This design comes from an exercise in tuning for small area on the open sky130 flow, not from production work.
Function was checked by simulation only, so behaviour that the tests miss may differ from the original.
Not every run is shown, and edits may drop behaviour that the tests do not exercise.
Treat power and IR drop as tool artefacts here; the default activity estimate runs too high for this design.

Fig. 1: run 1, the routed nets
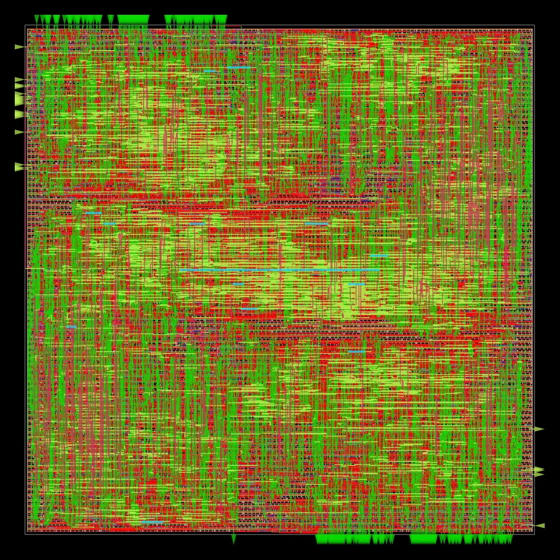
Fig. 2: run 1, static IR drop
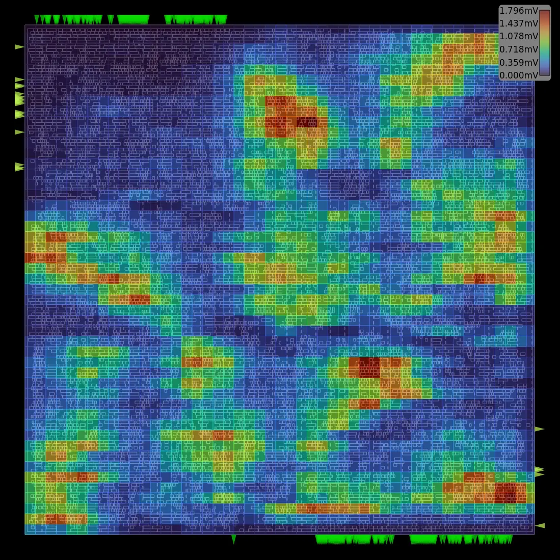
Fig. 3: run 1, signal wires on met1
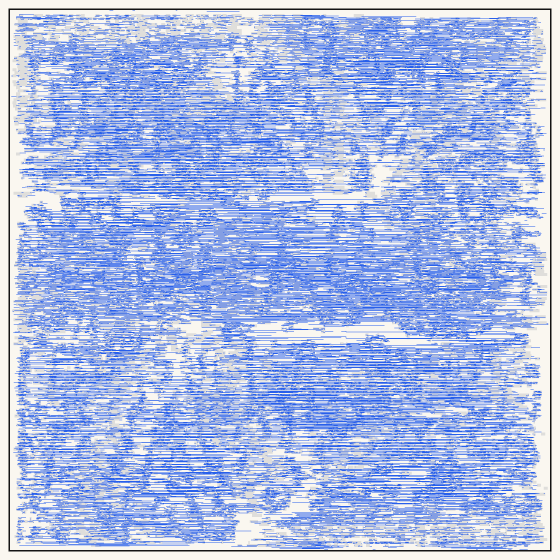
==> design.v <==
`timescale 1ns / 1ps
module chacha20_quarter#(parameter N = 32)(
    input wire [N-1:0] a,
    input wire [N-1:0] b,
    input wire [N-1:0] c,
    input wire [N-1:0] d,
    output wire [N-1:0] a_out,
    output wire [N-1:0] b_out,
    output wire [N-1:0] c_out,
    output wire [N-1:0] d_out
);
function [N-1:0] rotate_left;
    input [N-1:0] value;
    input integer amount;
    begin
        rotate_left = (value << amount) | (value >> (32 - amount));
    end
endfunction
wire [N-1:0] a1, b1, c1, d1;
wire [N-1:0] a2, b2, c2, d2;
assign a1 = a + b;
assign d1 = rotate_left(d ^ a1, 16);
assign c1 = c + d1;
assign b1 = rotate_left(b ^ c1, 12);
assign a2 = a1 + b1;
assign d2 = rotate_left(d1 ^ a2, 8);
assign c2 = c1 + d2;
assign b2 = rotate_left(b1 ^ c2, 7);
assign a_out = a2;
assign b_out = b2;
assign c_out = c2;
assign d_out = d2;
endmodule
`timescale 1ns / 1ps
module multiple_rounds#(parameter N = 32, parameter M= 20)(
  input clk, input rst,
  input wire [N-1:0] a,
  input wire [N-1:0] b,
  input wire [N-1:0] c,
  input wire [N-1:0] d,
  output wire [N-1:0] a_out,
  output wire [N-1:0] b_out,
  output wire [N-1:0] c_out,
  output wire [N-1:0] d_out,
  output reg ready);
  reg [N-1:0] a_hold_0;
  reg [N-1:0] b_hold_0;
  reg [N-1:0] c_hold_0;
  reg [N-1:0] d_hold_0;
  wire [N-1:0] a_next_0;
  wire [N-1:0] b_next_0;
  wire [N-1:0] c_next_0;
  wire [N-1:0] d_next_0;
  reg [N-1:0] a_hold_1;
  reg [N-1:0] b_hold_1;
  reg [N-1:0] c_hold_1;
  reg [N-1:0] d_hold_1;
  wire [N-1:0] a_next_1;
  wire [N-1:0] b_next_1;
  wire [N-1:0] c_next_1;
  wire [N-1:0] d_next_1;
  reg [N-1:0] a_hold_2;
  reg [N-1:0] b_hold_2;
  reg [N-1:0] c_hold_2;
  reg [N-1:0] d_hold_2;
  wire [N-1:0] a_next_2;
  wire [N-1:0] b_next_2;
  wire [N-1:0] c_next_2;
  wire [N-1:0] d_next_2;
  reg [N-1:0] a_hold_3;
  reg [N-1:0] b_hold_3;
  reg [N-1:0] c_hold_3;
  reg [N-1:0] d_hold_3;
  wire [N-1:0] a_next_3;
  wire [N-1:0] b_next_3;
  wire [N-1:0] c_next_3;
  wire [N-1:0] d_next_3;
  reg [N-1:0] a_hold_4;
  reg [N-1:0] b_hold_4;
  reg [N-1:0] c_hold_4;
  reg [N-1:0] d_hold_4;
  wire [N-1:0] a_next_4;
  wire [N-1:0] b_next_4;
  wire [N-1:0] c_next_4;
  wire [N-1:0] d_next_4;
  reg [N-1:0] a_hold_5;
  reg [N-1:0] b_hold_5;
  reg [N-1:0] c_hold_5;
  reg [N-1:0] d_hold_5;
  wire [N-1:0] a_next_5;
  wire [N-1:0] b_next_5;
  wire [N-1:0] c_next_5;
  wire [N-1:0] d_next_5;
  reg [N-1:0] a_hold_6;
  reg [N-1:0] b_hold_6;
  reg [N-1:0] c_hold_6;
  reg [N-1:0] d_hold_6;
  wire [N-1:0] a_next_6;
  wire [N-1:0] b_next_6;
  wire [N-1:0] c_next_6;
  wire [N-1:0] d_next_6;
  reg [N-1:0] a_hold_7;
  reg [N-1:0] b_hold_7;
  reg [N-1:0] c_hold_7;
  reg [N-1:0] d_hold_7;
  wire [N-1:0] a_next_7;
  wire [N-1:0] b_next_7;
  wire [N-1:0] c_next_7;
  wire [N-1:0] d_next_7;
  reg [N-1:0] a_hold_8;
  reg [N-1:0] b_hold_8;
  reg [N-1:0] c_hold_8;
  reg [N-1:0] d_hold_8;
  wire [N-1:0] a_next_8;
  wire [N-1:0] b_next_8;
  wire [N-1:0] c_next_8;
  wire [N-1:0] d_next_8;
  reg [N-1:0] a_hold_9;
  reg [N-1:0] b_hold_9;
  reg [N-1:0] c_hold_9;
  reg [N-1:0] d_hold_9;
  wire [N-1:0] a_next_9;
  wire [N-1:0] b_next_9;
  wire [N-1:0] c_next_9;
  wire [N-1:0] d_next_9;
  reg [N-1:0] a_hold_10;
  reg [N-1:0] b_hold_10;
  reg [N-1:0] c_hold_10;
  reg [N-1:0] d_hold_10;
  reg [4:0] count;
  reg [4:0] count_next;
  chacha20_quarter rounds_dut0(.a(a_hold_0),.b(b_hold_0),
                              .c(c_hold_0),.d(d_hold_0),
                              .a_out(a_next_0),.b_out(b_next_0),
                              .c_out(c_next_0),.d_out(d_next_0));
  chacha20_quarter rounds_dut1(.a(a_hold_1),.b(b_hold_1),
                              .c(c_hold_1),.d(d_hold_1),
                              .a_out(a_next_1),.b_out(b_next_1),
                              .c_out(c_next_1),.d_out(d_next_1));
  chacha20_quarter rounds_dut2(.a(a_hold_2),.b(b_hold_2),
                              .c(c_hold_2),.d(d_hold_2),
                              .a_out(a_next_2),.b_out(b_next_2),
                              .c_out(c_next_2),.d_out(d_next_2));
  chacha20_quarter rounds_dut3(.a(a_hold_3),.b(b_hold_3),
                              .c(c_hold_3),.d(d_hold_3),
                              .a_out(a_next_3),.b_out(b_next_3),
                              .c_out(c_next_3),.d_out(d_next_3));
  chacha20_quarter rounds_dut4(.a(a_hold_4),.b(b_hold_4),
                              .c(c_hold_4),.d(d_hold_4),
                              .a_out(a_next_4),.b_out(b_next_4),
                              .c_out(c_next_4),.d_out(d_next_4));
  chacha20_quarter rounds_dut5(.a(a_hold_5),.b(b_hold_5),
                              .c(c_hold_5),.d(d_hold_5),
                              .a_out(a_next_5),.b_out(b_next_5),
                              .c_out(c_next_5),.d_out(d_next_5)); 
  chacha20_quarter rounds_dut6(.a(a_hold_6),.b(b_hold_6),
                              .c(c_hold_6),.d(d_hold_6),
                              .a_out(a_next_6),.b_out(b_next_6),
                              .c_out(c_next_6),.d_out(d_next_6));   
  chacha20_quarter rounds_dut7(.a(a_hold_7),.b(b_hold_7),
                              .c(c_hold_7),.d(d_hold_7),
                              .a_out(a_next_7),.b_out(b_next_7),
                              .c_out(c_next_7),.d_out(d_next_7)); 
  chacha20_quarter rounds_dut8(.a(a_hold_8),.b(b_hold_8),
                              .c(c_hold_8),.d(d_hold_8),
                              .a_out(a_next_8),.b_out(b_next_8),
                              .c_out(c_next_8),.d_out(d_next_8));
  chacha20_quarter rounds_dut9(.a(a_hold_9),.b(b_hold_9),
                              .c(c_hold_9),.d(d_hold_9),
                              .a_out(a_next_9),.b_out(b_next_9),
                              .c_out(c_next_9),.d_out(d_next_9));                                                     
  always@(posedge clk or negedge rst)begin
    if(~rst)begin
      a_hold_0 <= 'b0;
      b_hold_0 <= 'b0;
      c_hold_0 <= 'b0;
      d_hold_0 <= 'b0;
    end
    else begin
      a_hold_0 <= a;
      b_hold_0 <= b;
      c_hold_0 <= c;
      d_hold_0 <= d;
    end
  end
  always@(posedge clk or negedge rst)begin
    if(~rst)begin
      a_hold_1 <= 'b0;
      b_hold_1 <= 'b0;
      c_hold_1 <= 'b0;
      d_hold_1 <= 'b0;
    end
    else begin
      a_hold_1 <= a_next_0;
      b_hold_1 <= b_next_0;
      c_hold_1 <= c_next_0;
      d_hold_1 <= d_next_0;
    end
  end
  always@(posedge clk or negedge rst)begin
    if(~rst)begin
      a_hold_2 <= 'b0;
      b_hold_2 <= 'b0;
      c_hold_2 <= 'b0;
      d_hold_2 <= 'b0;
    end
    else begin
      a_hold_2 <= a_next_1;
      b_hold_2 <= b_next_1;
      c_hold_2 <= c_next_1;
      d_hold_2 <= d_next_1;
    end
  end
  always@(posedge clk or negedge rst)begin
    if(~rst)begin
      a_hold_3 <= 'b0;
      b_hold_3 <= 'b0;
      c_hold_3 <= 'b0;
      d_hold_3 <= 'b0;
    end
    else begin
      a_hold_3 <= a_next_2;
      b_hold_3 <= b_next_2;
      c_hold_3 <= c_next_2;
      d_hold_3 <= d_next_2;
    end
  end
  always@(posedge clk or negedge rst)begin
    if(~rst)begin
      a_hold_4 <= 'b0;
      b_hold_4 <= 'b0;
      c_hold_4 <= 'b0;
      d_hold_4 <= 'b0;
    end
    else begin
      a_hold_4 <= a_next_3;
      b_hold_4 <= b_next_3;
      c_hold_4 <= c_next_3;
      d_hold_4 <= d_next_3;
    end
  end
  always@(posedge clk or negedge rst)begin
    if(~rst)begin
      a_hold_5 <= 'b0;
      b_hold_5 <= 'b0;
      c_hold_5 <= 'b0;
      d_hold_5 <= 'b0;
    end
    else begin
      a_hold_5 <= a_next_4;
      b_hold_5 <= b_next_4;
      c_hold_5 <= c_next_4;
      d_hold_5 <= d_next_4;
    end
  end 
  always@(posedge clk or negedge rst)begin
    if(~rst)begin
      a_hold_6 <= 'b0;
      b_hold_6 <= 'b0;
      c_hold_6 <= 'b0;
      d_hold_6 <= 'b0;
    end
    else begin
      a_hold_6 <= a_next_5;
      b_hold_6 <= b_next_5;
      c_hold_6 <= c_next_5;
      d_hold_6 <= d_next_5;
    end
  end 
  always@(posedge clk or negedge rst)begin
    if(~rst)begin
      a_hold_7 <= 'b0;
      b_hold_7 <= 'b0;
      c_hold_7 <= 'b0;
      d_hold_7 <= 'b0;
    end
    else begin
      a_hold_7 <= a_next_6;
      b_hold_7 <= b_next_6;
      c_hold_7 <= c_next_6;
      d_hold_7 <= d_next_6;
    end
  end 
  always@(posedge clk or negedge rst)begin
    if(~rst)begin
      a_hold_8 <= 'b0;
      b_hold_8 <= 'b0;
      c_hold_8 <= 'b0;
      d_hold_8 <= 'b0;
    end
    else begin
      a_hold_8 <= a_next_7;
      b_hold_8 <= b_next_7;
      c_hold_8 <= c_next_7;
      d_hold_8 <= d_next_7;
    end
  end
  always@(posedge clk or negedge rst)begin
    if(~rst)begin
      a_hold_9 <= 'b0;
      b_hold_9 <= 'b0;
      c_hold_9 <= 'b0;
      d_hold_9 <= 'b0;
    end
    else begin
      a_hold_9 <= a_next_8;
      b_hold_9 <= b_next_8;
      c_hold_9 <= c_next_8;
      d_hold_9 <= d_next_8;
    end
  end
  always@(posedge clk or negedge rst)begin
    if(~rst)begin
      a_hold_10 <= 'b0;
      b_hold_10 <= 'b0;
      c_hold_10 <= 'b0;
      d_hold_10 <= 'b0;
      ready <= 'b0;
    end
    else begin
      a_hold_10 <= a_next_9;
      b_hold_10 <= b_next_9;
      c_hold_10 <= c_next_9;
      d_hold_10 <= d_next_9;
      ready <= 1'b1;
    end
  end
  assign a_out = a_hold_10;
  assign b_out = b_hold_10;
  assign c_out = c_hold_10;
  assign d_out = d_hold_10;
endmodule
==> run.sh <==
#!/bin/bash
# synth_recipe.tcl (not shown) runs the flow's synth.tcl, then flattens the netlist and writes it again
# the make line also repeats each setting of config.mk as NAME=value (left out here)
make -C /OpenROAD-flow-scripts/flow DESIGN_CONFIG=/design/flow/config.mk WORK_HOME=/design/flow/orfs CLKGATE_MAP_FILE= SYNTH_SCRIPT=/design/flow/synth_recipe.tcl finish
==> config.mk <==
export PLATFORM = sky130hd
export DESIGN_NAME = multiple_rounds
export DESIGN_NICKNAME = multiple_rounds
export VERILOG_FILES = /design/flow/design.v
export SDC_FILE = /design/flow/constraint.sdc
export NUM_CORES = 4
export LEC_CHECK = 0
export CAP_MARGIN = 20
export CORE_MARGIN = 2
export CORE_UTILIZATION = 45
export PLACE_DENSITY = 0.6
export SLEW_MARGIN = 20
==> constraint.sdc <==
create_clock -name core_clock -period 18.0 [get_ports {clk}]
set_input_delay 3.6000 -clock core_clock [delete_from_list [all_inputs] [get_ports {clk}]]
set_output_delay 3.6000 -clock core_clock [all_outputs]
set_load 0.01 [all_outputs]
==> summary.txt, run 1 <==
| Step | Parameter | Value |
|---|---|---|
| layout | # nets final | 12,500 |
| cts | Clock tree from TritonCTS | done |
| synth | Share of synthesized flip-flops with an asynchronous set or reset | 100% |
| critical path | Highest net fanout along the worst path | 5 |
| critical path | Reg2reg setup slack | 2.63 ns |
| layout | Multi-input gate share of total cell area | 58.3% |
| synth | Unique cell type count in the Yosys netlist | 101 |
| hold path | Cell count of the worst hold path | 2 |
| layout | Layout inverter count without the clock tree | 352 |
| critical path | Critical path's most frequent cell | sky130_fd_sc_hd__xnor2_1 |
| global routing | Pin count of the biggest net entering global routing | 156 |
| die | Tapcell Cnt | 3,132 |
| placed design | Placer Congestion | 1.11 |
| synth | Cell area after synthesis | 105,000 um^2 |
| sta | Number of hold violations in the final report | 0 |
| synth | Number of warnings reported in the yosys synthesis log | 2 |
| route | Detailed Routing Iterations Pass 1 | 7 |
| cts | Buffers inserted by post-CTS timing repair | 0 |
| layout | Clock Network Area Fraction | 4.89% |
| critical path | Peak per-stage delay on the critical path | 0.88 ns |
| sta | Slew at the pin with the worst max-slew slack | 1.29 ns |
| critical path | CP Data Arrival Time | 16.09 ns |
| cts | Post_cts resized | 0 |
| global routing | Via count of the first global-routing pass | 85,000 |
| synth | Multiplexer fraction of the synthesized cell area | 0.0285% |
| global routing | Grt ovf | 0 |
| synth | Post-synth EDFFs | 0 |
| die | Starting utilization of the core area | 45.3% |
| sta | Post-route setup slack | 2.63 ns |
| sta | Final min period | 15.37 ns |
| cts | Clock buffer count from CTS | 162 |
| layout | Area used by sequential logic in the layout | 35,300 um^2 |
| critical path | Type of element capturing the critical path | flip-flop |
| layout | Number of buffers outside the clock class in the layout | 295 |
| placed design | Estimated wirelength of the detail-placed design | 414 mm |
| layout | Post-route design area | 118,000 um^2 |
| synth | Fraction of the mapped netlist area in simple logic gates | 9.04% |
| synth | Area leader, netlist | sky130_fd_sc_hd__dfrtp_1 |
| sta | Relative slew slack | 13.9% |
| layout | Multi-input logic area | 68,700 um^2 |
| critical path | Max stage delay cell, worst path | sky130_fd_sc_hd__xor2_1 |
| critical path | Class of the most critical setup path | flip-flop to flip-flop |
| synth | Prevailing post-synth register cell | sky130_fd_sc_hd__dfrtp_1 |
| route | Starting DRT DRC Count | 11,400 |
| layout | Multi-input gate count | 8,843 |
| layout | Layout cell share with drive strength beyond 1 | 4.10% |
| synth | Syn nets | 12,100 |
| sta | RSZ-0062 raised after global routing | false |
| die | Width of the chip | 488 um |
| route | Remaining antenna violation count after routing | 0 |
| hold path | Worst Hold Endpoint | d_hold_8[22] |
| die | Floorplan die area | 238,000 um^2 |
| placed design | Post-placement worst setup slack | 3.53 ns |
| layout | Share of the final layout cell area in sequential cells | 29.9% |
| sta | Max-slew violation count | 0 |
| layout | Cell type taking the most area | multi-input gates |
| cts | CTS H-tree depth | 4 |
| cts | Clock latency at the later pin of the worst-skew pair | 0.86 ns |
| layout | Non-clock buffering overhead | 2.46% |
| cts | Hold_buf cts | 0 |
| sta | Summed negative setup slack over all endpoints | 0 ns |
| synth | Share of the synthesized netlist area taken by xor and xnor gates | 20.9% |
| hold path | Hold Crit Class | flip-flop to flip-flop |
| placed design | Standard cell area after detailed placement | 112,000 um^2 |
| sta | Fmax | 65.0 MHz |
| global routing | Aggregate global-route resource usage | 39.2% |
| global routing | Wire length of the first global-routing pass | 654 mm |
| synth | Portion of the post-synthesis area used by sequential elements | 33.5% |
| layout | Post-synthesis to final-layout area growth | 12.0% |
| critical path | Reg-to-reg endpoint | b_hold_10[6] |
| die | Core area | 233,000 um^2 |
| sta | Worst Clk Skew | 0.0398 ns |
| synth | Mean Syn Cell Area | 9.90 um^2 |
| cts | Clk root buf | sky130_fd_sc_hd__clkbuf_16 |
| layout | Total number of sequential cells | 1,409 |
| route | Post-DR vias/cell | 6.25 |
| sta | Setup Viol. Count Final | 0 |
| synth | Leading post-synthesis cells by cell area | sky130_fd_sc_hd__dfrtp_1, sky130_fd_sc_hd__ha_1, sky130_fd_sc_hd__xor2_1 |
| cts | Num Clock Sinks | 1,409 |
| critical path | Required time of the worst setup path | 18.72 ns |
| critical path | Worst R2R Path Depth | 48 |
| die | IO Pins | 259 |
| synth | Fraction of post-synthesis cell area in the top cell type by area | 33.5% |
| synth | Adder and majority cell fraction of the synthesized area | 15.8% |
| synth | Most used standard cell by instance count after synthesis | sky130_fd_sc_hd__xor2_1 |
| layout | Clock buffer count | 207 |
| status | Outcome | complete, no violations |
| hold path | Startpoint of the tightest hold check path | d_hold_7[30] |
| die | Number of placement rows | 177 |
| synth | Complex-gate fraction of the synthesized area | 19.4% |
| sta | WHS | 0.691 ns |
| placed design | Count of input and output buffers | 258 |
| synth | Mapped Cells | 10,600 |
| flow run | Max-Cap Viols | 0 |
| die | Die boundary height | 488 um |
| sta | Ratio of final minimum period to clock period | 85.4% |
| cts | Bufs on Longest Clock Path | 3 |
| route | Final routed DRC violation total | 0 |
| global routing | Antenna violations before repair | 48 |
| critical path | Reg-to-reg startpoint | b_hold_9[0] |
| critical path | Critical path launch point type | flip-flop |
| layout | Diodes inserted | 20 |
| layout | Fill count | 21,200 |
| cts | Clk slew on worst S/H paths | 0.07 ns |
| synth | Combinational family with the most area after synthesis | XOR/XNOR gates |
| synth | Yosys reg bits | 1,409 |
| synth | Ranking of synthesized cells by instance count | sky130_fd_sc_hd__xor2_1, sky130_fd_sc_hd__dfrtp_1, sky130_fd_sc_hd__ha_1, sky130_fd_sc_hd__a21oi_1, sky130_fd_sc_hd__xnor2_1 |
Notes on Fig. 1 above:
Routed WL per cell: 33.4 um
met1 routed wirelength after detailed routing: 208 mm
Routed met3 length: 51.4 mm
top routing layer in use: met5
overall routed net length: 480 mm

Notes on Fig. 2 above:

Notes on Fig. 3 above:
main direction: horizontal
longest straight run: 150 um
nets with wire on the layer: 12,151
wire length on this layer: 208 mm
global-route met1 utilization: 55.0%
routed via count: 89,600

run 1: cell usage in the layout, fill, tap and decap left out, drive strengths merged, types with 121 or more instances in the layout:
| cell type | Yosys | routed |
|---|---|---|
| a211oi | 121 | 121 |
| nand2b | 131 | 131 |
| nor3 | 125 | 125 |
| a21oi | 975 | 975 |
| o21a | 154 | 154 |
| ha | 1266 | 1266 |
| a21o | 601 | 601 |
| nor2 | 567 | 567 |
| o21bai | 157 | 157 |
| xnor2 | 885 | 885 |
| nand3 | 177 | 177 |
| o21ai | 517 | 517 |
| nor2b | 125 | 125 |
| clkbuf | 37 | 207 |
| dfrtp | 1409 | 1409 |
| inv | 352 | 364 |
| xor2 | 1507 | 1507 |
| nand2 | 478 | 478 |
| clkdlybuf4s50 | 0 | 257 |
run 1: critical path, delay by kind of cell, from the launching register on:
| kind | cells | cell delay, ns |
|---|---|---|
| DFF | 1 | 0.37 |
| buffers and inverters | 2 | 0.14 |
| adders and majority gates | 6 | 2.17 |
| and+or+nand+nor | 4 | 0.70 |
| AOI/OAI and AO/OA | 27 | 7.79 |
| xor gates and xnor gates | 9 | 4.09 |
run 1: kinds of logic after synthesis:
family / after synthesis
other: 1
adders and majority gates: 1306
and+or+nand+nor: 1976
DFF: 1409
buffers and inverters: 391
AOI/OAI and AO/OA: 3122
xor gates and xnor gates: 2435
muxes: 3
run 1: worst max path at each step:
stage	start	to	slack (ns)	cells past startpoint
CTS	b_hold_9[0]	b_hold_10[6]	3.38	48
floorplan	b_hold_6[0]	b_hold_7[5]	7.62	45
detailed placement	b_hold_9[0]	b_hold_10[6]	3.53	47
finish	b_hold_9[0]	b_hold_10[6]	2.63	48
global route	b_hold_9[0]	b_hold_10[6]	2.37	48
global placement	b_hold_9[0]	b_hold_10[6]	3.27	47
run 1: layer usage:
metal	GRT usage [%]	share of wire (%)
met1	55.0	43
met2	55.4	41
met3	11.3	11
met4	17.8	5.3
met5	0.551	0.075
run 1: through the flow:
step           util, %  instances
4_1_cts           50.6      14300
6_report          50.7      14300
3_5_place_dp      48.1      14000
5_1_grt           50.6      14300
2_1_floorplan        -      10600
3_3_place_gp      48.1      14000
Fig. 4: run 1, routed metal, one colour a layer
Only two layers are drawn.
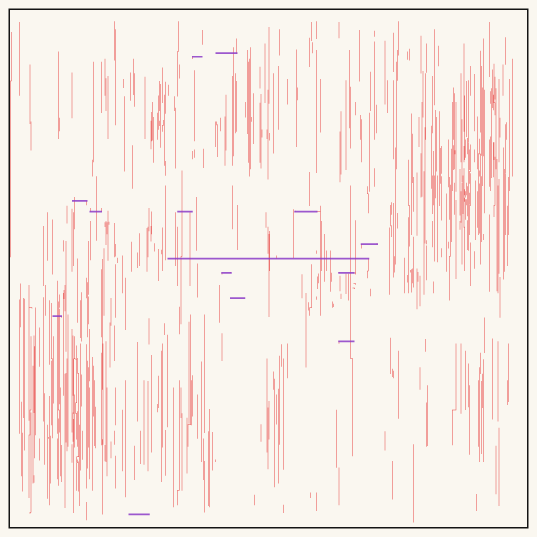

==> run 2, diff against run 1 <==
==> design.v (replaced) <==
`timescale 1ns / 1ps
module chacha20_quarter#(parameter N = 32)(
    input wire [N-1:0] a,
    input wire [N-1:0] b,
    input wire [N-1:0] c,
    input wire [N-1:0] d,
    output wire [N-1:0] a_out,
    output wire [N-1:0] b_out,
    output wire [N-1:0] c_out,
    output wire [N-1:0] d_out
);
function [N-1:0] rotate_left;
    input [N-1:0] value;
    input integer amount;
    begin
        rotate_left = (value << amount) | (value >> (32 - amount));
    end
endfunction
wire [N-1:0] a1, b1, c1, d1;
wire [N-1:0] a2, b2, c2, d2;
assign a1 = a + b;
assign d1 = rotate_left(d ^ a1, 16);
assign c1 = c + d1;
assign b1 = rotate_left(b ^ c1, 12);
assign a2 = a1 + b1;
assign d2 = rotate_left(d1 ^ a2, 8);
assign c2 = c1 + d2;
assign b2 = rotate_left(b1 ^ c2, 7);
assign a_out = a2;
assign b_out = b2;
assign c_out = c2;
assign d_out = d2;
endmodule
module multiple_rounds#(parameter N = 32, parameter M= 20)(
  input clk, input rst,
  input wire [N-1:0] a,
  input wire [N-1:0] b,
  input wire [N-1:0] c,
  input wire [N-1:0] d,
  output wire [N-1:0] a_out,
  output wire [N-1:0] b_out,
  output wire [N-1:0] c_out,
  output wire [N-1:0] d_out,
  output reg ready);
  reg [4*N-1:0] hold_0;
  reg [10:1] valid;
  genvar i;
  generate for (i = 0; i < 10; i = i + 1) begin : rounds
    wire [4*N-1:0] cur;
    wire [4*N-1:0] nxt;
    reg [4*N-1:0] hold;
    if (i == 0) begin : first
      assign cur = hold_0;
    end else begin : later
      assign cur = rounds[i-1].hold;
    end
    chacha20_quarter #(.N(N)) qr(.a(cur[4*N-1:3*N]), .b(cur[3*N-1:2*N]),
                                 .c(cur[2*N-1:N]), .d(cur[N-1:0]),
                                 .a_out(nxt[4*N-1:3*N]), .b_out(nxt[3*N-1:2*N]),
                                 .c_out(nxt[2*N-1:N]), .d_out(nxt[N-1:0]));
    always @(posedge clk)
      hold <= nxt;
  end endgenerate
  always @(posedge clk)
    hold_0 <= {a, b, c, d};
  always @(posedge clk or negedge rst) begin
    if (~rst) begin
      ready <= 1'b0;
      valid <= 10'b0;
    end else begin
      ready <= 1'b1;
      valid <= {valid[9:1], ready};
    end
  end
  assign {a_out, b_out, c_out, d_out} = rounds[9].hold & {4*N{valid[10]}};
endmodule
Fig. 5: run 2, routed metal, one colour a layer
Only two layers are drawn.
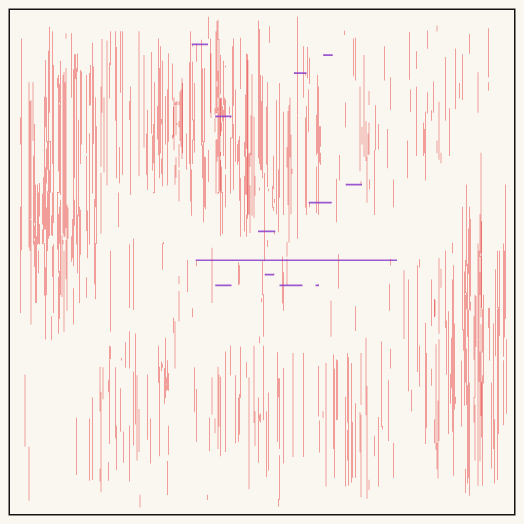
[metal 4] red | wire length: 28.7 mm
[metal 5] purple | wire length: 326 um
aggregate global-route resource usage: 39.7%
routed via count: 90,000
overall routed net length: 471 mm

Fig. 6: run 2, static IR drop
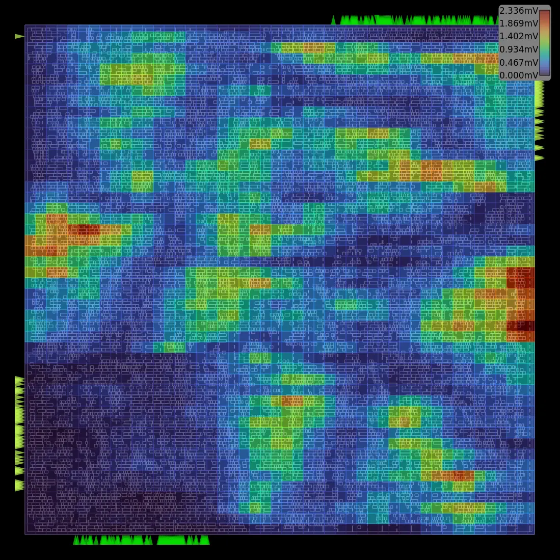

==> run 2 against run 1 <==
Worst setup slack got worse by 0.66 ns. Register-to-register slack worse by 0.66 ns. Count of clock-buffer cells in the layout unchanged. Critical endpoint is now rounds[4].hold[70]. Largest cell class unchanged. Critical path type unchanged. Still clean on timing, DRC and antenna. Synthesized cell count increased by 3.4%.
==> summary.txt, run 2 <==
| Step | Parameter | Value | Change |
|---|---|---|---|
| synth | Share of the synthesized netlist area taken by xor and xnor gates | 21.8% | +0.92 points |
| synth | Fraction of post-synthesis cell area in the top cell type by area | 28.1% | -5.4 points |
| critical path | Critical path launch point type | flip-flop |  |
| layout | Share of the core filled with cells in the final layout | 50.6% | -0.11 points |
| synth | Ranking of synthesized cells by instance count | sky130_fd_sc_hd__xor2_1, sky130_fd_sc_hd__dfxtp_1, sky130_fd_sc_hd__ha_1, sky130_fd_sc_hd__a21oi_1, sky130_fd_sc_hd__xnor2_1 |  |
| global routing | Wire length of the first global-routing pass | 645 mm | -1.4% |
| synth | Area leader, netlist | sky130_fd_sc_hd__dfxtp_1 |  |
| status | Outcome | complete, no violations |  |
| synth | Portion of the post-synthesis area used by sequential elements | 28.4% | -5.1 points |
| synth | Fraction of the mapped netlist area in simple logic gates | 10.8% | +1.8 points |
| route | Final routed DRC violation total | 0 | unchanged |
| die | Die boundary height | 476 um | -2.4% |
| layout | Largest registers in the final layout | rounds.hold x1280, hold_0 x128, valid x10 |  |
| die | Width of the chip | 476 um | -2.4% |
| hold path | Worst Hold Endpoint | valid[9] |  |
| sta | Summed negative setup slack over all endpoints | 0 ns | unchanged |
| cts | Clock tree from TritonCTS | done |  |
| critical path | Peak per-stage delay on the critical path | 1.06 ns | +0.18 ns |
| layout | Largest register by flop count | rounds.hold |  |
| sta | Worst Clk Skew | 0.0481 ns | +0.00831 ns |
| layout | Post-synthesis to final-layout area growth | 11.8% |  |
| route | Starting DRT DRC Count | 11,400 | +0.018% |
| hold path | Hold Crit Class | flip-flop to flip-flop |  |
| cts | Num Clock Sinks | 1,419 | +0.71% |
| route | Remaining antenna violation count after routing | 0 | unchanged |
| critical path | Reg-to-reg endpoint | rounds[4].hold[70] |  |
| sta | RSZ-0062 raised after global routing | false |  |
| layout | Layout cell share with drive strength beyond 1 | 3.70% | -0.40 points |
| route | Post-DR vias/cell | 6.21 | -0.50% |
| die | Number of placement rows | 173 | -2.3% |
| synth | Unique cell type count in the Yosys netlist | 106 | +5.0% |
| sta | Relative slew slack | 11.3% | -2.6 points |
| cts | Clock latency at the later pin of the worst-skew pair | 0.87 ns | about the same |
| layout | Commonest non-fill, non-tap cell in the layout | sky130_fd_sc_hd__xor2_1 |  |
| cts | Clock buffer count from CTS | 164 | +1.2% |
| sta | Slew at the pin with the worst max-slew slack | 1.33 ns | +0.0382 ns |
| cts | Hold_buf cts | 0 | unchanged |
| synth | Multiplexer fraction of the synthesized cell area | 0.0312% | +0.0027 points |
| critical path | Class of the most critical setup path | flip-flop to flip-flop |  |
| die | IO Pins | 259 | unchanged |
| route | Detailed Routing Iterations Pass 1 | 6 | -1 |
| synth | Number of warnings reported in the yosys synthesis log | 2 | unchanged |
| cts | CTS H-tree depth | 4 | unchanged |
| sta | Ratio of final minimum period to clock period | 89.1% | +3.7 points |
| cts | Bufs on Longest Clock Path | 3 | unchanged |
| critical path | CP Data Arrival Time | 16.74 ns | +0.65 ns |
| synth | Complex-gate fraction of the synthesized area | 20.7% | +1.3 points |
| sta | Final min period | 16.03 ns | +0.660 ns |
| die | Floorplan die area | 227,000 um^2 | -4.7% |
| layout | Post-route design area | 112,000 um^2 | -4.9% |
| cts | Buffers inserted by post-CTS timing repair | 0 | unchanged |
| critical path | Reg-to-reg startpoint | rounds[3].hold[74] |  |
| synth | Syn nets | 12,400 | +3.0% |
| sta | Setup Viol. Count Final | 0 | unchanged |
| critical path | Worst R2R Path Depth | 46 | -4.2% |
| synth | Share of synthesized flip-flops with an asynchronous set or reset | 0.775% | -99 points |
| flow run | Max-Cap Viols | 0 | unchanged |
| die | Core area | 222,000 um^2 | -4.7% |
| synth | Prevailing post-synth register cell | sky130_fd_sc_hd__dfxtp_1 |  |
| synth | Adder and majority cell fraction of the synthesized area | 16.6% | +0.79 points |
| synth | Yosys reg bits | 1,419 | +0.71% |
| critical path | Reg2reg setup slack | 1.97 ns | -0.66 ns |
| critical path | Max stage delay cell, worst path | sky130_fd_sc_hd__xor2_1 |  |
| synth | Leading post-synthesis cells by cell area | sky130_fd_sc_hd__dfxtp_1, sky130_fd_sc_hd__ha_1, sky130_fd_sc_hd__xor2_1 |  |
| layout | # nets final | 12,800 | +2.4% |
| synth | Mapped Cells | 11,000 | +3.4% |
| global routing | Antenna violations before repair | 43 | -10% |
| synth | Mean Syn Cell Area | 9.11 um^2 | -7.9% |
| cts | Post_cts resized | 0 | unchanged |
| placed design | Placer Congestion | 1.15 | +3.3% |
| die | Starting utilization of the core area | 45.2% | -0.048 points |
| critical path | Highest net fanout along the worst path | 7 | +2 |
| critical path | Start point of the critical path | rounds[3].hold[74] |  |
| critical path | Critical path's most frequent cell | sky130_fd_sc_hd__o21ai_0 |  |
| synth | Post-synth EDFFs | 0 | unchanged |
| global routing | Via count of the first global-routing pass | 85,200 | +0.25% |
| sta | WHS | 0.348 ns | -0.343 ns |
| synth | Combinational family with the most area after synthesis | XOR/XNOR gates |  |
| placed design | Standard cell area after detailed placement | 106,000 um^2 | -5.0% |
| hold path | Cell count of the worst hold path | 0 | -2 |
| critical path | Type of element capturing the critical path | flip-flop |  |
| synth | Most used standard cell by instance count after synthesis | sky130_fd_sc_hd__xor2_1 |  |
| sta | Number of hold violations in the final report | 0 | unchanged |
| placed design | Estimated wirelength of the detail-placed design | 411 mm | -0.67% |
| layout | Commonest cells after routing, fill and taps aside | sky130_fd_sc_hd__xor2_1, sky130_fd_sc_hd__dfxtp_1, sky130_fd_sc_hd__ha_1 |  |
| route | Routed WL per cell | 32.5 um | -2.8% |
| cts | Clk root buf | sky130_fd_sc_hd__clkbuf_16 |  |
| global routing | Grt ovf | 0 | unchanged |
| synth | Cell area after synthesis | 100,000 um^2 | -4.8% |
| placed design | Count of input and output buffers | 258 | unchanged |
| layout | Number of flip-flops under the largest register name | 1,280 |  |
| sta | Max-slew violation count | 0 | unchanged |
| critical path | Worst Path Buf+Inv | 0 | -2 |
| hold path | Startpoint of the tightest hold check path | valid[8] |  |
| layout | Fill count | 20,800 | -1.8% |
| cts | Clk slew on worst S/H paths | 0.06 ns | about the same |
| critical path | Required time of the worst setup path | 18.71 ns | about the same |
| sta | Fmax | 62.4 MHz | -4.1% |
| global routing | Pin count of the biggest net entering global routing | 129 | -17% |
| critical path | Largest delay share family, worst path | compound AO/OA/AOI/OAI gates |  |
run 2: worst max path at each step:
stage	endpoint	depth (start not counted)
2_1_floorplan	rounds[3].hold[95]	49
3_3_place_gp	rounds[4].hold[70]	46
3_5_place_dp	rounds[4].hold[70]	46
4_1_cts	rounds[4].hold[70]	46
5_1_grt	rounds[4].hold[70]	46
6_report	rounds[4].hold[70]	46
run 2: cells by family (layout without fill, tap and decap cells):
group / count (synthesis) / after routing
AO/OA/AOI/OAI: 3205 / 3205
XOR/XNOR: 2447 / 2447
AND/OR/NAND/NOR: 2196 / 2196
flip-flops: 1419 / 1419
adder cells (fa/ha/maj): 1306 / 1306
buffers and inverters: 427 / 916
multiplexers: 3 / 3
other: 1 / 20
run 2: cell type report:
cell class | instances | area [um^2] | share of cell area [%]
Inverter | 348 | 1310 | 1.16
Timing Repair Buffer | 269 | 2670 | 2.38
Sequential cell | 1419 | 28500 | 25.4
Tap cell | 2975 | 3720 | 3.32
Clock buffer | 207 | 4570 | 4.08
Antenna cell | 19 | 47.5 | 0.0424
Multi-Input combinational cell | 9158 | 70300 | 62.7
Clock inverter | 92 | 1030 | 0.918
run 2: per-stage QoR:
step	std cells	setup slack, ns
5_1_grt	14500	1.96
3_5_place_dp	14200	2.77
4_1_cts	14500	2.61
6_report	14500	1.97
3_3_place_gp	14200	2.81
2_1_floorplan	11000	7.73
run 2: metal layers:
layer	wire length, um	share of wire (%)	vias to the layer above	global-route usage [%]
met1	201000	43	43500	54.0
met4	28700	6.1	24	20.7
met2	189000	40	5308	56.9
met5	325	0.069	-	0.567
met3	52200	11	1111	10.8
li1	-	-	40100	-
Fig. 7: run 2, signal wires on met1
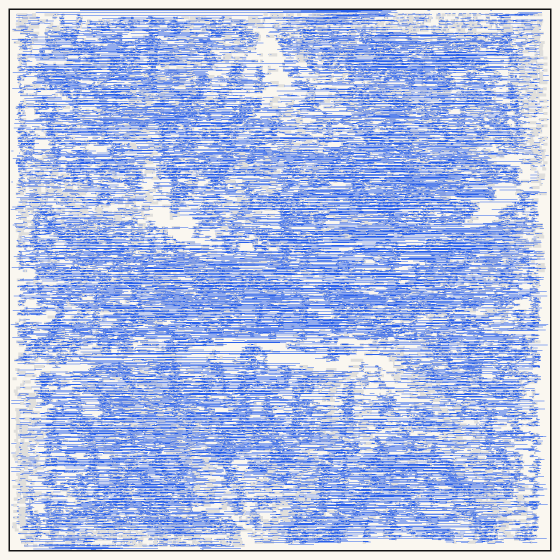

==> run 3, diff against run 2 <==
--- a/design.v
+++ b/design.v
@@ -1,4 +1,3 @@
-`timescale 1ns / 1ps
 module chacha20_quarter#(parameter N = 32)(
     input wire [N-1:0] a,
     input wire [N-1:0] b,
@@ -16,15 +15,33 @@
         rotate_left = (value << amount) | (value >> (32 - amount));
     end
 endfunction
-wire [N-1:0] a1, b1, c1, d1;
-wire [N-1:0] a2, b2, c2, d2;
-assign a1 = a + b;
+function [31:0] add32;
+    input [31:0] x, y;
+    reg [31:0] g, p, G, P, G2, P2;
+    integer i, s;
+    begin
+        g = x & y; p = x ^ y;
+        G = g; P = p;
+        for (s = 1; s < 32; s = s * 2) begin
+            G2 = G; P2 = P;
+            for (i = 0; i < 32; i = i + 1)
+                if ((i / s) % 2 == 1) begin
+                    G2[i] = G[i] | (P[i] & G[(i / s) * s - 1]);
+                    P2[i] = P[i] & P[(i / s) * s - 1];
+                end
+            G = G2; P = P2;
+        end
+        add32 = p ^ {G[30:0], 1'b0};
+    end
+endfunction
+wire [N-1:0] a1, b1, c1, d1, a2, b2, c2, d2;
+assign a1 = add32(a, b);
 assign d1 = rotate_left(d ^ a1, 16);
-assign c1 = c + d1;
+assign c1 = add32(c, d1);
 assign b1 = rotate_left(b ^ c1, 12);
-assign a2 = a1 + b1;
+assign a2 = add32(a1, b1);
 assign d2 = rotate_left(d1 ^ a2, 8);
-assign c2 = c1 + d2;
+assign c2 = add32(c1, d2);
 assign b2 = rotate_left(b1 ^ c2, 7);
 assign a_out = a2;
 assign b_out = b2;
Fig. 8: run 3, signal wires on met1
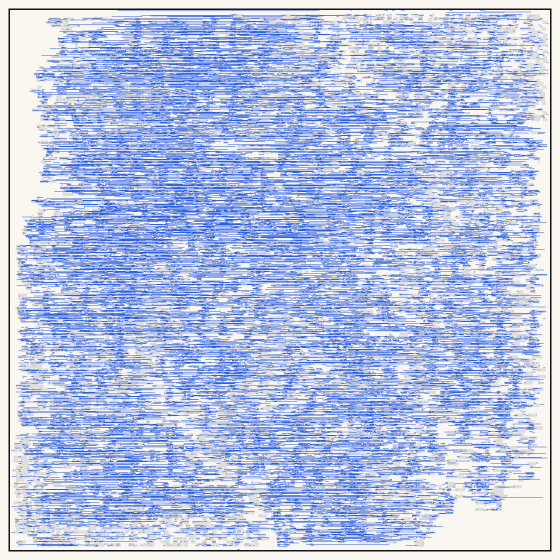
longest straight run: 169 um
share of all routed wire: 37%
routed via count: 73,600
overall routed net length: 433 mm
global-route met1 utilization: 47.0%

==> run 3 against run 2 <==
Synthesized cell count fell by 18%. Worst setup slack better by 1.5 ns. Routed wire length decreased by 8.1%. Highest routed layer unchanged. Non-clock buffer count grew 22. Still clean. Die area shrank 9.8%.
==> summary.txt, run 3 <==
| Step | Parameter | Value | Change |
|---|---|---|---|
| synth | Unique cell type count in the Yosys netlist | 88 | -17% |
| layout | # nets final | 11,000 | -14% |
| cts | Post_cts resized | 0 | unchanged |
| die | Floorplan die area | 205,000 um^2 | -9.8% |
| cts | Buffers inserted by post-CTS timing repair | 0 | unchanged |
| cts | Clk root buf | sky130_fd_sc_hd__clkbuf_16 |  |
| layout | Share of the core filled with cells in the final layout | 51.4% | +0.80 points |
| synth | Mean Syn Cell Area | 9.97 um^2 | +9.3% |
| critical path | Peak per-stage delay on the critical path | 1.05 ns | about the same |
| critical path | Required time of the worst setup path | 18.73 ns | +0.02 ns |
| critical path | Max stage delay cell, worst path | sky130_fd_sc_hd__xnor2_1 |  |
| route | Routed WL per cell | 35.1 um | +8.0% |
| die | Die boundary height | 452 um | -5.0% |
| placed design | Estimated wirelength of the detail-placed design | 381 mm | -7.3% |
| critical path | Critical path launch point type | flip-flop |  |
| sta | Worst Clk Skew | 0.0419 ns | -0.00622 ns |
| synth | Share of synthesized flip-flops with an asynchronous set or reset | 0.775% | unchanged |
| synth | Prevailing post-synth register cell | sky130_fd_sc_hd__dfxtp_1 |  |
| global routing | Antenna violations before repair | 34 | -21% |
| flow run | Max-Cap Viols | 0 | unchanged |
| synth | Fraction of post-synthesis cell area in the top cell type by area | 31.2% | +3.1 points |
| placed design | Count of input and output buffers | 258 | unchanged |
| route | Remaining antenna violation count after routing | 0 | unchanged |
| placed design | Placer Congestion | 1.14 | -0.25% |
| sta | WHS | 0.349 ns | +0.000951 ns |
| global routing | Wire length of the first global-routing pass | 580 mm | -10% |
| global routing | Aggregate global-route resource usage | 41.4% | +1.6 points |
| global routing | Pin count of the biggest net entering global routing | 129 | unchanged |
| critical path | CP Data Arrival Time | 15.23 ns | -1.51 ns |
| sta | Slew at the pin with the worst max-slew slack | 1.41 ns | +0.0866 ns |
| route | Detailed Routing Iterations Pass 1 | 6 | unchanged |
| synth | Portion of the post-synthesis area used by sequential elements | 31.5% | +3.1 points |
| synth | Yosys reg bits | 1,419 | unchanged |
| die | Core area | 200,000 um^2 | -10% |
| die | Starting utilization of the core area | 45.3% | +0.087 points |
| synth | Ranking of synthesized cells by instance count | sky130_fd_sc_hd__dfxtp_1, sky130_fd_sc_hd__xor2_1, sky130_fd_sc_hd__ha_1, sky130_fd_sc_hd__xnor2_1, sky130_fd_sc_hd__a21oi_1 |  |
| synth | Most used standard cell by instance count after synthesis | sky130_fd_sc_hd__dfxtp_1 |  |
| critical path | Reg2reg setup slack | 3.50 ns | +1.54 ns |
| layout | Commonest non-fill, non-tap cell in the layout | sky130_fd_sc_hd__dfxtp_1 |  |
| sta | Fmax | 69.0 MHz | +11% |
| cts | Clock buffer count from CTS | 163 | -0.61% |
| placed design | Standard cell area after detailed placement | 96,500 um^2 | -9.3% |
| critical path | Class of the most critical setup path | flip-flop to flip-flop |  |
| cts | Clock latency at the later pin of the worst-skew pair | 0.86 ns | about the same |
| cts | Num Clock Sinks | 1,419 | unchanged |
| layout | Largest registers in the final layout | rounds.hold x1280, hold_0 x128, valid x10 |  |
| layout | Commonest cells after routing, fill and taps aside | sky130_fd_sc_hd__dfxtp_1, sky130_fd_sc_hd__xor2_1, sky130_fd_sc_hd__ha_1 |  |
| synth | Mapped Cells | 9,074 | -18% |
| die | IO Pins | 259 | unchanged |
| synth | Syn nets | 10,600 | -15% |
| sta | Ratio of final minimum period to clock period | 80.5% | -8.5 points |
| hold path | Hold Crit Class | flip-flop to flip-flop |  |
| die | Number of placement rows | 164 | -5.2% |
| layout | Largest register by flop count | rounds.hold |  |
| sta | Relative slew slack | 5.50% | -5.8 points |
| route | Post-DR vias/cell | 5.97 | -4.0% |
| cts | Hold_buf cts | 0 | unchanged |
| layout | Number of flip-flops under the largest register name | 1,280 | unchanged |
| sta | Summed negative setup slack over all endpoints | 0 ns | unchanged |
| cts | Clock tree from TritonCTS | done |  |
| cts | CTS H-tree depth | 4 | unchanged |
| synth | Cell area after synthesis | 90,400 um^2 | -9.8% |
| sta | Setup Viol. Count Final | 0 | unchanged |
| synth | Post-synth EDFFs | 0 | unchanged |
| critical path | Highest net fanout along the worst path | 6 | -1 |
| status | Outcome | complete, no violations |  |
| synth | Leading post-synthesis cells by cell area | sky130_fd_sc_hd__dfxtp_1, sky130_fd_sc_hd__ha_1, sky130_fd_sc_hd__xor2_1 |  |
| route | Final routed DRC violation total | 0 | unchanged |
| critical path | Type of element capturing the critical path | flip-flop |  |
| sta | Number of hold violations in the final report | 0 | unchanged |
| die | Width of the chip | 452 um | -5.0% |
| cts | Clk slew on worst S/H paths | 0.06 ns | about the same |
| sta | Max-slew violation count | 0 | unchanged |
| sta | Final min period | 14.50 ns | -1.54 ns |
| route | Starting DRT DRC Count | 7,822 | -31% |
| global routing | Via count of the first global-routing pass | 71,000 | -17% |
| cts | Bufs on Longest Clock Path | 3 | unchanged |
| layout | Layout cell share with drive strength beyond 1 | 3.99% | +0.29 points |
| global routing | Grt ovf | 0 | unchanged |
| synth | Number of warnings reported in the yosys synthesis log | 2 | unchanged |
| synth | Area leader, netlist | sky130_fd_sc_hd__dfxtp_1 |  |
| sta | RSZ-0062 raised after global routing | false |  |
Fig. 9: run 3, cells by drive strength
The bar under the picture is 100 um long.
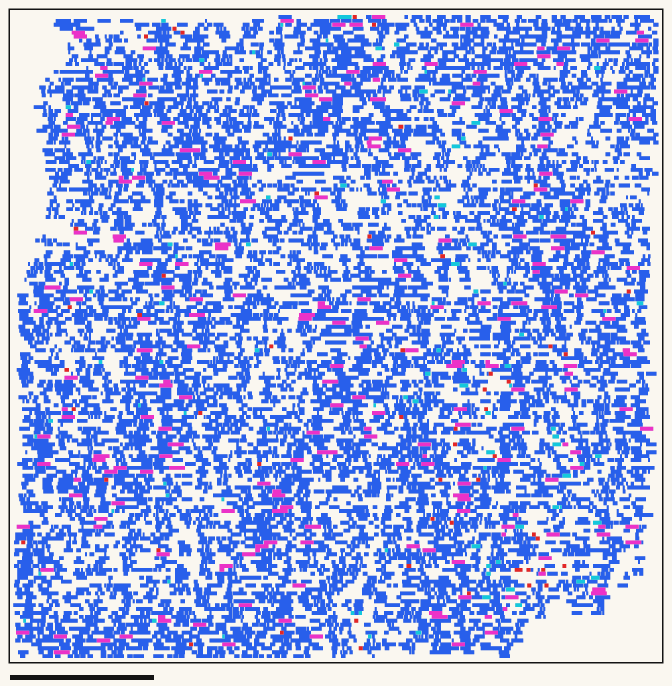
[_2 cells] cyan | cells: 97
[_0 and _1 cells] blue | cells: 9,265
[_6 and larger] magenta | cells: 231
[_3 and _4 cells] red | cells: 57
number of buffers outside the clock class in the layout: 291
post-synthesis to final-layout area growth: 13.4%
post-route design area: 103,000 um^2
post-route setup slack: 3.50 ns

==> run 3: kinds of logic (layout without fill, tap and decap cells) <==
family	after synthesis	after routing	synth area share [%]
and+or+nand+nor	1583	1583	8.81
AOI/OAI and AO/OA	1869	1869	13.5
xor gates and xnor gates	2240	2240	22.8
buffers and inverters	561	1137	2.33
muxes	1	1	0.0111
other	1	25	0.00415
adders and majority gates	1400	1400	21.0
DFF	1419	1419	31.5
==> run 3: through the flow <==
stage	setup slack [ns]	std cells
after floorplan	7.93	9074
after global placement	4.27	12000
after detailed placement	4.09	12000
after CTS	4.05	12300
after global routing	3.32	12300
final	3.50	12300
==> run 3: critical path, delay by kind of cell, from the launching register on <==
kind	cells	cell delay, ns
AOI/OAI and AO/OA	25	7.34
xor gates and xnor gates	8	3.24
adders and majority gates	5	1.67
and+or+nand+nor	6	1.31
buffers and inverters	3	0.43
DFF	1	0.32
==> run 3: layout make-up <==
cell class / instances / area [um^2]
clock buffers: 216 / 4570
flip-flops and latches: 1419 / 28500
fillers: 18100 / 97100
clock inverters: 88 / 1250
well taps: 2656 / 3320
multi-input cells: 7094 / 60000
repair buffers: 291 / 2840
diodes: 24 / 60.1
inverters: 542 / 2030
==> run 3: per-layer routing <==
| layer | vias to the layer above | global-route usage (%) | part of all wire [%] |
|---|---|---|---|
| met5 | - | 0 | 0.015 |
| met4 | 10 | 33.4 | 9.8 |
| met3 | 1393 | 10.8 | 9.0 |
| met1 | 35700 | 47.0 | 37 |
| met2 | 4148 | 65.7 | 44 |
| li1 | 32400 | - | - |
==> run 3: path summary, 6_finish.rpt <==
check | start | cells after the start | end
min reg2reg | valid[2] | 0 | valid[3]
min in group asynchronous | rst | 1 | valid[9]
max | rounds[7].hold[64] | 47 | rounds[8].hold[70]
min | valid[2] | 0 | valid[3]
max in group asynchronous | rst | 1 | valid[10]
max reg2reg | rounds[7].hold[64] | 47 | rounds[8].hold[70]
Fig. 10: run 3, routed metal, one colour a layer
Only two layers are drawn.
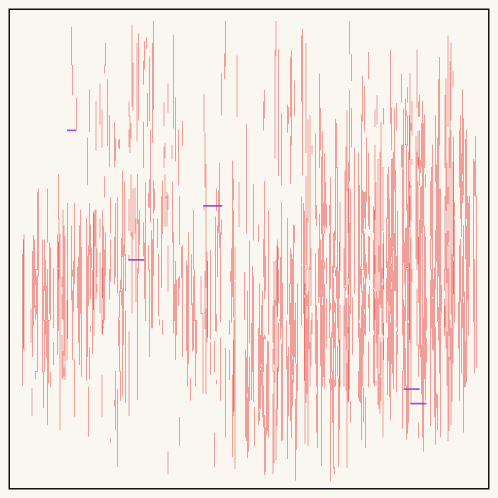

==> run 4, diff against run 3 <==
--- a/config.mk
+++ b/config.mk
@@ -7,6 +7,7 @@
 export LEC_CHECK = 0
 export CAP_MARGIN = 20
 export CORE_MARGIN = 2
-export CORE_UTILIZATION = 45
-export PLACE_DENSITY = 0.6
+export CORE_UTILIZATION = 60
+export CTS_BUF_LIST = sky130_fd_sc_hd__clkbuf_4 sky130_fd_sc_hd__clkbuf_8
+export PLACE_DENSITY = 0.7
 export SLEW_MARGIN = 20
Fig. 11: run 4, routed metal, one colour a layer
Only two layers are drawn.
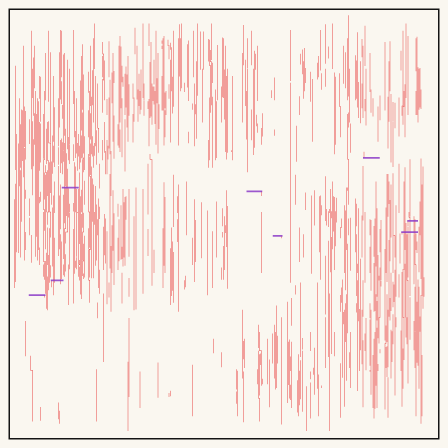
[metal 5] purple | wire length: 93.8 um
[metal 4] red | wire length: 28.7 mm
routed via count: 74,600
Routed WL per cell: 30.8 um
overall routed net length: 362 mm
aggregate global-route resource usage: 46.1%

Fig. 12: run 4, the routed nets
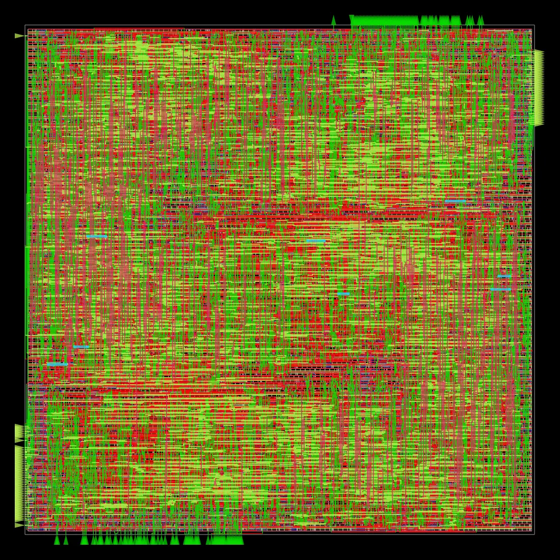
met1 routed wirelength after detailed routing: 141 mm
Routed met3 length: 49.7 mm
detailed-routed wire length on met2: 142 mm

==> run 4 against run 3 <==
Count of clock-buffer cells in the layout up 110. Flip-flop and latch count unchanged. Sequential share of layout area up 0.41 points. Cell count down 4.6%. Synthesized cell count unchanged. Global-route usage up 4.7 points.
==> summary.txt, run 4 <==
| Step | Parameter | Value | Change |
|---|---|---|---|
| synth | Leading post-synthesis cells by cell area | sky130_fd_sc_hd__dfxtp_1, sky130_fd_sc_hd__ha_1, sky130_fd_sc_hd__xor2_1 |  |
| route | Post-DR vias/cell | 6.34 | +6.2% |
| critical path | Required time of the worst setup path | 18.87 ns | +0.14 ns |
| route | Top routing layer in use | met5 |  |
| global routing | Antenna violations before repair | 29 | -15% |
| die | Floorplan die area | 154,000 um^2 | -25% |
| sta | WHS | 0.350 ns | +0.00141 ns |
| layout | Largest registers in the final layout | rounds.hold x1280, hold_0 x128, valid x10 |  |
| synth | Ranking of synthesized cells by instance count | sky130_fd_sc_hd__dfxtp_1, sky130_fd_sc_hd__xor2_1, sky130_fd_sc_hd__ha_1, sky130_fd_sc_hd__xnor2_1, sky130_fd_sc_hd__a21oi_1 |  |
| cts | Clock tree from TritonCTS | done |  |
| critical path | Highest net fanout along the worst path | 4 | -2 |
| cts | Clk root buf | sky130_fd_sc_hd__clkbuf_8 |  |
| synth | Yosys reg bits | 1,419 | unchanged |
| die | Width of the chip | 392 um | -13% |
| cts | Hold_buf cts | 0 | unchanged |
| global routing | Met2 Track Usage GR | 64.6% | -1.0 points |
| critical path | Class of the most critical setup path | flip-flop to flip-flop |  |
| route | Remaining antenna violation count after routing | 0 | unchanged |
| sta | Summed negative setup slack over all endpoints | 0 ns | unchanged |
| cts | Buffers inserted by post-CTS timing repair | 0 | unchanged |
| synth | Fraction of post-synthesis cell area in the top cell type by area | 31.2% | unchanged |
| placed design | Count of input and output buffers | 258 | unchanged |
| sta | Relative slew slack | 16.5% | +11 points |
| layout | Largest register by flop count | rounds.hold |  |
| layout | Post-route design area | 101,000 um^2 | -1.5% |
| synth | Unique cell type count in the Yosys netlist | 88 | unchanged |
| layout | Share of the core filled with cells in the final layout | 67.4% | +16 points |
| placed design | Placed Instances | 11,300 | -5.5% |
| sta | Setup Viol. Count Final | 0 | unchanged |
| cts | Clock buffer count from CTS | 230 | +41% |
| synth | Most used standard cell by instance count after synthesis | sky130_fd_sc_hd__dfxtp_1 |  |
| cts | Clock latency at the later pin of the worst-skew pair | 1.02 ns | +0.16 ns |
| cts | Bufs on Longest Clock Path | 3 | unchanged |
| cts | Post_cts resized | 0 | unchanged |
| die | Number of placement rows | 142 | -13% |
| placed design | Placer Congestion | 1.16 | +1.7% |
| global routing | Most Used Layer, Global Route | met2 |  |
| sta | Ratio of final minimum period to clock period | 78.5% | -2.0 points |
| synth | Prevailing post-synth register cell | sky130_fd_sc_hd__dfxtp_1 |  |
| die | IO Pins | 259 | unchanged |
| flow run | Max-Cap Viols | 0 | unchanged |
| global routing | GRT met3 Usage | 15.2% | +4.3 points |
| sta | Max-slew violation count | 0 | unchanged |
| sta | Slew at the pin with the worst max-slew slack | 1.24 ns | -0.170 ns |
| placed design | Standard cell area after detailed placement | 95,500 um^2 | -1.0% |
| sta | Number of hold violations in the final report | 0 | unchanged |
| critical path | Type of element capturing the critical path | flip-flop |  |
| sta | RSZ-0062 raised after global routing | false |  |
| layout | Commonest non-fill, non-tap cell in the layout | sky130_fd_sc_hd__dfxtp_1 |  |
| layout | Post-synthesis to final-layout area growth | 11.7% |  |
| global routing | Global-route met1 utilization | 60.3% | +13 points |
| route | Detailed Routing Iterations Pass 1 | 8 | +2 |
| synth | Area leader, netlist | sky130_fd_sc_hd__dfxtp_1 |  |
| critical path | Critical path launch point type | flip-flop |  |
| synth | Post-synth EDFFs | 0 | unchanged |
| die | Starting utilization of the core area | 60.4% | +15 points |
| synth | Syn nets | 10,600 | unchanged |
| layout | Number of flip-flops under the largest register name | 1,280 | unchanged |
| synth | Number of warnings reported in the yosys synthesis log | 2 | unchanged |
| cts | Num Clock Sinks | 1,419 | unchanged |
| layout | Layout cell share with drive strength beyond 1 | 5.00% | +1.0 points |
| synth | Portion of the post-synthesis area used by sequential elements | 31.5% | unchanged |
| critical path | Peak per-stage delay on the critical path | 0.86 ns | -0.19 ns |
| synth | Share of synthesized flip-flops with an asynchronous set or reset | 0.775% | unchanged |
| layout | Final Instance Count excl. Fillers | 11,800 | -4.6% |
| global routing | Wire length of the first global-routing pass | 502 mm | -13% |
| critical path | Max stage delay cell, worst path | sky130_fd_sc_hd__o31ai_1 |  |
| synth | Mean Syn Cell Area | 9.97 um^2 | unchanged |
| global routing | Grt ovf | 0 | unchanged |
| synth | Cell area after synthesis | 90,400 um^2 | unchanged |
| cts | Clk slew on worst S/H paths | 0.07 ns | about the same |
| route | Final routed DRC violation total | 0 | unchanged |
| global routing | Pin count of the biggest net entering global routing | 129 | unchanged |
| global routing | Via count of the first global-routing pass | 72,200 | +1.7% |
| sta | Fmax | 70.7 MHz | +2.5% |
| die | Core area | 150,000 um^2 | -25% |
| route | Starting DRT DRC Count | 9,795 | +25% |
| layout | # nets final | 11,100 | +0.39% |
| placed design | Post-placement worst setup slack | 4.57 ns | +0.480 ns |
| critical path | CP Data Arrival Time | 15.01 ns | -0.22 ns |
| sta | Worst Clk Skew | 0.0823 ns | +0.0404 ns |
| placed design | Estimated wirelength of the detail-placed design | 309 mm | -19% |
| cts | CTS H-tree depth | 4 | unchanged |
| sta | Post-route setup slack | 3.86 ns | +0.358 ns |
| synth | Mapped Cells | 9,074 | unchanged |
| status | Outcome | complete, no violations |  |
| hold path | Hold Crit Class | flip-flop to flip-flop |  |
| sta | Final min period | 14.14 ns | -0.358 ns |
| layout | Commonest cells after routing, fill and taps aside | sky130_fd_sc_hd__dfxtp_1, sky130_fd_sc_hd__xor2_1, sky130_fd_sc_hd__ha_1 |  |
| die | Die boundary height | 392 um | -13% |
==> run 4: changes by cell type in the layout (fill, tap and decap cells not counted), moves of 8 or more <==
| cell | before | now |
|---|---|---|
| sky130_fd_sc_hd__clkbuf_8 | 23 | 287 |
| sky130_fd_sc_hd__clkbuf_16 | 166 | 0 |
| sky130_fd_sc_hd__clkbuf_4 | 1 | 39 |
| sky130_fd_sc_hd__clkbuf_1 | 27 | 0 |
| sky130_fd_sc_hd__buf_4 | 30 | 9 |
| sky130_fd_sc_hd__clkinv_2 | 22 | 41 |
| sky130_fd_sc_hd__diode_2 | 24 | 10 |
| sky130_fd_sc_hd__xor2_1 | 1362 | 1370 |
| sky130_fd_sc_hd__xor2_2 | 8 | 0 |
==> run 4: worst paths after layout <==
path	startpoint	endpoint	slack (ns)	cells after the start
worst min-delay path	valid[9]	valid[10]	0.35	0
worst max-delay path	hold_0[64]	rounds[0].hold[70]	3.86	44
max in group asynchronous	rst	valid[10]	14.48	1
worst min register to register	valid[9]	valid[10]	0.35	0
min in group asynchronous	rst	valid[7]	3.02	1
worst max register to register	hold_0[64]	rounds[0].hold[70]	3.86	44
==> run 4: final cells by class <==
class,instances,area (um^2)
Inverter,542,2030
Multi-Input combinational cell,7094,59900
Timing Repair Buffer,267,2650
Tap cell,2016,2520
Antenna cell,10,25.0
Clock inverter,94,1220
Sequential cell,1419,28500
Fill cell,11700,48800
Clock buffer,326,4240
==> run 4: logic make-up (layout without fill, tap and decap cells) <==
logic type	count (synthesis)	after routing	synth area share, %
compound gates	1869	1869	13.5
xor+xnor	2240	2240	22.8
fa+ha+maj	1400	1400	21.0
buf+inv	561	1229	2.33
flops	1419	1419	31.5
mux	1	1	0.0111
other cells	1	11	0.00415
simple gates	1583	1583	8.81
==> run 4: worst max-delay path, delay by kind of cell, from the launching register on <==
kind / cells / cell delay [ns]
adders and majority gates: 5 / 1.78
and+or+nand+nor: 8 / 2.24
xor gates and xnor gates: 7 / 2.48
buffers and inverters: 1 / 0.05
DFF: 1 / 0.39
AOI/OAI and AO/OA: 23 / 7.07
Fig. 13: run 4, pin placement
The bar under the picture is 100 um long. Pins as bars across the die edge, other pins in grey.
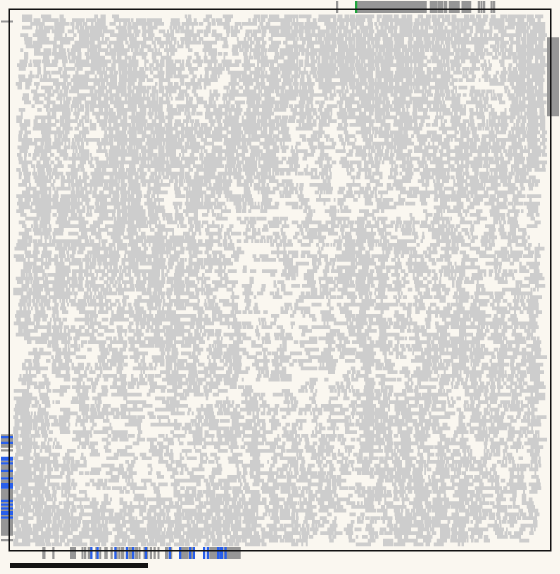

==> run 5, diff against run 4 <==
--- a/config.mk
+++ b/config.mk
@@ -7,7 +7,7 @@
 export LEC_CHECK = 0
 export CAP_MARGIN = 20
 export CORE_MARGIN = 2
-export CORE_UTILIZATION = 60
-export CTS_BUF_LIST = sky130_fd_sc_hd__clkbuf_4 sky130_fd_sc_hd__clkbuf_8
-export PLACE_DENSITY = 0.7
+export CORE_UTILIZATION = 70
+export CTS_BUF_LIST = sky130_fd_sc_hd__clkbuf_2 sky130_fd_sc_hd__clkbuf_4
+export PLACE_DENSITY = 0.8
 export SLEW_MARGIN = 20
Fig. 14: run 5, pin placement
The bar under the picture is 100 um long. Pins as bars across the die edge, other pins in grey.
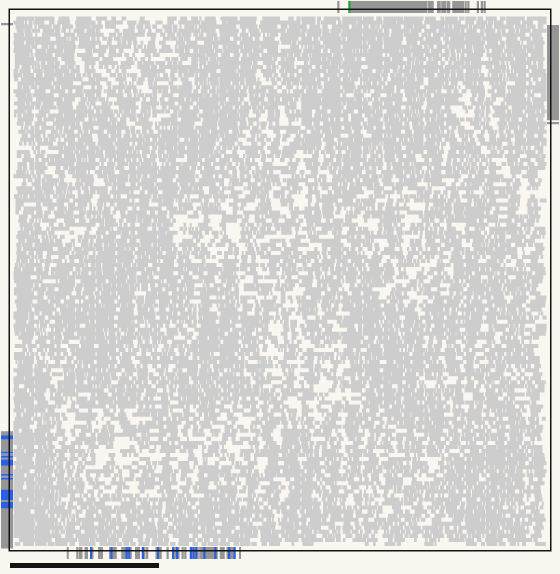
[c] blue | pins: 32 | direction: input | edge: 17 left, 15 bottom
[rst] green | pins: 1 | direction: input | edge: top
all pins by edge: 82 top, 70 bottom, 59 left, 48 right
width of the chip: 363 um
count of input and output buffers: 258

Fig. 15: run 5, routed metal, one colour a layer
Only two layers are drawn.
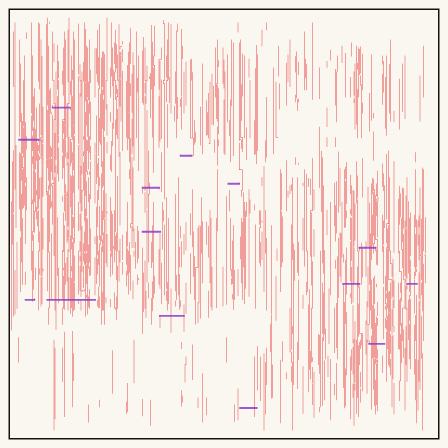
[metal 4] red | wire length: 33.7 mm
[metal 5] purple | wire length: 209 um
routed via count: 77,500
overall routed net length: 352 mm

==> run 5 against run 4 <==
Still clean. Flip-flop and latch count did not move. Critical path depth fell by 1. Cell count fell by 1.1%. First-iteration DRC count rose by 17%. Register-to-register slack improved by 0.55 ns. Critical path type unchanged. Critical endpoint unchanged. Highest routed layer unchanged.
==> summary.txt, run 5 <==
| Step | Parameter | Value | Change |
|---|---|---|---|
| global routing | Wire length of the first global-routing pass | 495 mm | -1.4% |
| sta | Fmax | 73.6 MHz | +4.0% |
| route | Routed met3 length | 58.4 mm | +18% |
| route | Remaining antenna violation count after routing | 0 | unchanged |
| critical path | Peak per-stage delay on the critical path | 0.63 ns | -0.23 ns |
| sta | Relative slew slack | 10.3% | -6.3 points |
| global routing | Antenna violations before repair | 42 | +45% |
| critical path | WP depth | 43 | -2.3% |
| layout | Commonest non-fill, non-tap cell in the layout | sky130_fd_sc_hd__dfxtp_1 |  |
| sta | RSZ-0062 raised after global routing | false |  |
| cts | Post_cts resized | 0 | unchanged |
| cts | Hold_buf cts | 0 | unchanged |
| layout | Commonest cells after routing, fill and taps aside | sky130_fd_sc_hd__dfxtp_1, sky130_fd_sc_hd__xor2_1, sky130_fd_sc_hd__ha_1 |  |
| placed design | Estimated wirelength of the detail-placed design | 294 mm | -5.0% |
| die | IO Pins | 259 | unchanged |
| route | Routed WL per cell | 30.3 um | -1.6% |
| layout | Fill count | 8,573 | -27% |
| critical path | Worst R2R Path Depth | 43 | -2.3% |
| layout | # nets final | 11,200 | +1.3% |
| cts | Buffers inserted by post-CTS timing repair | 0 | unchanged |
| layout | Largest register by flop count | rounds.hold |  |
| critical path | Largest delay share family, worst path | compound AO/OA/AOI/OAI gates |  |
| critical path | Required time of the worst setup path | 19.19 ns | +0.32 ns |
| flow run | Max-Cap Viols | 0 | unchanged |
| critical path | Worst Path Buf+Inv | 1 | unchanged |
| sta | Number of hold violations in the final report | 0 | unchanged |
| global routing | Grt ovf | 0 | unchanged |
| route | Detailed-routed wire length on met2 | 133 mm | -6.4% |
| sta | Max-slew violation count | 0 | unchanged |
| die | Number of placement rows | 131 | -7.7% |
| synth | Ranking of synthesized cells by instance count | sky130_fd_sc_hd__dfxtp_1, sky130_fd_sc_hd__xor2_1, sky130_fd_sc_hd__ha_1, sky130_fd_sc_hd__xnor2_1, sky130_fd_sc_hd__a21oi_1 |  |
| synth | Prevailing post-synth register cell | sky130_fd_sc_hd__dfxtp_1 |  |
| synth | Mapped Cells | 9,074 | unchanged |
| layout | Layout cell share with drive strength beyond 1 | 6.32% | +1.3 points |
| critical path | Type of element capturing the critical path | flip-flop |  |
| layout | Number of flip-flops under the largest register name | 1,280 | unchanged |
| route | Detailed Routing Iterations Pass 1 | 12 | +4 |
| route | Top routing layer in use | met5 |  |
| global routing | Pin count of the biggest net entering global routing | 129 | unchanged |
| synth | Leading post-synthesis cells by cell area | sky130_fd_sc_hd__dfxtp_1, sky130_fd_sc_hd__ha_1, sky130_fd_sc_hd__xor2_1 |  |
| synth | Portion of the post-synthesis area used by sequential elements | 31.5% | unchanged |
| global routing | Aggregate global-route resource usage | 52.3% | +6.2 points |
| synth | Number of warnings reported in the yosys synthesis log | 2 | unchanged |
| sta | Slew at the pin with the worst max-slew slack | 1.34 ns | +0.0984 ns |
| sta | Final min period | 13.59 ns | -0.545 ns |
| cts | Clk root buf | sky130_fd_sc_hd__clkbuf_4 |  |
| synth | Post-synth EDFFs | 0 | unchanged |
| cts | Bufs on Longest Clock Path | 4 | +1 |
| synth | Syn nets | 10,600 | unchanged |
| cts | Clock latency at the later pin of the worst-skew pair | 1.45 ns | +0.43 ns |
| critical path | Highest net fanout along the worst path | 5 | +1 |
| status | Outcome | complete, no violations |  |
| hold path | Hold Crit Class | flip-flop to flip-flop |  |
| critical path | CP Data Arrival Time | 14.78 ns | -0.23 ns |
| route | Met1 routed wirelength after detailed routing | 127 mm | -10% |
| critical path | Critical path launch point type | flip-flop |  |
| layout | Largest registers in the final layout | rounds.hold x1280, hold_0 x128, valid x10 |  |
| layout | Post-synthesis to final-layout area growth | 10.3% |  |
| cts | Clock buffer count from CTS | 370 | +61% |
| sta | Worst Clk Skew | 0.171 ns | +0.0890 ns |
| synth | Unique cell type count in the Yosys netlist | 88 | unchanged |
| synth | Yosys reg bits | 1,419 | unchanged |
| global routing | Via count of the first global-routing pass | 75,000 | +3.9% |
| synth | Cell area after synthesis | 90,400 um^2 | unchanged |
| cts | Clock tree from TritonCTS | done |  |
## run 5: stage by stage
stage / cell area [um^2] / instances / setup slack, ns / utilization [%]
6_report: 99800 / 11600 / 4.41 / 78.0
5_1_grt: 99700 / 11600 / 4.05 / 78.0
4_1_cts: 99600 / 11600 / 4.80 / 77.9
3_5_place_dp: 95100 / 11000 / 5.02 / 74.4
3_3_place_gp: 95100 / 11000 / 5.17 / 74.4
2_1_floorplan: 90400 / 9074 / 7.93 / -
## run 5: metal layers
layer	global-route usage, %	vias up
met1	64.3	36000
met3	23.6	1949
met2	70.5	6557
met4	40.8	28
met5	0.581	-
li1	-	32900
## run 5: cell type report
| cell class | count | area, um^2 | area share, % |
|---|---|---|---|
| antenna | 26 | 65.1 | 0.0652 |
| clock buffer | 509 | 3820 | 3.83 |
| clock inverter | 116 | 687 | 0.689 |
| inverter | 542 | 2030 | 2.04 |
| multi-input combinational | 7094 | 60000 | 60.1 |
| sequential | 1419 | 28500 | 28.5 |
| tap | 1662 | 2080 | 2.08 |
| timing repair buffer | 267 | 2650 | 2.66 |
## run 5: path summary, 6_finish.rpt
check	from	endpoint	slack (ns)
max in group asynchronous	rst	valid[10]	15.04
setup / recovery	hold_0[64]	rounds[0].hold[70]	4.41
min in group asynchronous	rst	valid[7]	2.58
setup reg to reg	hold_0[64]	rounds[0].hold[70]	4.41
hold reg to reg	valid[8]	valid[9]	0.34
hold / removal	valid[8]	valid[9]	0.34
## run 5: logic make-up after synthesis
group	synth area share, %
XOR/XNOR	22.8
AO/OA/AOI/OAI	13.5
AND/OR/NAND/NOR	8.81
flip-flops	31.5
adder cells (fa/ha/maj)	21.0
buffers and inverters	2.33
other	0.00415
multiplexers	0.0111
Fig. 16: run 5, signal wires on met1
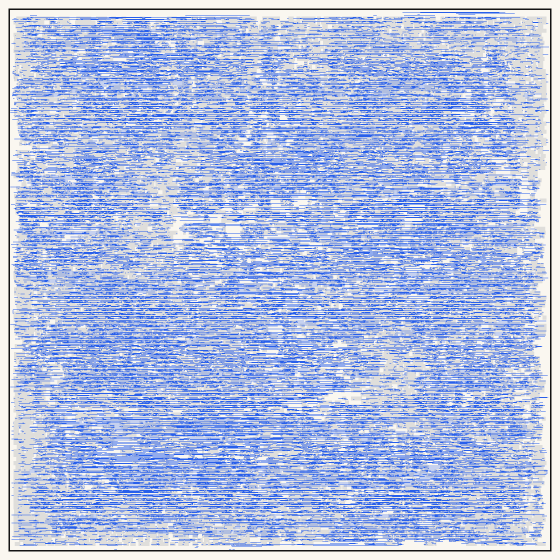

==> run 6, diff against run 5 <==
==> flow/run.sh (new file) <==
#!/bin/bash
# The standard layout, with minimum-size buffers on the ports instead of
# the delay-cell buffers buffer_ports picks by default. The whole make output
# is kept in standard_flow.log; ORFS keeps each tool's log under orfs/logs/.
bash standard.sh "BUFFER_PORTS_ARGS=-buffer_cell sky130_fd_sc_hd__buf_1" finish > standard_flow.log 2>&1
==> standard.sh (new file) <==
#!/bin/bash
# synth_recipe.tcl (not shown) runs the flow's synth.tcl, then flattens the netlist and writes it again
# the make line also repeats each setting of config.mk as NAME=value (left out here)
make -C /OpenROAD-flow-scripts/flow DESIGN_CONFIG=/design/flow/config.mk WORK_HOME=/design/flow/orfs CLKGATE_MAP_FILE= SYNTH_SCRIPT=/design/flow/synth_recipe.tcl "${@:-finish}"
--- a/config.mk
+++ b/config.mk
@@ -7,7 +7,7 @@
 export LEC_CHECK = 0
 export CAP_MARGIN = 20
 export CORE_MARGIN = 2
-export CORE_UTILIZATION = 70
-export CTS_BUF_LIST = sky130_fd_sc_hd__clkbuf_2 sky130_fd_sc_hd__clkbuf_4
-export PLACE_DENSITY = 0.8
+export CORE_UTILIZATION = 60
+export CTS_BUF_LIST = sky130_fd_sc_hd__clkbuf_4 sky130_fd_sc_hd__clkbuf_8
+export PLACE_DENSITY = 0.7
 export SLEW_MARGIN = 20
removed: run.sh
Fig. 17: run 6, signal wires on met1
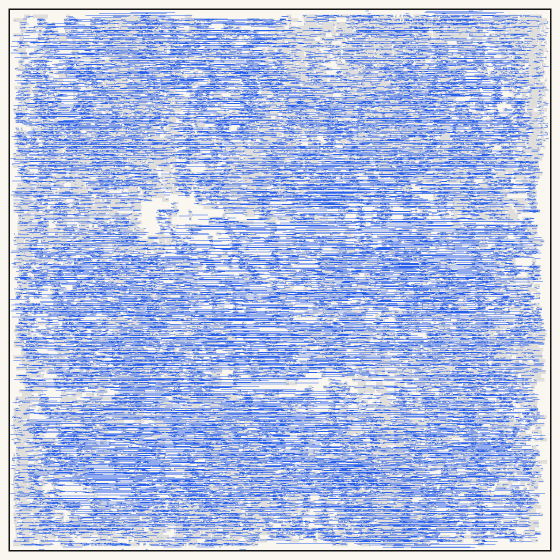
main direction: horizontal
wire length on this layer: 143 mm
nets with wire on the layer: 10,728
longest straight run: 110 um
share of all routed wire: 39%
global-route met1 utilization: 60.8%
routed via count: 74,300
overall routed net length: 363 mm

==> run 6 against run 5 <==
Still clean on timing, DRC and antenna. Flip-flop and latch count unchanged. First-iteration DRC count down 19%. Via count down 4.1%. Cell count up 1.1%. Critical path type unchanged.
==> summary.txt, run 6 <==
| Step | Parameter | Value | Change |
|---|---|---|---|
| status | Outcome | complete, no violations |  |
| critical path | Reg2reg setup slack | 4.34 ns | -0.06 ns |
| global routing | Aggregate global-route resource usage | 46.3% | -6.0 points |
| synth | Leading post-synthesis cells by cell area | sky130_fd_sc_hd__dfxtp_1, sky130_fd_sc_hd__ha_1, sky130_fd_sc_hd__xor2_1 |  |
| synth | Most used standard cell by instance count after synthesis | sky130_fd_sc_hd__dfxtp_1 |  |
| synth | Unique cell type count in the Yosys netlist | 88 | unchanged |
| layout | Fill count | 11,800 | +38% |
| die | Floorplan die area | 154,000 um^2 |  |
| cts | Clk slew on worst S/H paths | 0.07 ns |  |
| critical path | Critical path launch point type | flip-flop |  |
| global routing | Antenna violations before repair | 26 | -38% |
| critical path | Class of the most critical setup path | flip-flop to flip-flop |  |
| critical path | Required time of the worst setup path | 18.86 ns | -0.33 ns |
| synth | Prevailing post-synth register cell | sky130_fd_sc_hd__dfxtp_1 |  |
| route | Detailed Routing Iterations Pass 1 | 6 | -6 |
| route | Starting DRT DRC Count | 9,344 |  |
| sta | WHS | 0.350 ns |  |
| layout | Area used by sequential logic in the layout | 28,500 um^2 | unchanged |
| critical path | Highest net fanout along the worst path | 6 | +1 |
| sta | Max-slew violation count | 0 | unchanged |
| cts | Buffers inserted by post-CTS timing repair | 0 | unchanged |
| layout | Share of the core filled with cells in the final layout | 66.5% | -12 points |
| layout | Multi-input logic area | 59,900 um^2 | -0.12% |
| cts | Clock tree from TritonCTS | done |  |
| sta | Slew at the pin with the worst max-slew slack | 1.22 ns | -0.126 ns |
| critical path | Worst Path Buf+Inv | 3 | +2 |
| hold path | Hold Crit Class | flip-flop to flip-flop |  |
| sta | Setup Viol. Count Final | 0 |  |
| route | Final routed DRC violation total | 0 |  |
| layout | Commonest cells after routing, fill and taps aside | sky130_fd_sc_hd__dfxtp_1, sky130_fd_sc_hd__xor2_1, sky130_fd_sc_hd__ha_1 |  |
| die | IO Pins | 259 | unchanged |
| sta | Summed negative setup slack over all endpoints | 0 ns |  |
| critical path | Max stage delay cell, worst path | sky130_fd_sc_hd__a2111oi_0 |  |
| global routing | Wire length of the first global-routing pass | 505 mm | +2.0% |
| placed design | Count of input and output buffers | 258 | unchanged |
| cts | Clock buffer count from CTS | 226 | -39% |
| cts | Bufs on Longest Clock Path | 3 | -1 |
| synth | Area leader, netlist | sky130_fd_sc_hd__dfxtp_1 |  |
| die | Width of the chip | 392 um | +7.9% |
| synth | Mapped Cells | 9,074 | unchanged |
| layout | Largest register by flop count | rounds.hold |  |
| placed design | Placed Instances | 11,300 | +3.2% |
| route | Routed WL per cell | 30.8 um | +1.8% |
| placed design | Estimated wirelength of the detail-placed design | 310 mm | +5.5% |
| synth | Syn nets | 10,600 | unchanged |
| layout | Layout cell share with drive strength beyond 1 | 5.03% | -1.3 points |
| flow run | Max-Cap Viols | 0 | unchanged |
| synth | Yosys reg bits | 1,419 | unchanged |
| layout | # nets final | 11,100 | -1.3% |
| critical path | CP Data Arrival Time | 14.51 ns | -0.27 ns |
| cts | Num Clock Sinks | 1,419 |  |
| die | Core area | 150,000 um^2 |  |
| layout | Largest registers in the final layout | rounds.hold x1280, hold_0 x128, valid x10 |  |
| route | Post-DR vias/cell | 6.31 |  |
| sta | Worst Clk Skew | 0.0761 ns | -0.0951 ns |
| synth | Mean Syn Cell Area | 9.97 um^2 |  |
| die | Number of placement rows | 142 | +8.4% |
| placed design | Post-placement worst setup slack | 4.91 ns | -0.105 ns |
| global routing | Pin count of the biggest net entering global routing | 129 | unchanged |
| synth | Fraction of post-synthesis cell area in the top cell type by area | 31.2% |  |
| critical path | Type of element capturing the critical path | flip-flop |  |
| die | Die boundary height | 392 um |  |
| synth | Cell area after synthesis | 90,400 um^2 | unchanged |
| critical path | Largest delay share family, worst path | compound AO/OA/AOI/OAI gates |  |
| sta | Post-route setup slack | 4.34 ns | -0.0643 ns |
| cts | Post_cts resized | 0 | unchanged |
| sta | Relative slew slack | 18.7% | +8.4 points |
| sta | Fmax | 73.2 MHz | -0.47% |
| critical path | Critical path's most frequent cell | sky130_fd_sc_hd__a21oi_1 |  |
| cts | Clock latency at the later pin of the worst-skew pair | 0.98 ns | -0.47 ns |
| synth | Share of synthesized flip-flops with an asynchronous set or reset | 0.775% |  |
| synth | Ranking of synthesized cells by instance count | sky130_fd_sc_hd__dfxtp_1, sky130_fd_sc_hd__xor2_1, sky130_fd_sc_hd__ha_1, sky130_fd_sc_hd__xnor2_1, sky130_fd_sc_hd__a21oi_1 |  |
| cts | CTS H-tree depth | 4 |  |
| layout | Commonest non-fill, non-tap cell in the layout | sky130_fd_sc_hd__dfxtp_1 |  |
| route | Remaining antenna violation count after routing | 0 | unchanged |
| layout | Final Instance Count excl. Fillers | 11,800 | +1.1% |
| sta | Number of hold violations in the final report | 0 | unchanged |
| placed design | Placer Congestion | 1.14 |  |
| global routing | Grt ovf | 0 | unchanged |
| die | Starting utilization of the core area | 60.4% |  |
| critical path | Peak per-stage delay on the critical path | 0.81 ns | +0.18 ns |
| synth | Post-synth EDFFs | 0 | unchanged |
| sta | RSZ-0062 raised after global routing | false |  |
| synth | Number of warnings reported in the yosys synthesis log | 2 | unchanged |
| sta | Ratio of final minimum period to clock period | 75.9% |  |
| layout | Number of flip-flops under the largest register name | 1,280 | unchanged |
| synth | Portion of the post-synthesis area used by sequential elements | 31.5% | unchanged |
| cts | Hold_buf cts | 0 | unchanged |
| global routing | Via count of the first global-routing pass | 71,800 | -4.3% |
| cts | Clk root buf | sky130_fd_sc_hd__clkbuf_8 |  |
| sta | Final min period | 13.66 ns | +0.0643 ns |
| placed design | Standard cell area after detailed placement | 93,900 um^2 | -1.2% |
Fig. 18: run 6, cells by drive strength
The bar under the picture is 100 um long.
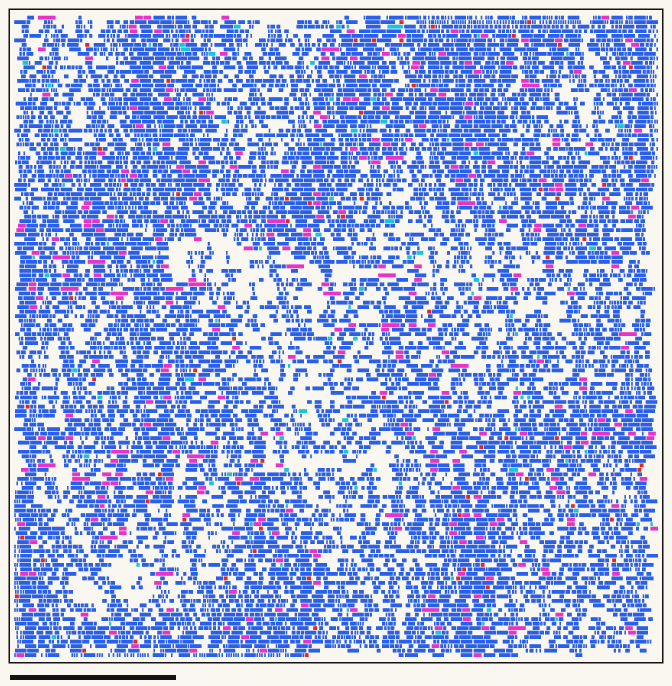
[_6 and larger] magenta | cells: 326
[_0 and _1 cells] blue | cells: 9,252
[_2 cells] cyan | cells: 94
[_3 and _4 cells] red | cells: 70
number of buffers outside the clock class in the layout: 266
post-route design area: 99,500 um^2
post-synthesis to final-layout area growth: 10.1%

==> run 6: cell count changes in the layout (fill, tap and decap cells not counted), moves of 7 or more <==
| cell | previous run | this run |
|---|---|---|
| sky130_fd_sc_hd__clkbuf_4 | 509 | 48 |
| sky130_fd_sc_hd__clkinvlp_4 | 1 | 12 |
| sky130_fd_sc_hd__diode_2 | 26 | 10 |
| sky130_fd_sc_hd__bufinv_16 | 8 | 28 |
| sky130_fd_sc_hd__clkbuf_8 | 0 | 287 |
| sky130_fd_sc_hd__xor2_2 | 8 | 1 |
| sky130_fd_sc_hd__buf_1 | 0 | 258 |
| sky130_fd_sc_hd__clkdlybuf4s50_1 | 258 | 0 |
| sky130_fd_sc_hd__clkinv_1 | 76 | 0 |
| sky130_fd_sc_hd__clkinv_2 | 26 | 33 |
| sky130_fd_sc_hd__xor2_1 | 1362 | 1369 |
==> run 6: path summary, 6_finish.rpt <==
path	end	start	depth (start not counted)
max in group asynchronous	valid[10]	rst	1
min in group asynchronous	ready	rst	1
worst max register to register	rounds[7].hold[70]	rounds[6].hold[64]	45
worst max-delay path	rounds[7].hold[70]	rounds[6].hold[64]	45
worst min-delay path	valid[8]	valid[7]	0
worst min register to register	valid[8]	valid[7]	0
==> run 6: logic make-up after synthesis <==
group	count (synthesis)	share of synthesized area [%]
XOR/XNOR	2240	22.8
AO/OA/AOI/OAI	1869	13.5
AND/OR/NAND/NOR	1583	8.81
flip-flops	1419	31.5
adder cells (fa/ha/maj)	1400	21.0
buffers and inverters	561	2.33
other	1	0.00415
multiplexers	1	0.0111
==> run 6: metal layers <==
metal  wire, um  vias to the layer above  GRT usage [%]
met5         60                        -              0
met4      28200                        8           30.0
met3      49300                     1334           15.1
met2     143000                     5169           64.7
met1     143000                    35300           60.8
li1           -                    32500              -
==> run 6: area by class of cell <==
class                   count  share of cell area [%]
diodes                     10                  0.0251
clock buffers             335                    4.33
clock inverters            86                    1.28
inverters                 542                    2.04
multi-input cells        7094                    60.2
flip-flops and latches   1419                    28.6
well taps                2016                    2.53
repair buffers            266                    1.03
Fig. 19: run 6, pin placement
The bar under the picture is 100 um long. Pins as bars across the die edge, other pins in grey.
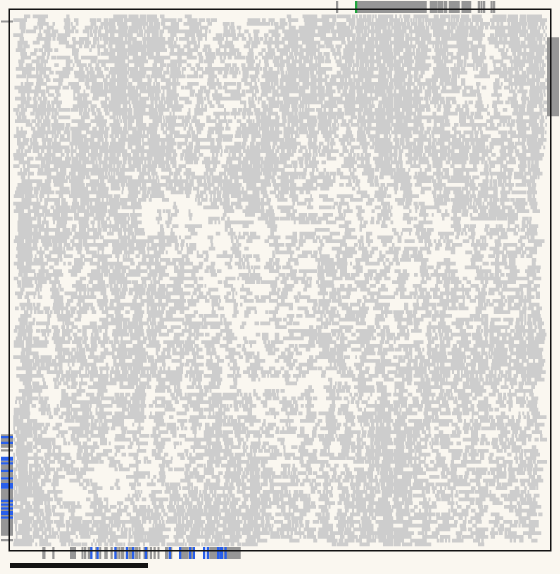

==> run 7: too many edits to list; what changed since run 6 <==
design.v: 93 -> 7043 lines; modules unchanged: 0
  qr_fa: new, 4 lines
  qr_ha: new, 4 lines
  qr_xor2: new, 3 lines
  qr_xnor2: new, 3 lines
  qr_nand2: new, 3 lines
  qr_aoi21: new, 3 lines
  qr_oai21: new, 3 lines
  qr_mux2i: new, 3 lines
  qr_mux2: new, 3 lines
  qr_nand2b: new, 3 lines
  qr_add32: new, 22 lines
  qr_inv: new, 3 lines
  multiple_rounds: edited, 43 -> 6986 lines
  removed: chacha20_quarter
==> module qr_nand2b as of run 7 <==
module qr_nand2b(input A_N, input B, output Y);
  assign Y = ~(~A_N & B);
endmodule
==> module qr_ha as of run 7 <==
module qr_ha(input A, input B, output S, output CO);
  assign S = A ^ B;
  assign CO = A & B;
endmodule
==> module qr_xor2 as of run 7 <==
module qr_xor2(input A, input B, output Y);
  assign Y = A ^ B;
endmodule
==> module qr_mux2 as of run 7 <==
module qr_mux2(input SEL, input A0, input A1, output Y);
  assign Y = SEL ? A1 : A0;
endmodule
==> module qr_nand2 as of run 7 <==
module qr_nand2(input A, input B, output Y);
  assign Y = ~(A & B);
endmodule
==> module qr_xnor2 as of run 7 <==
module qr_xnor2(input A, input B, output Y);
  assign Y = ~(A ^ B);
endmodule
==> module qr_fa as of run 7 <==
module qr_fa(input A, input B, input CI, output S, output CO);
  assign S = ~(~A ^ B ^ CI);
  assign CO = (A & B) | (A & CI) | (B & CI);
endmodule
==> module qr_aoi21 as of run 7 <==
module qr_aoi21(input A1, input A2, input B1, output Y);
  assign Y = ~((A1 & A2) | B1);
endmodule
==> module qr_add32 as of run 7 <==
module qr_add32(input [31:0] A, input [31:0] B, output [31:0] Y);
  reg [31:0] g, p, G, P, G2, P2;
  integer i, s;
  always @(*) begin
    g = A & B;
    p = A ^ B;
    G = g;
    P = p;
    for (s = 1; s < 32; s = s * 2) begin
      G2 = G;
      P2 = P;
      for (i = 0; i < 32; i = i + 1)
        if ((i / s) % 2 == 1) begin
          G2[i] = G[i] | (P[i] & G[(i / s) * s - 1]);
          P2[i] = P[i] & P[(i / s) * s - 1];
        end
      G = G2;
      P = P2;
    end
  end
  assign Y = p ^ {G[30:0], 1'b0};
endmodule
==> module qr_oai21 as of run 7 <==
module qr_oai21(input A1, input A2, input B1, output Y);
  assign Y = ~((A1 | A2) & B1);
endmodule
==> module qr_mux2i as of run 7 <==
module qr_mux2i(input SEL, input A0, input A1, output Y);
  assign Y = ~(SEL ? A1 : A0);
endmodule
==> module qr_inv as of run 7 <==
module qr_inv(input A, output Y);
  assign Y = ~A;
endmodule
==> run.sh (new file) <==
#!/bin/bash
# synth_recipe.tcl (not shown) runs the flow's synth.tcl, then flattens the netlist and writes it again
# the make line also repeats each setting of config.mk as NAME=value (left out here)
make -C /OpenROAD-flow-scripts/flow DESIGN_CONFIG=/design/flow/config.mk WORK_HOME=/design/flow/orfs CLKGATE_MAP_FILE= SYNTH_SCRIPT=/design/flow/synth_recipe.tcl finish
--- a/config.mk
+++ b/config.mk
@@ -9,5 +9,4 @@
 export CORE_MARGIN = 2
 export CORE_UTILIZATION = 60
-export CTS_BUF_LIST = sky130_fd_sc_hd__clkbuf_4 sky130_fd_sc_hd__clkbuf_8
 export PLACE_DENSITY = 0.7
 export SLEW_MARGIN = 20
removed: flow/run.sh
removed: standard.sh
Fig. 20: run 7, pin placement
The bar under the picture is 100 um long. Pins as bars across the die edge, other pins in grey.
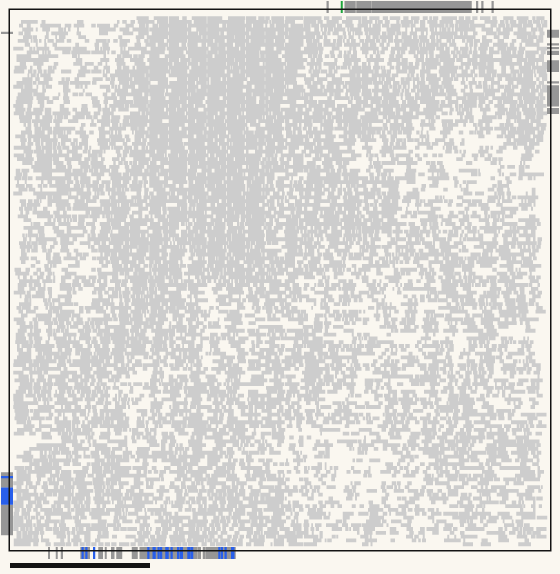
[rst] green | pins: 1 | direction: input | edge: top
[c] blue | pins: 32 | direction: input | edge: 22 bottom, 10 left
width of the chip: 385 um
die boundary height: 385 um

==> run 7 against run 6 <==
Clock skew shrank 0.0094 ns. Routed wire length decreased by 1.2%. Synthesized area shrank 3.6%. Synthesized cell count fell by 5.8%. Design area fell by 1.6%. Register-to-register slack lost 4.1 ns. Maximum frequency shrank 23%. Critical path type unchanged. Critical endpoint is now r7_k24_z29.
==> summary.txt, run 7 <==
| Step | Parameter | Value | Change |
|---|---|---|---|
| layout | Post-synthesis to final-layout area growth | 12.3% |  |
| sta | Relative slew slack | 15.9% | -2.8 points |
| synth | Syn nets | 10,100 | -5.1% |
| synth | Area leader, netlist | sky130_fd_sc_hd__dfxtp_1 |  |
| synth | Portion of the post-synthesis area used by sequential elements | 32.7% | +1.2 points |
| synth | Prevailing post-synth register cell | sky130_fd_sc_hd__dfxtp_1 |  |
| flow run | Max-Cap Viols | 0 | unchanged |
| route | Routed WL per cell | 32.6 um | +5.7% |
| layout | Largest register by flop count | valid |  |
| die | IO Pins | 259 | unchanged |
| route | Remaining antenna violation count after routing | 0 | unchanged |
| route | Detailed Routing Iterations Pass 1 | 6 | unchanged |
| die | Core area | 144,000 um^2 | -3.9% |
| cts | CTS H-tree depth | 4 | unchanged |
| synth | Yosys reg bits | 1,422 | +0.21% |
| cts | Clk root buf | sky130_fd_sc_hd__clkbuf_16 |  |
| critical path | Required time of the worst setup path | 18.72 ns | -0.14 ns |
| critical path | Critical path launch point type | flip-flop |  |
| global routing | Antenna violations before repair | 37 | +42% |
| synth | Leading post-synthesis cells by cell area | sky130_fd_sc_hd__dfxtp_1, sky130_fd_sc_hd__ha_1, sky130_fd_sc_hd__xor2_1 |  |
| route | Post-DR vias/cell | 6.39 | +1.2% |
| placed design | Estimated wirelength of the detail-placed design | 303 mm | -2.4% |
| synth | Unique cell type count in the Yosys netlist | 93 | +5.7% |
| critical path | Largest delay share family, worst path | adder cells |  |
| synth | Most used standard cell by instance count after synthesis | sky130_fd_sc_hd__dfxtp_1 |  |
| die | Number of placement rows | 139 | -2.1% |
| critical path | Critical path's most frequent cell | sky130_fd_sc_hd__fa_1 |  |
| global routing | Grt ovf | 0 | unchanged |
| sta | Worst Clk Skew | 0.0667 ns | -0.00941 ns |
| layout | Layout cell share with drive strength beyond 1 | 4.45% | -0.58 points |
| sta | Ratio of final minimum period to clock period | 98.4% | +23 points |
| placed design | Count of input and output buffers | 258 | unchanged |
| sta | Setup Viol. Count Final | 0 | unchanged |
| cts | Clock tree from TritonCTS | done |  |
| layout | Commonest non-fill, non-tap cell in the layout | sky130_fd_sc_hd__dfxtp_1 |  |
| synth | Share of synthesized flip-flops with an asynchronous set or reset | 0.774% | -0.0016 points |
| global routing | Wire length of the first global-routing pass | 489 mm | -3.1% |
| layout | Post-route design area | 98,000 um^2 | -1.6% |
| synth | Ranking of synthesized cells by instance count | sky130_fd_sc_hd__dfxtp_1, sky130_fd_sc_hd__xor2_1, sky130_fd_sc_hd__ha_1, sky130_fd_sc_hd__xnor2_1, sky130_fd_sc_hd__inv_1 |  |
| die | Floorplan die area | 148,000 um^2 | -3.5% |
| status | Outcome | complete, no violations |  |
| cts | Num Clock Sinks | 1,422 | +0.21% |
| global routing | Pin count of the biggest net entering global routing | 83 | -36% |
| critical path | Worst Path Buf+Inv | 6 | +3 |
| critical path | Highest net fanout along the worst path | 2 | -4 |
| placed design | Placer Congestion | 1.14 | -0.74% |
| sta | Fmax | 56.4 MHz | -23% |
| synth | Cell area after synthesis | 87,200 um^2 | -3.6% |
| layout | Area used by sequential logic in the layout | 28,500 um^2 | +0.21% |
| sta | Slew at the pin with the worst max-slew slack | 1.26 ns | +0.0412 ns |
| layout | Commonest cells after routing, fill and taps aside | sky130_fd_sc_hd__dfxtp_1, sky130_fd_sc_hd__xor2_1, sky130_fd_sc_hd__ha_1 |  |
| cts | Hold_buf cts | 0 | unchanged |
| cts | Bufs on Longest Clock Path | 3 | unchanged |
| layout | # nets final | 10,500 | -5.5% |
| cts | Clk slew on worst S/H paths | 0.08 ns | about the same |
| global routing | Via count of the first global-routing pass | 67,500 | -5.9% |
| sta | Final min period | 17.72 ns | +4.06 ns |
| hold path | Hold Crit Class | flip-flop to flip-flop |  |
| cts | Clock latency at the later pin of the worst-skew pair | 0.85 ns | -0.13 ns |
| sta | Max-slew violation count | 0 | unchanged |
| layout | Number of flip-flops under the largest register name | 10 | -99% |
| layout | Fill count | 10,900 | -7.8% |
| route | Starting DRT DRC Count | 9,601 | +2.8% |
| sta | Post-route setup slack | 0.283 ns | -4.06 ns |
| critical path | Type of element capturing the critical path | flip-flop |  |
| sta | Number of hold violations in the final report | 0 | unchanged |
| die | Starting utilization of the core area | 60.5% | +0.17 points |
| synth | Mean Syn Cell Area | 10.2 um^2 | +2.3% |
| critical path | Max stage delay cell, worst path | sky130_fd_sc_hd__fa_2 |  |
| global routing | Aggregate global-route resource usage | 47.2% | +0.95 points |
| route | Final routed DRC violation total | 0 | unchanged |
| synth | Number of warnings reported in the yosys synthesis log | 2 | unchanged |
| critical path | Class of the most critical setup path | flip-flop to flip-flop |  |
| layout | Multi-input logic area | 56,500 um^2 | -5.6% |
| synth | Post-synth EDFFs | 0 | unchanged |
| synth | Fraction of post-synthesis cell area in the top cell type by area | 32.4% | +1.2 points |
| placed design | Standard cell area after detailed placement | 92,200 um^2 | -1.9% |
Fig. 21: run 7, signal wires on met1
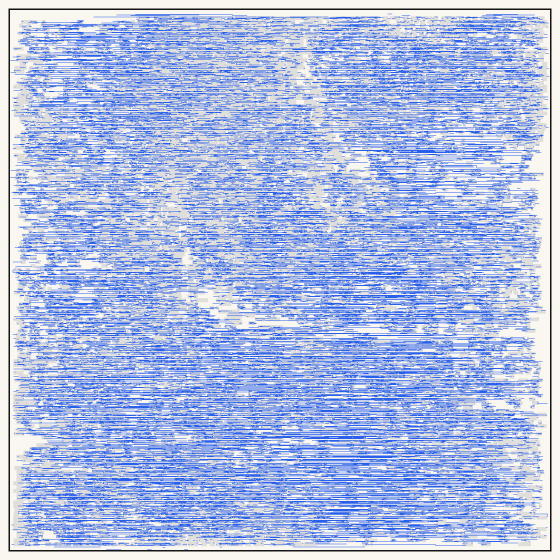
longest straight run: 135 um
nets with wire on the layer: 10,163
wire length on this layer: 140 mm
overall routed net length: 358 mm
routed via count: 70,300

[run 7: changes by cell type after synthesis, sizes merged, moves of 24 or more]
cell and change:
nand2 -63, xnor3 -24, nand2b -31, or3 -29, o21ai -68, fa +100
ha -116, a211oi -35, xor2 -81, and2 -43, o211ai -24, a21oi -89
inv +55
[run 7: layout make-up]
type | instances | area share [%]
repair buffers | 269 | 2.72
well taps | 1903 | 2.43
clock inverters | 99 | 1.56
multi-input cells | 6511 | 57.7
inverters | 597 | 2.29
flip-flops and latches | 1422 | 29.1
clock buffers | 179 | 4.14
diodes | 19 | 0.0485
[run 7: metrics by stage]
step / setup TNS, ns / std cells / hold slack [ns] / utilization [%]
after CTS: 0 / 11000 / 0.324 / 67.9
after floorplan: 0 / 8549 / 0.310 / -
after global placement: 0 / 10700 / 0.311 / 64.0
after detailed placement: -0.951 / 10700 / 0.312 / 64.0
final: 0 / 11000 / 0.324 / 68.0
after global routing: -0.0621 / 11000 / 0.331 / 68.0
[run 7: logic make-up after synthesis]
kind of cell / Yosys count / share of synthesized area [%]
and+or+nand+nor: 1374 / 7.77
AOI/OAI and AO/OA: 1624 / 12.4
DFF: 1422 / 32.7
other: 1 / 0.00430
muxes: 1 / 0.0115
adders and majority gates: 1384 / 22.4
xor gates and xnor gates: 2127 / 22.0
buffers and inverters: 616 / 2.65
[run 7: routing by layer]
layer  wire, um  up-vias  track usage (%)
li1           -    30000                -
met1     140000    33800             61.4
met2     138000     5174             64.7
met3      55000     1295             21.0
met4      24900       38             26.4
met5        483        -            0.715
[run 7: worst paths after layout]
kind	start	endpoint	slack, ns	cells past startpoint
worst min-delay path	r6_k22_s27	r7_k22_s27	0.32	0
min in group asynchronous	rst	ready	3.08	1
worst min register to register	r6_k22_s27	r7_k22_s27	0.32	0
worst max-delay path	r6_k22_z3	r7_k24_z29	0.28	45
worst max register to register	r6_k22_z3	r7_k24_z29	0.28	45
max in group asynchronous	rst	valid[10]	14.55	1
[run 7: what timing repair did]
| item | in CTS | in global routing |
|---|---|---|
| setup buffers | 0 | 1 |
| hold endpoints to repair | 0 | 0 |
| resized for setup | 13 | 20 |
| pin swaps | 0 | 7 |
| endpoints found under the setup margin | 5 | 7 |
Fig. 22: run 7, cells by drive strength
The bar under the picture is 100 um long.
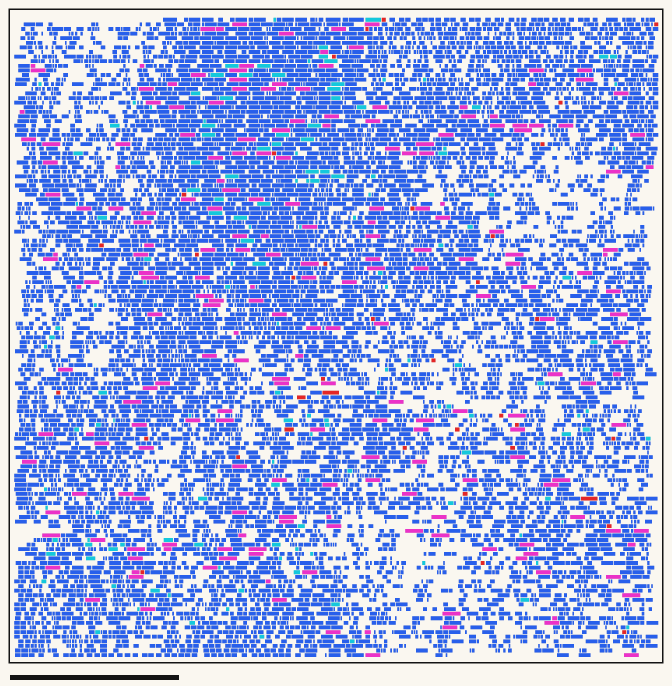

==> run 8, diff against run 7 <==
==> flow/run.sh (new file) <==
#!/bin/bash
# The standard layout, with minimum-size buffers on the ports instead of
# the delay-cell buffers buffer_ports picks by default. The whole make output
# is kept in standard_flow.log; ORFS keeps each tool's log under orfs/logs/.
bash standard.sh "BUFFER_PORTS_ARGS=-buffer_cell sky130_fd_sc_hd__buf_1" finish > standard_flow.log 2>&1
==> standard.sh (new file) <==
#!/bin/bash
# synth_recipe.tcl (not shown) runs the flow's synth.tcl, then flattens the netlist and writes it again
# the make line also repeats each setting of config.mk as NAME=value (left out here)
make -C /OpenROAD-flow-scripts/flow DESIGN_CONFIG=/design/flow/config.mk WORK_HOME=/design/flow/orfs CLKGATE_MAP_FILE= SYNTH_SCRIPT=/design/flow/synth_recipe.tcl "${@:-finish}"
--- a/config.mk
+++ b/config.mk
@@ -8,5 +8,8 @@
 export CAP_MARGIN = 20
 export CORE_MARGIN = 2
 export CORE_UTILIZATION = 60
+export CTS_BUF_LIST = sky130_fd_sc_hd__clkbuf_16
+export CTS_CLUSTER_DIAMETER = 60
+export CTS_CLUSTER_SIZE = 20
 export PLACE_DENSITY = 0.7
 export SLEW_MARGIN = 20
removed: run.sh
Fig. 23: run 8, cells by drive strength
The bar under the picture is 100 um long.
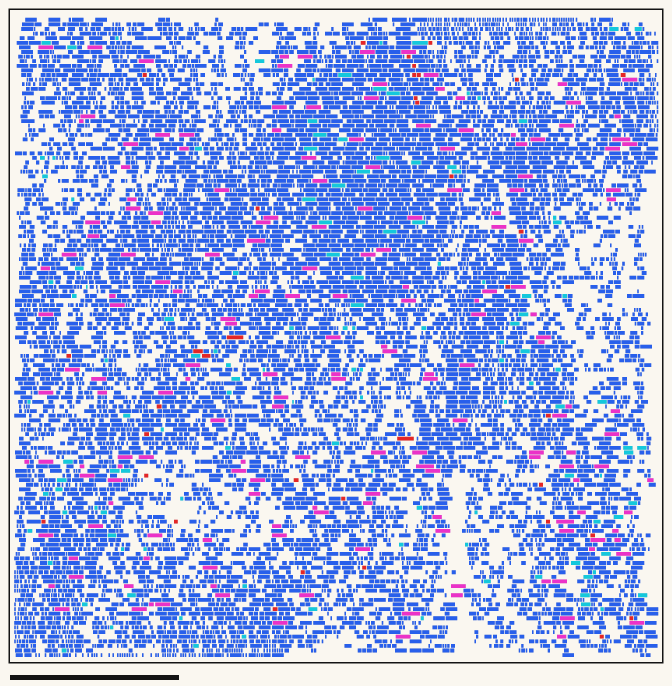
[_6 and larger] magenta | cells: 183
[_2 cells] cyan | cells: 127
[_0 and _1 cells] blue | cells: 8,667
[_3 and _4 cells] red | cells: 36
post-route design area: 94,900 um^2
post-synthesis to final-layout area growth: 8.87%

Fig. 24: run 8, routed metal, one colour a layer
Only two layers are drawn.
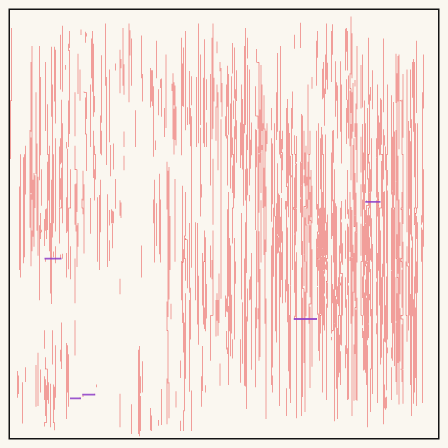
[metal 5] purple | wire length: 63.5 um
[metal 4] red | wire length: 36.0 mm
Routed WL per cell: 32.2 um
overall routed net length: 352 mm
aggregate global-route resource usage: 47.1%

==> run 8 against run 7 <==
Still clean on timing, DRC and antenna. Count of clock-buffer cells in the layout decreased by 63. Via count fell by 2.4%. Sequential share of layout area is 0.93 points higher. Global-route usage decreased by 0.11 points. Critical endpoint is now r8_k26_z19. Largest cell class unchanged.
==> summary.txt, run 8 <==
| Step | Parameter | Value | Change |
|---|---|---|---|
| sta | Relative slew slack | 15.0% | -0.95 points |
| die | Number of placement rows | 139 | unchanged |
| layout | Largest register by flop count | valid |  |
| die | Core area | 144,000 um^2 | unchanged |
| global routing | Grt ovf | 0 | unchanged |
| flow run | Max-Cap Viols | 0 | unchanged |
| synth | Mapped Cells | 8,549 |  |
| sta | Ratio of final minimum period to clock period | 98.1% | -0.29 points |
| sta | Worst Clk Skew | 0.0712 ns | +0.00450 ns |
| die | Die boundary height | 385 um | unchanged |
| sta | RSZ-0062 raised after global routing | true |  |
| placed design | Count of input and output buffers | 258 | unchanged |
| synth | Most used standard cell by instance count after synthesis | sky130_fd_sc_hd__dfxtp_1 |  |
| placed design | Placed Instances | 10,700 | -0.0093% |
| synth | Portion of the post-synthesis area used by sequential elements | 32.7% | unchanged |
| cts | Clock buffer count from CTS | 116 |  |
| synth | Ranking of synthesized cells by instance count | sky130_fd_sc_hd__dfxtp_1, sky130_fd_sc_hd__xor2_1, sky130_fd_sc_hd__ha_1, sky130_fd_sc_hd__xnor2_1, sky130_fd_sc_hd__inv_1 |  |
| synth | Prevailing post-synth register cell | sky130_fd_sc_hd__dfxtp_1 |  |
| cts | Bufs on Longest Clock Path | 3 | unchanged |
| synth | Combinational family with the most area after synthesis | adder cells |  |
| sta | Final min period | 17.66 ns | -0.0528 ns |
| cts | Clk root buf | sky130_fd_sc_hd__clkbuf_16 |  |
| global routing | Via count of the first global-routing pass | 67,000 | -0.76% |
| critical path | Required time of the worst setup path | 18.65 ns | -0.07 ns |
| layout | Final Instance Count excl. Fillers | 10,900 | -0.68% |
| critical path | Type of element capturing the critical path | flip-flop |  |
| placed design | Estimated wirelength of the detail-placed design | 301 mm | -0.70% |
| layout | Commonest cells after routing, fill and taps aside | sky130_fd_sc_hd__dfxtp_1, sky130_fd_sc_hd__xor2_1, sky130_fd_sc_hd__ha_1 |  |
| cts | Clock latency at the later pin of the worst-skew pair | 0.80 ns | -0.05 ns |
| placed design | Placer Congestion | 1.15 | +1.5% |
| critical path | Peak per-stage delay on the critical path | 0.60 ns |  |
| sta | Setup Viol. Count Final | 0 | unchanged |
| status | Outcome | complete, no violations |  |
| synth | Fraction of post-synthesis cell area in the top cell type by area | 32.4% | unchanged |
| die | Starting utilization of the core area | 60.5% | unchanged |
| sta | Slew at the pin with the worst max-slew slack | 1.27 ns | +0.0141 ns |
| synth | Share of synthesized flip-flops with an asynchronous set or reset | 0.774% | unchanged |
| synth | Adder and majority cell fraction of the synthesized area | 22.4% | unchanged |
| synth | Leading post-synthesis cells by cell area | sky130_fd_sc_hd__dfxtp_1, sky130_fd_sc_hd__ha_1, sky130_fd_sc_hd__xor2_1 |  |
| layout | Number of flip-flops under the largest register name | 10 | unchanged |
| synth | Mean Syn Cell Area | 10.2 um^2 | unchanged |
| global routing | Pin count of the biggest net entering global routing | 83 | unchanged |
| synth | Yosys reg bits | 1,422 | unchanged |
| hold path | Hold Crit Class | flip-flop to flip-flop |  |
| route | Final routed DRC violation total | 0 | unchanged |
| critical path | Class of the most critical setup path | flip-flop to flip-flop |  |
| layout | Commonest non-fill, non-tap cell in the layout | sky130_fd_sc_hd__dfxtp_1 |  |
| route | Routed met3 length | 38.3 mm | -30% |
| global routing | Wire length of the first global-routing pass | 488 mm | -0.32% |
| critical path | Highest net fanout along the worst path | 2 | unchanged |
| cts | Clk slew on worst S/H paths | 0.08 ns | about the same |
| route | Detailed Routing Iterations Pass 1 | 6 | unchanged |
| synth | Post-synth EDFFs | 0 | unchanged |
| route | Met1 routed wirelength after detailed routing | 127 mm | -9.1% |
| die | Width of the chip | 385 um | unchanged |
| synth | Complex-gate fraction of the synthesized area | 12.4% | unchanged |
| critical path | Critical path launch point type | flip-flop |  |
| synth | Number of warnings reported in the yosys synthesis log | 2 | unchanged |
| layout | Layout cell share with drive strength beyond 1 | 3.84% | -0.61 points |
| global routing | Antenna violations before repair | 18 | -51% |
| route | Top routing layer in use | met5 |  |
| critical path | CP Data Arrival Time | 18.31 ns |  |
| route | Routed via count | 68,500 | -2.4% |
| die | IO Pins | 259 | unchanged |
| sta | Summed negative setup slack over all endpoints | 0 ns | unchanged |
| synth | Cell area after synthesis | 87,200 um^2 | unchanged |
| sta | Fmax | 56.6 MHz | +0.30% |
| die | Floorplan die area | 148,000 um^2 | unchanged |
| sta | Post-route setup slack | 0.336 ns | +0.0528 ns |
| route | Detailed-routed wire length on met2 | 151 mm | +9.0% |
| sta | Number of hold violations in the final report | 0 | unchanged |
| placed design | Post-placement worst setup slack | -0.0753 ns |  |
| synth | Multiplexer fraction of the synthesized cell area | 0.0115% | unchanged |
| cts | CTS H-tree depth | 3 | -1 |
| route | Remaining antenna violation count after routing | 0 | unchanged |
| synth | Share of the synthesized netlist area taken by xor and xnor gates | 22.0% | unchanged |
| critical path | Critical path's most frequent cell | sky130_fd_sc_hd__fa_1 |  |
| synth | Area leader, netlist | sky130_fd_sc_hd__dfxtp_1 |  |
| synth | Fraction of the mapped netlist area in simple logic gates | 7.77% | unchanged |
| route | Starting DRT DRC Count | 7,755 | -19% |
| sta | Max-slew violation count | 0 | unchanged |
| cts | Num Clock Sinks | 1,422 | unchanged |
| synth | Unique cell type count in the Yosys netlist | 93 | unchanged |
| layout | # nets final | 10,400 | -0.22% |
| critical path | Max stage delay cell, worst path | sky130_fd_sc_hd__fa_1 |  |
| route | Post-DR vias/cell | 6.27 | -1.8% |
| synth | Syn nets | 10,100 | unchanged |
| cts | Clock tree from TritonCTS | done |  |
[run 8: worst max-delay path: cells and delay by family (launching register included)]
kind,cells,cell delay (ns)
XOR/XNOR,5,0.86
adder cells (fa/ha/maj),35,15.80
flip-flops,1,0.33
buffers and inverters,6,0.50
[run 8: path summary, 6_finish.rpt]
path / startpoint / to / slack, ns / cells after the start
min in group asynchronous: rst / ready / 2.76 / 1
max in group asynchronous: rst / valid[10] / 14.85 / 1
max reg2reg: r7_k23_z14 / r8_k26_z19 / 0.34 / 46
min reg2reg: r6_k22_s23 / r7_k22_s23 / 0.29 / 0
max: r7_k23_z14 / r8_k26_z19 / 0.34 / 46
min: r6_k22_s23 / r7_k22_s23 / 0.29 / 0
[run 8: kinds of logic after synthesis]
logic type                 count (synthesis)
adders and majority gates               1384
muxes                                      1
xor gates and xnor gates                2127
AOI/OAI and AO/OA                       1624
other                                      1
buffers and inverters                    616
and+or+nand+nor                         1374
DFF                                     1422
[run 8: cell type report]
cell class | count | area (um^2)
multi-input cells | 6511 | 56600
fillers | 11300 | 49100
flip-flops and latches | 1422 | 28500
clock buffers | 116 | 2900
well taps | 1903 | 2380
inverters | 597 | 2240
repair buffers | 281 | 1180
clock inverters | 86 | 1110
diodes | 8 | 20.0
[run 8: timing repair]
action                                  4_1_cts  5_1_grt
resized for setup                             5       13
hold endpoints to repair                      0        0
hold buffers                                  0        0
pin swaps                                     1        2
setup buffers                                 5        1
endpoints found under the setup margin        2        6
[run 8: per-stage QoR]
stage          hold WS, ns  cell area [um^2]  util (%)
2_1_floorplan        0.310             87200         -
3_3_place_gp         0.311             90500      62.9
3_5_place_dp         0.313             90500      62.9
4_1_cts              0.296             94600      65.7
5_1_grt              0.300             94900      65.9
6_report             0.295             94900      65.9
[run 8: metal layers]
metal | GRT usage [%] | up-vias
li1 | - | 29900
met5 | 0 | -
met3 | 14.9 | 1457
met2 | 71.3 | 4351
met1 | 54.9 | 32800
met4 | 38.0 | 10
Fig. 25: run 8, the routed nets
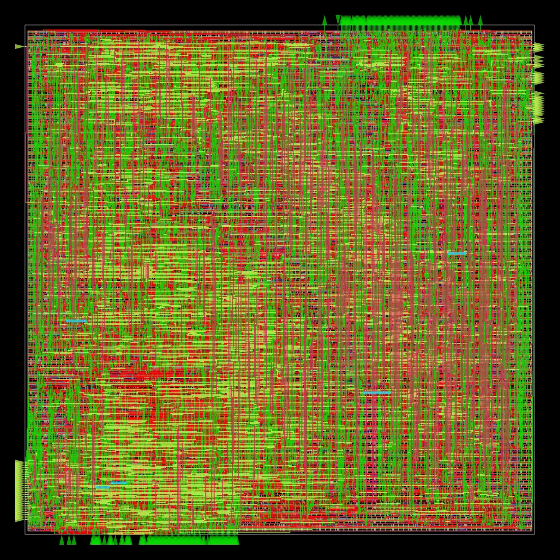

--- run 9: outline of the changes from run 8 ---
design.v: 7043 -> 7309 lines; modules unchanged: 12
  multiple_rounds: edited, 6986 -> 7252 lines
Fig. 26: run 9, the routed nets
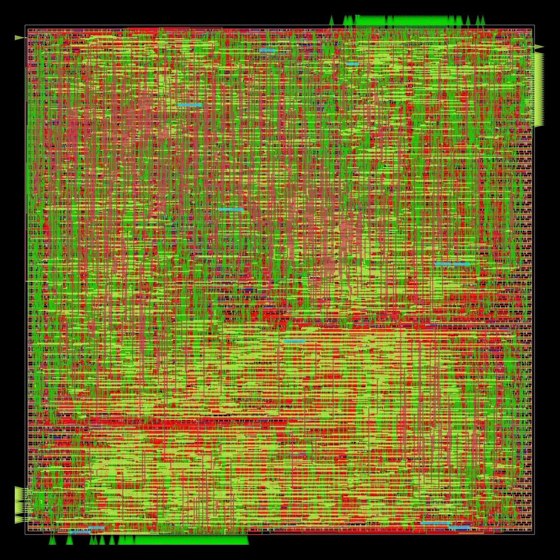
routed via count: 67,000
aggregate global-route resource usage: 47.5%

Fig. 27: run 9, static IR drop
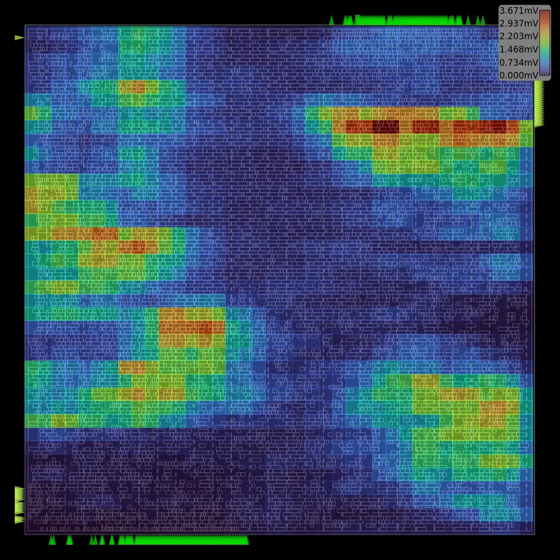

==> run 9 against run 8 <==
First-iteration DRC count rose by 21%. Sequential share of layout area rose by 0.70 points. Synthesized area fell by 2.1%. Utilization fell by 0.081 points. Via count fell by 2.3%. Non-clock buffer count rose by 16. Routed wire length rose by 0.30%. Worst hold slack improved by 0.013 ns. Die area fell by 2.1%.
==> summary.txt, run 9 <==
| Step | Parameter | Value | Change |
|---|---|---|---|
| status | Outcome | complete, no violations |  |
| layout | Area used by sequential logic in the layout | 28,600 um^2 | +0.36% |
| cts | Bufs on Longest Clock Path | 3 | unchanged |
| synth | Fraction of post-synthesis cell area in the top cell type by area | 33.2% | +0.83 points |
| critical path | CP Data Arrival Time | 18.43 ns | +0.12 ns |
| global routing | Grt ovf | 0 | unchanged |
| critical path | Critical path's most frequent cell | sky130_fd_sc_hd__fa_1 |  |
| critical path | Type of element capturing the critical path | flip-flop |  |
| route | Remaining antenna violation count after routing | 0 | unchanged |
| flow run | Max-Cap Viols | 0 | unchanged |
| layout | Number of flip-flops under the largest register name | 10 | unchanged |
| critical path | Largest delay share family, worst path | adder cells |  |
| sta | Post-route setup slack | 0.246 ns | -0.0898 ns |
| sta | Max-slew violation count | 0 | unchanged |
| cts | Clk slew on worst S/H paths | 0.09 ns | about the same |
| layout | Final Instance Count excl. Fillers | 10,600 | -3.3% |
| cts | Num Clock Sinks | 1,427 | +0.35% |
| layout | Commonest non-fill, non-tap cell in the layout | sky130_fd_sc_hd__dfxtp_1 |  |
| synth | Most used standard cell by instance count after synthesis | sky130_fd_sc_hd__dfxtp_1 |  |
| sta | Slew at the pin with the worst max-slew slack | 1.29 ns | +0.0226 ns |
| layout | # nets final | 10,100 | -3.4% |
| critical path | Max stage delay cell, worst path | sky130_fd_sc_hd__fa_1 |  |
| sta | Final min period | 17.75 ns | +0.0898 ns |
| sta | Summed negative setup slack over all endpoints | 0 ns | unchanged |
| placed design | Estimated wirelength of the detail-placed design | 301 mm | +0.27% |
| synth | Leading post-synthesis cells by cell area | sky130_fd_sc_hd__dfxtp_1, sky130_fd_sc_hd__ha_1, sky130_fd_sc_hd__xor2_1 |  |
| synth | Mapped Cells | 8,185 | -4.3% |
| synth | Yosys reg bits | 1,427 | +0.35% |
| layout | Commonest cells after routing, fill and taps aside | sky130_fd_sc_hd__dfxtp_1, sky130_fd_sc_hd__xor2_1, sky130_fd_sc_hd__ha_1 |  |
| hold path | Hold Crit Class | flip-flop to flip-flop |  |
| die | Starting utilization of the core area | 60.3% | -0.21 points |
| layout | Multi-input logic area | 54,300 um^2 | -4.0% |
| synth | Unique cell type count in the Yosys netlist | 91 | -2.2% |
| route | Final routed DRC violation total | 0 | unchanged |
| critical path | Critical path launch point type | flip-flop |  |
| route | Post-DR vias/cell | 6.34 | +0.98% |
| layout | Layout cell share with drive strength beyond 1 | 3.71% | -0.13 points |
| cts | Clock latency at the later pin of the worst-skew pair | 0.83 ns | +0.03 ns |
| placed design | Placer Congestion | 1.15 | -0.40% |
| critical path | Class of the most critical setup path | flip-flop to flip-flop |  |
| synth | Area leader, netlist | sky130_fd_sc_hd__dfxtp_1 |  |
| global routing | Wire length of the first global-routing pass | 483 mm | -1.0% |
| placed design | Count of input and output buffers | 258 | unchanged |
| layout | Largest register by flop count | valid |  |
| die | IO Pins | 259 | unchanged |
| synth | Cell area after synthesis | 85,300 um^2 | -2.1% |
| layout | Share of the core filled with cells in the final layout | 65.8% | -0.081 points |
| sta | Fmax | 56.3 MHz | -0.51% |
| cts | Clk root buf | sky130_fd_sc_hd__clkbuf_16 |  |
| route | Routed WL per cell | 33.4 um | +3.7% |
| sta | Worst Clk Skew | 0.0958 ns | +0.0246 ns |
| sta | Setup Viol. Count Final | 0 | unchanged |
| global routing | Antenna violations before repair | 30 | +12 |
| die | Floorplan die area | 145,000 um^2 | -2.1% |
| layout | Post-synthesis to final-layout area growth | 9.11% |  |
| layout | Fill count | 10,700 | -4.9% |
| route | Starting DRT DRC Count | 9,363 | +21% |
| die | Width of the chip | 381 um | -1.1% |
| synth | Prevailing post-synth register cell | sky130_fd_sc_hd__dfxtp_1 |  |
| critical path | Highest net fanout along the worst path | 2 | unchanged |
| die | Die boundary height | 381 um | -1.1% |
| cts | CTS H-tree depth | 3 | unchanged |
| placed design | Placed Instances | 10,400 | -3.2% |
| critical path | Required time of the worst setup path | 18.67 ns | +0.02 ns |
| route | Detailed Routing Iterations Pass 1 | 8 | +2 |
| synth | Syn nets | 9,683 | -3.8% |
| synth | Post-synth EDFFs | 0 | unchanged |
| cts | Clock tree from TritonCTS | done |  |
| critical path | Peak per-stage delay on the critical path | 0.56 ns | -0.04 ns |
| synth | Mean Syn Cell Area | 10.4 um^2 | +2.2% |
| placed design | Post-placement worst setup slack | 0.387 ns | +0.462 ns |
| route | Overall routed net length | 353 mm | +0.30% |
| global routing | Pin count of the biggest net entering global routing | 89 | +7.2% |
| critical path | Worst Path Buf+Inv | 4 | -2 |
| synth | Share of synthesized flip-flops with an asynchronous set or reset | 0.771% | -0.0027 points |
| synth | Ranking of synthesized cells by instance count | sky130_fd_sc_hd__dfxtp_1, sky130_fd_sc_hd__xor2_1, sky130_fd_sc_hd__ha_1, sky130_fd_sc_hd__xnor2_1, sky130_fd_sc_hd__inv_1 |  |
| synth | Number of warnings reported in the yosys synthesis log | 2 | unchanged |
| die | Number of placement rows | 138 | -0.72% |
| global routing | Via count of the first global-routing pass | 65,400 | -2.4% |
| sta | Ratio of final minimum period to clock period | 98.6% | +0.50 points |
| cts | Clock buffer count from CTS | 115 | -0.86% |
| synth | Portion of the post-synthesis area used by sequential elements | 33.5% | +0.83 points |
| die | Core area | 141,000 um^2 | -1.8% |
| sta | Number of hold violations in the final report | 0 | unchanged |
| sta | Relative slew slack | 13.5% | -1.5 points |
## run 9: cell count changes after synthesis, sizes merged, moves of 44 or more
| cell | before | now |
|---|---|---|
| a21oi | 494 | 447 |
| o21a | 163 | 116 |
| inv | 597 | 663 |
| nor2 | 475 | 381 |
| fa | 300 | 400 |
| ha | 1084 | 968 |
| xor2 | 1289 | 1220 |
| a21o | 351 | 307 |
## run 9: per-stage QoR
step                      cell area (um^2)  hold WS, ns
after floorplan                      85300        0.310
after global placement               88900        0.310
after detailed placement             88900        0.312
after CTS                            92900        0.307
after global routing                 93100        0.330
final                                93100        0.308
## run 9: kinds of logic after synthesis
group / after synthesis / synth area share [%]
and+or+nand+nor: 1200 / 6.98
buffers and inverters: 677 / 2.98
DFF: 1427 / 33.5
other: 1 / 0.00439
muxes: 2 / 0.0235
AOI/OAI and AO/OA: 1445 / 11.2
adders and majority gates: 1368 / 23.6
xor gates and xnor gates: 2065 / 21.7
## run 9: worst paths after layout
kind,startpoint,slack [ns],to,cells past startpoint
max,r8_k26_z29,0.25,r9_k30_z8,44
min,r8_k28_s1,0.31,r9_k28_s1,0
max reg2reg,r8_k26_z29,0.25,r9_k30_z8,44
min reg2reg,r8_k28_s1,0.31,r9_k28_s1,0
max in group asynchronous,rst,14.88,valid[10],1
min in group asynchronous,rst,2.73,valid[6],1
## run 9: timing repair
| action | 4_1_cts | 5_1_grt |
|---|---|---|
| hold buffers | 0 | 0 |
| endpoints found under the setup margin | 1 | 11 |
| resized for setup | 1 | 19 |
| endpoints found under the hold margin | 0 | 0 |
| pin swaps | 1 | 2 |
| setup buffers | 1 | 2 |
## run 9: area by class of cell
| type | count | area share, % |
|---|---|---|
| Antenna cell | 15 | 0.0403 |
| Clock buffer | 116 | 3.12 |
| Clock inverter | 77 | 1.17 |
| Inverter | 664 | 2.68 |
| Multi-Input combinational cell | 6081 | 58.4 |
| Sequential cell | 1427 | 30.7 |
| Tap cell | 1890 | 2.54 |
| Timing Repair Buffer | 297 | 1.35 |
## run 9: metal layers
layer	global-route usage, %	share of wire [%]	vias up
li1	-	-	28300
met1	62.5	39	32400
met2	65.1	39	4934
met3	19.5	15	1293
met4	27.9	7.3	22
met5	0	0.040	-

-- port drivers added, routing unchanged --
The results above use ideal ports. As a check the final layouts listed here were re-extracted and re-timed, cells and wires unchanged. Step 1 assumes that a clkbuf_16 drives the clock port and a buf_2 every other input. Step 2 moves the port delays by t, midway between the first and last clock arrival at a register: inputs arrive t later, outputs are due t later. That takes back most of the time a late clock gives input paths. a / b / c = ideal / step 1 / step 2; a / b = the first two.
| run | t (ns) | setup slack, ns | worst hold slack (ns) | worst setup path at the end |
|---|---|---|---|---|
| run 1 | 0.936 | 2.626 / 2.626 / 2.626 | 0.691 / 0.691 / 0.691 | register to register |
| run 2 | 0.939 | 1.966 / 1.966 / 1.966 | 0.348 / 0.348 / 0.348 | register to register |
| run 3 | 0.938 | 3.505 / 3.505 / 3.505 | 0.349 / 0.349 / 0.349 | register to register |
| run 4 | 1.062 | 3.863 / 3.863 / 3.863 | 0.350 / 0.350 / 0.350 | register to register |
| run 5 | 1.442 | 4.408 / 4.408 / 4.408 | 0.339 / 0.339 / 0.339 | register to register |
| run 6 | 1.042 | 4.344 / 4.344 / 4.344 | 0.350 / 0.350 / 0.350 | register to register |
| run 7 | 0.901 | 0.283 / 0.283 / 0.283 | 0.324 / 0.324 / 0.324 | register to register |
| run 8 | 0.844 | 0.336 / 0.336 / 0.336 | 0.295 / 0.295 / 0.295 | register to register |
| run 9 | 0.866 | 0.246 / 0.246 / 0.047 | 0.308 / 0.308 / 0.308 | input to register |
After both steps every run listed still meets setup and hold. The setup slack of run 9, which loses most, moves by 0.000 ns with the drivers and by -0.199 ns with both steps.
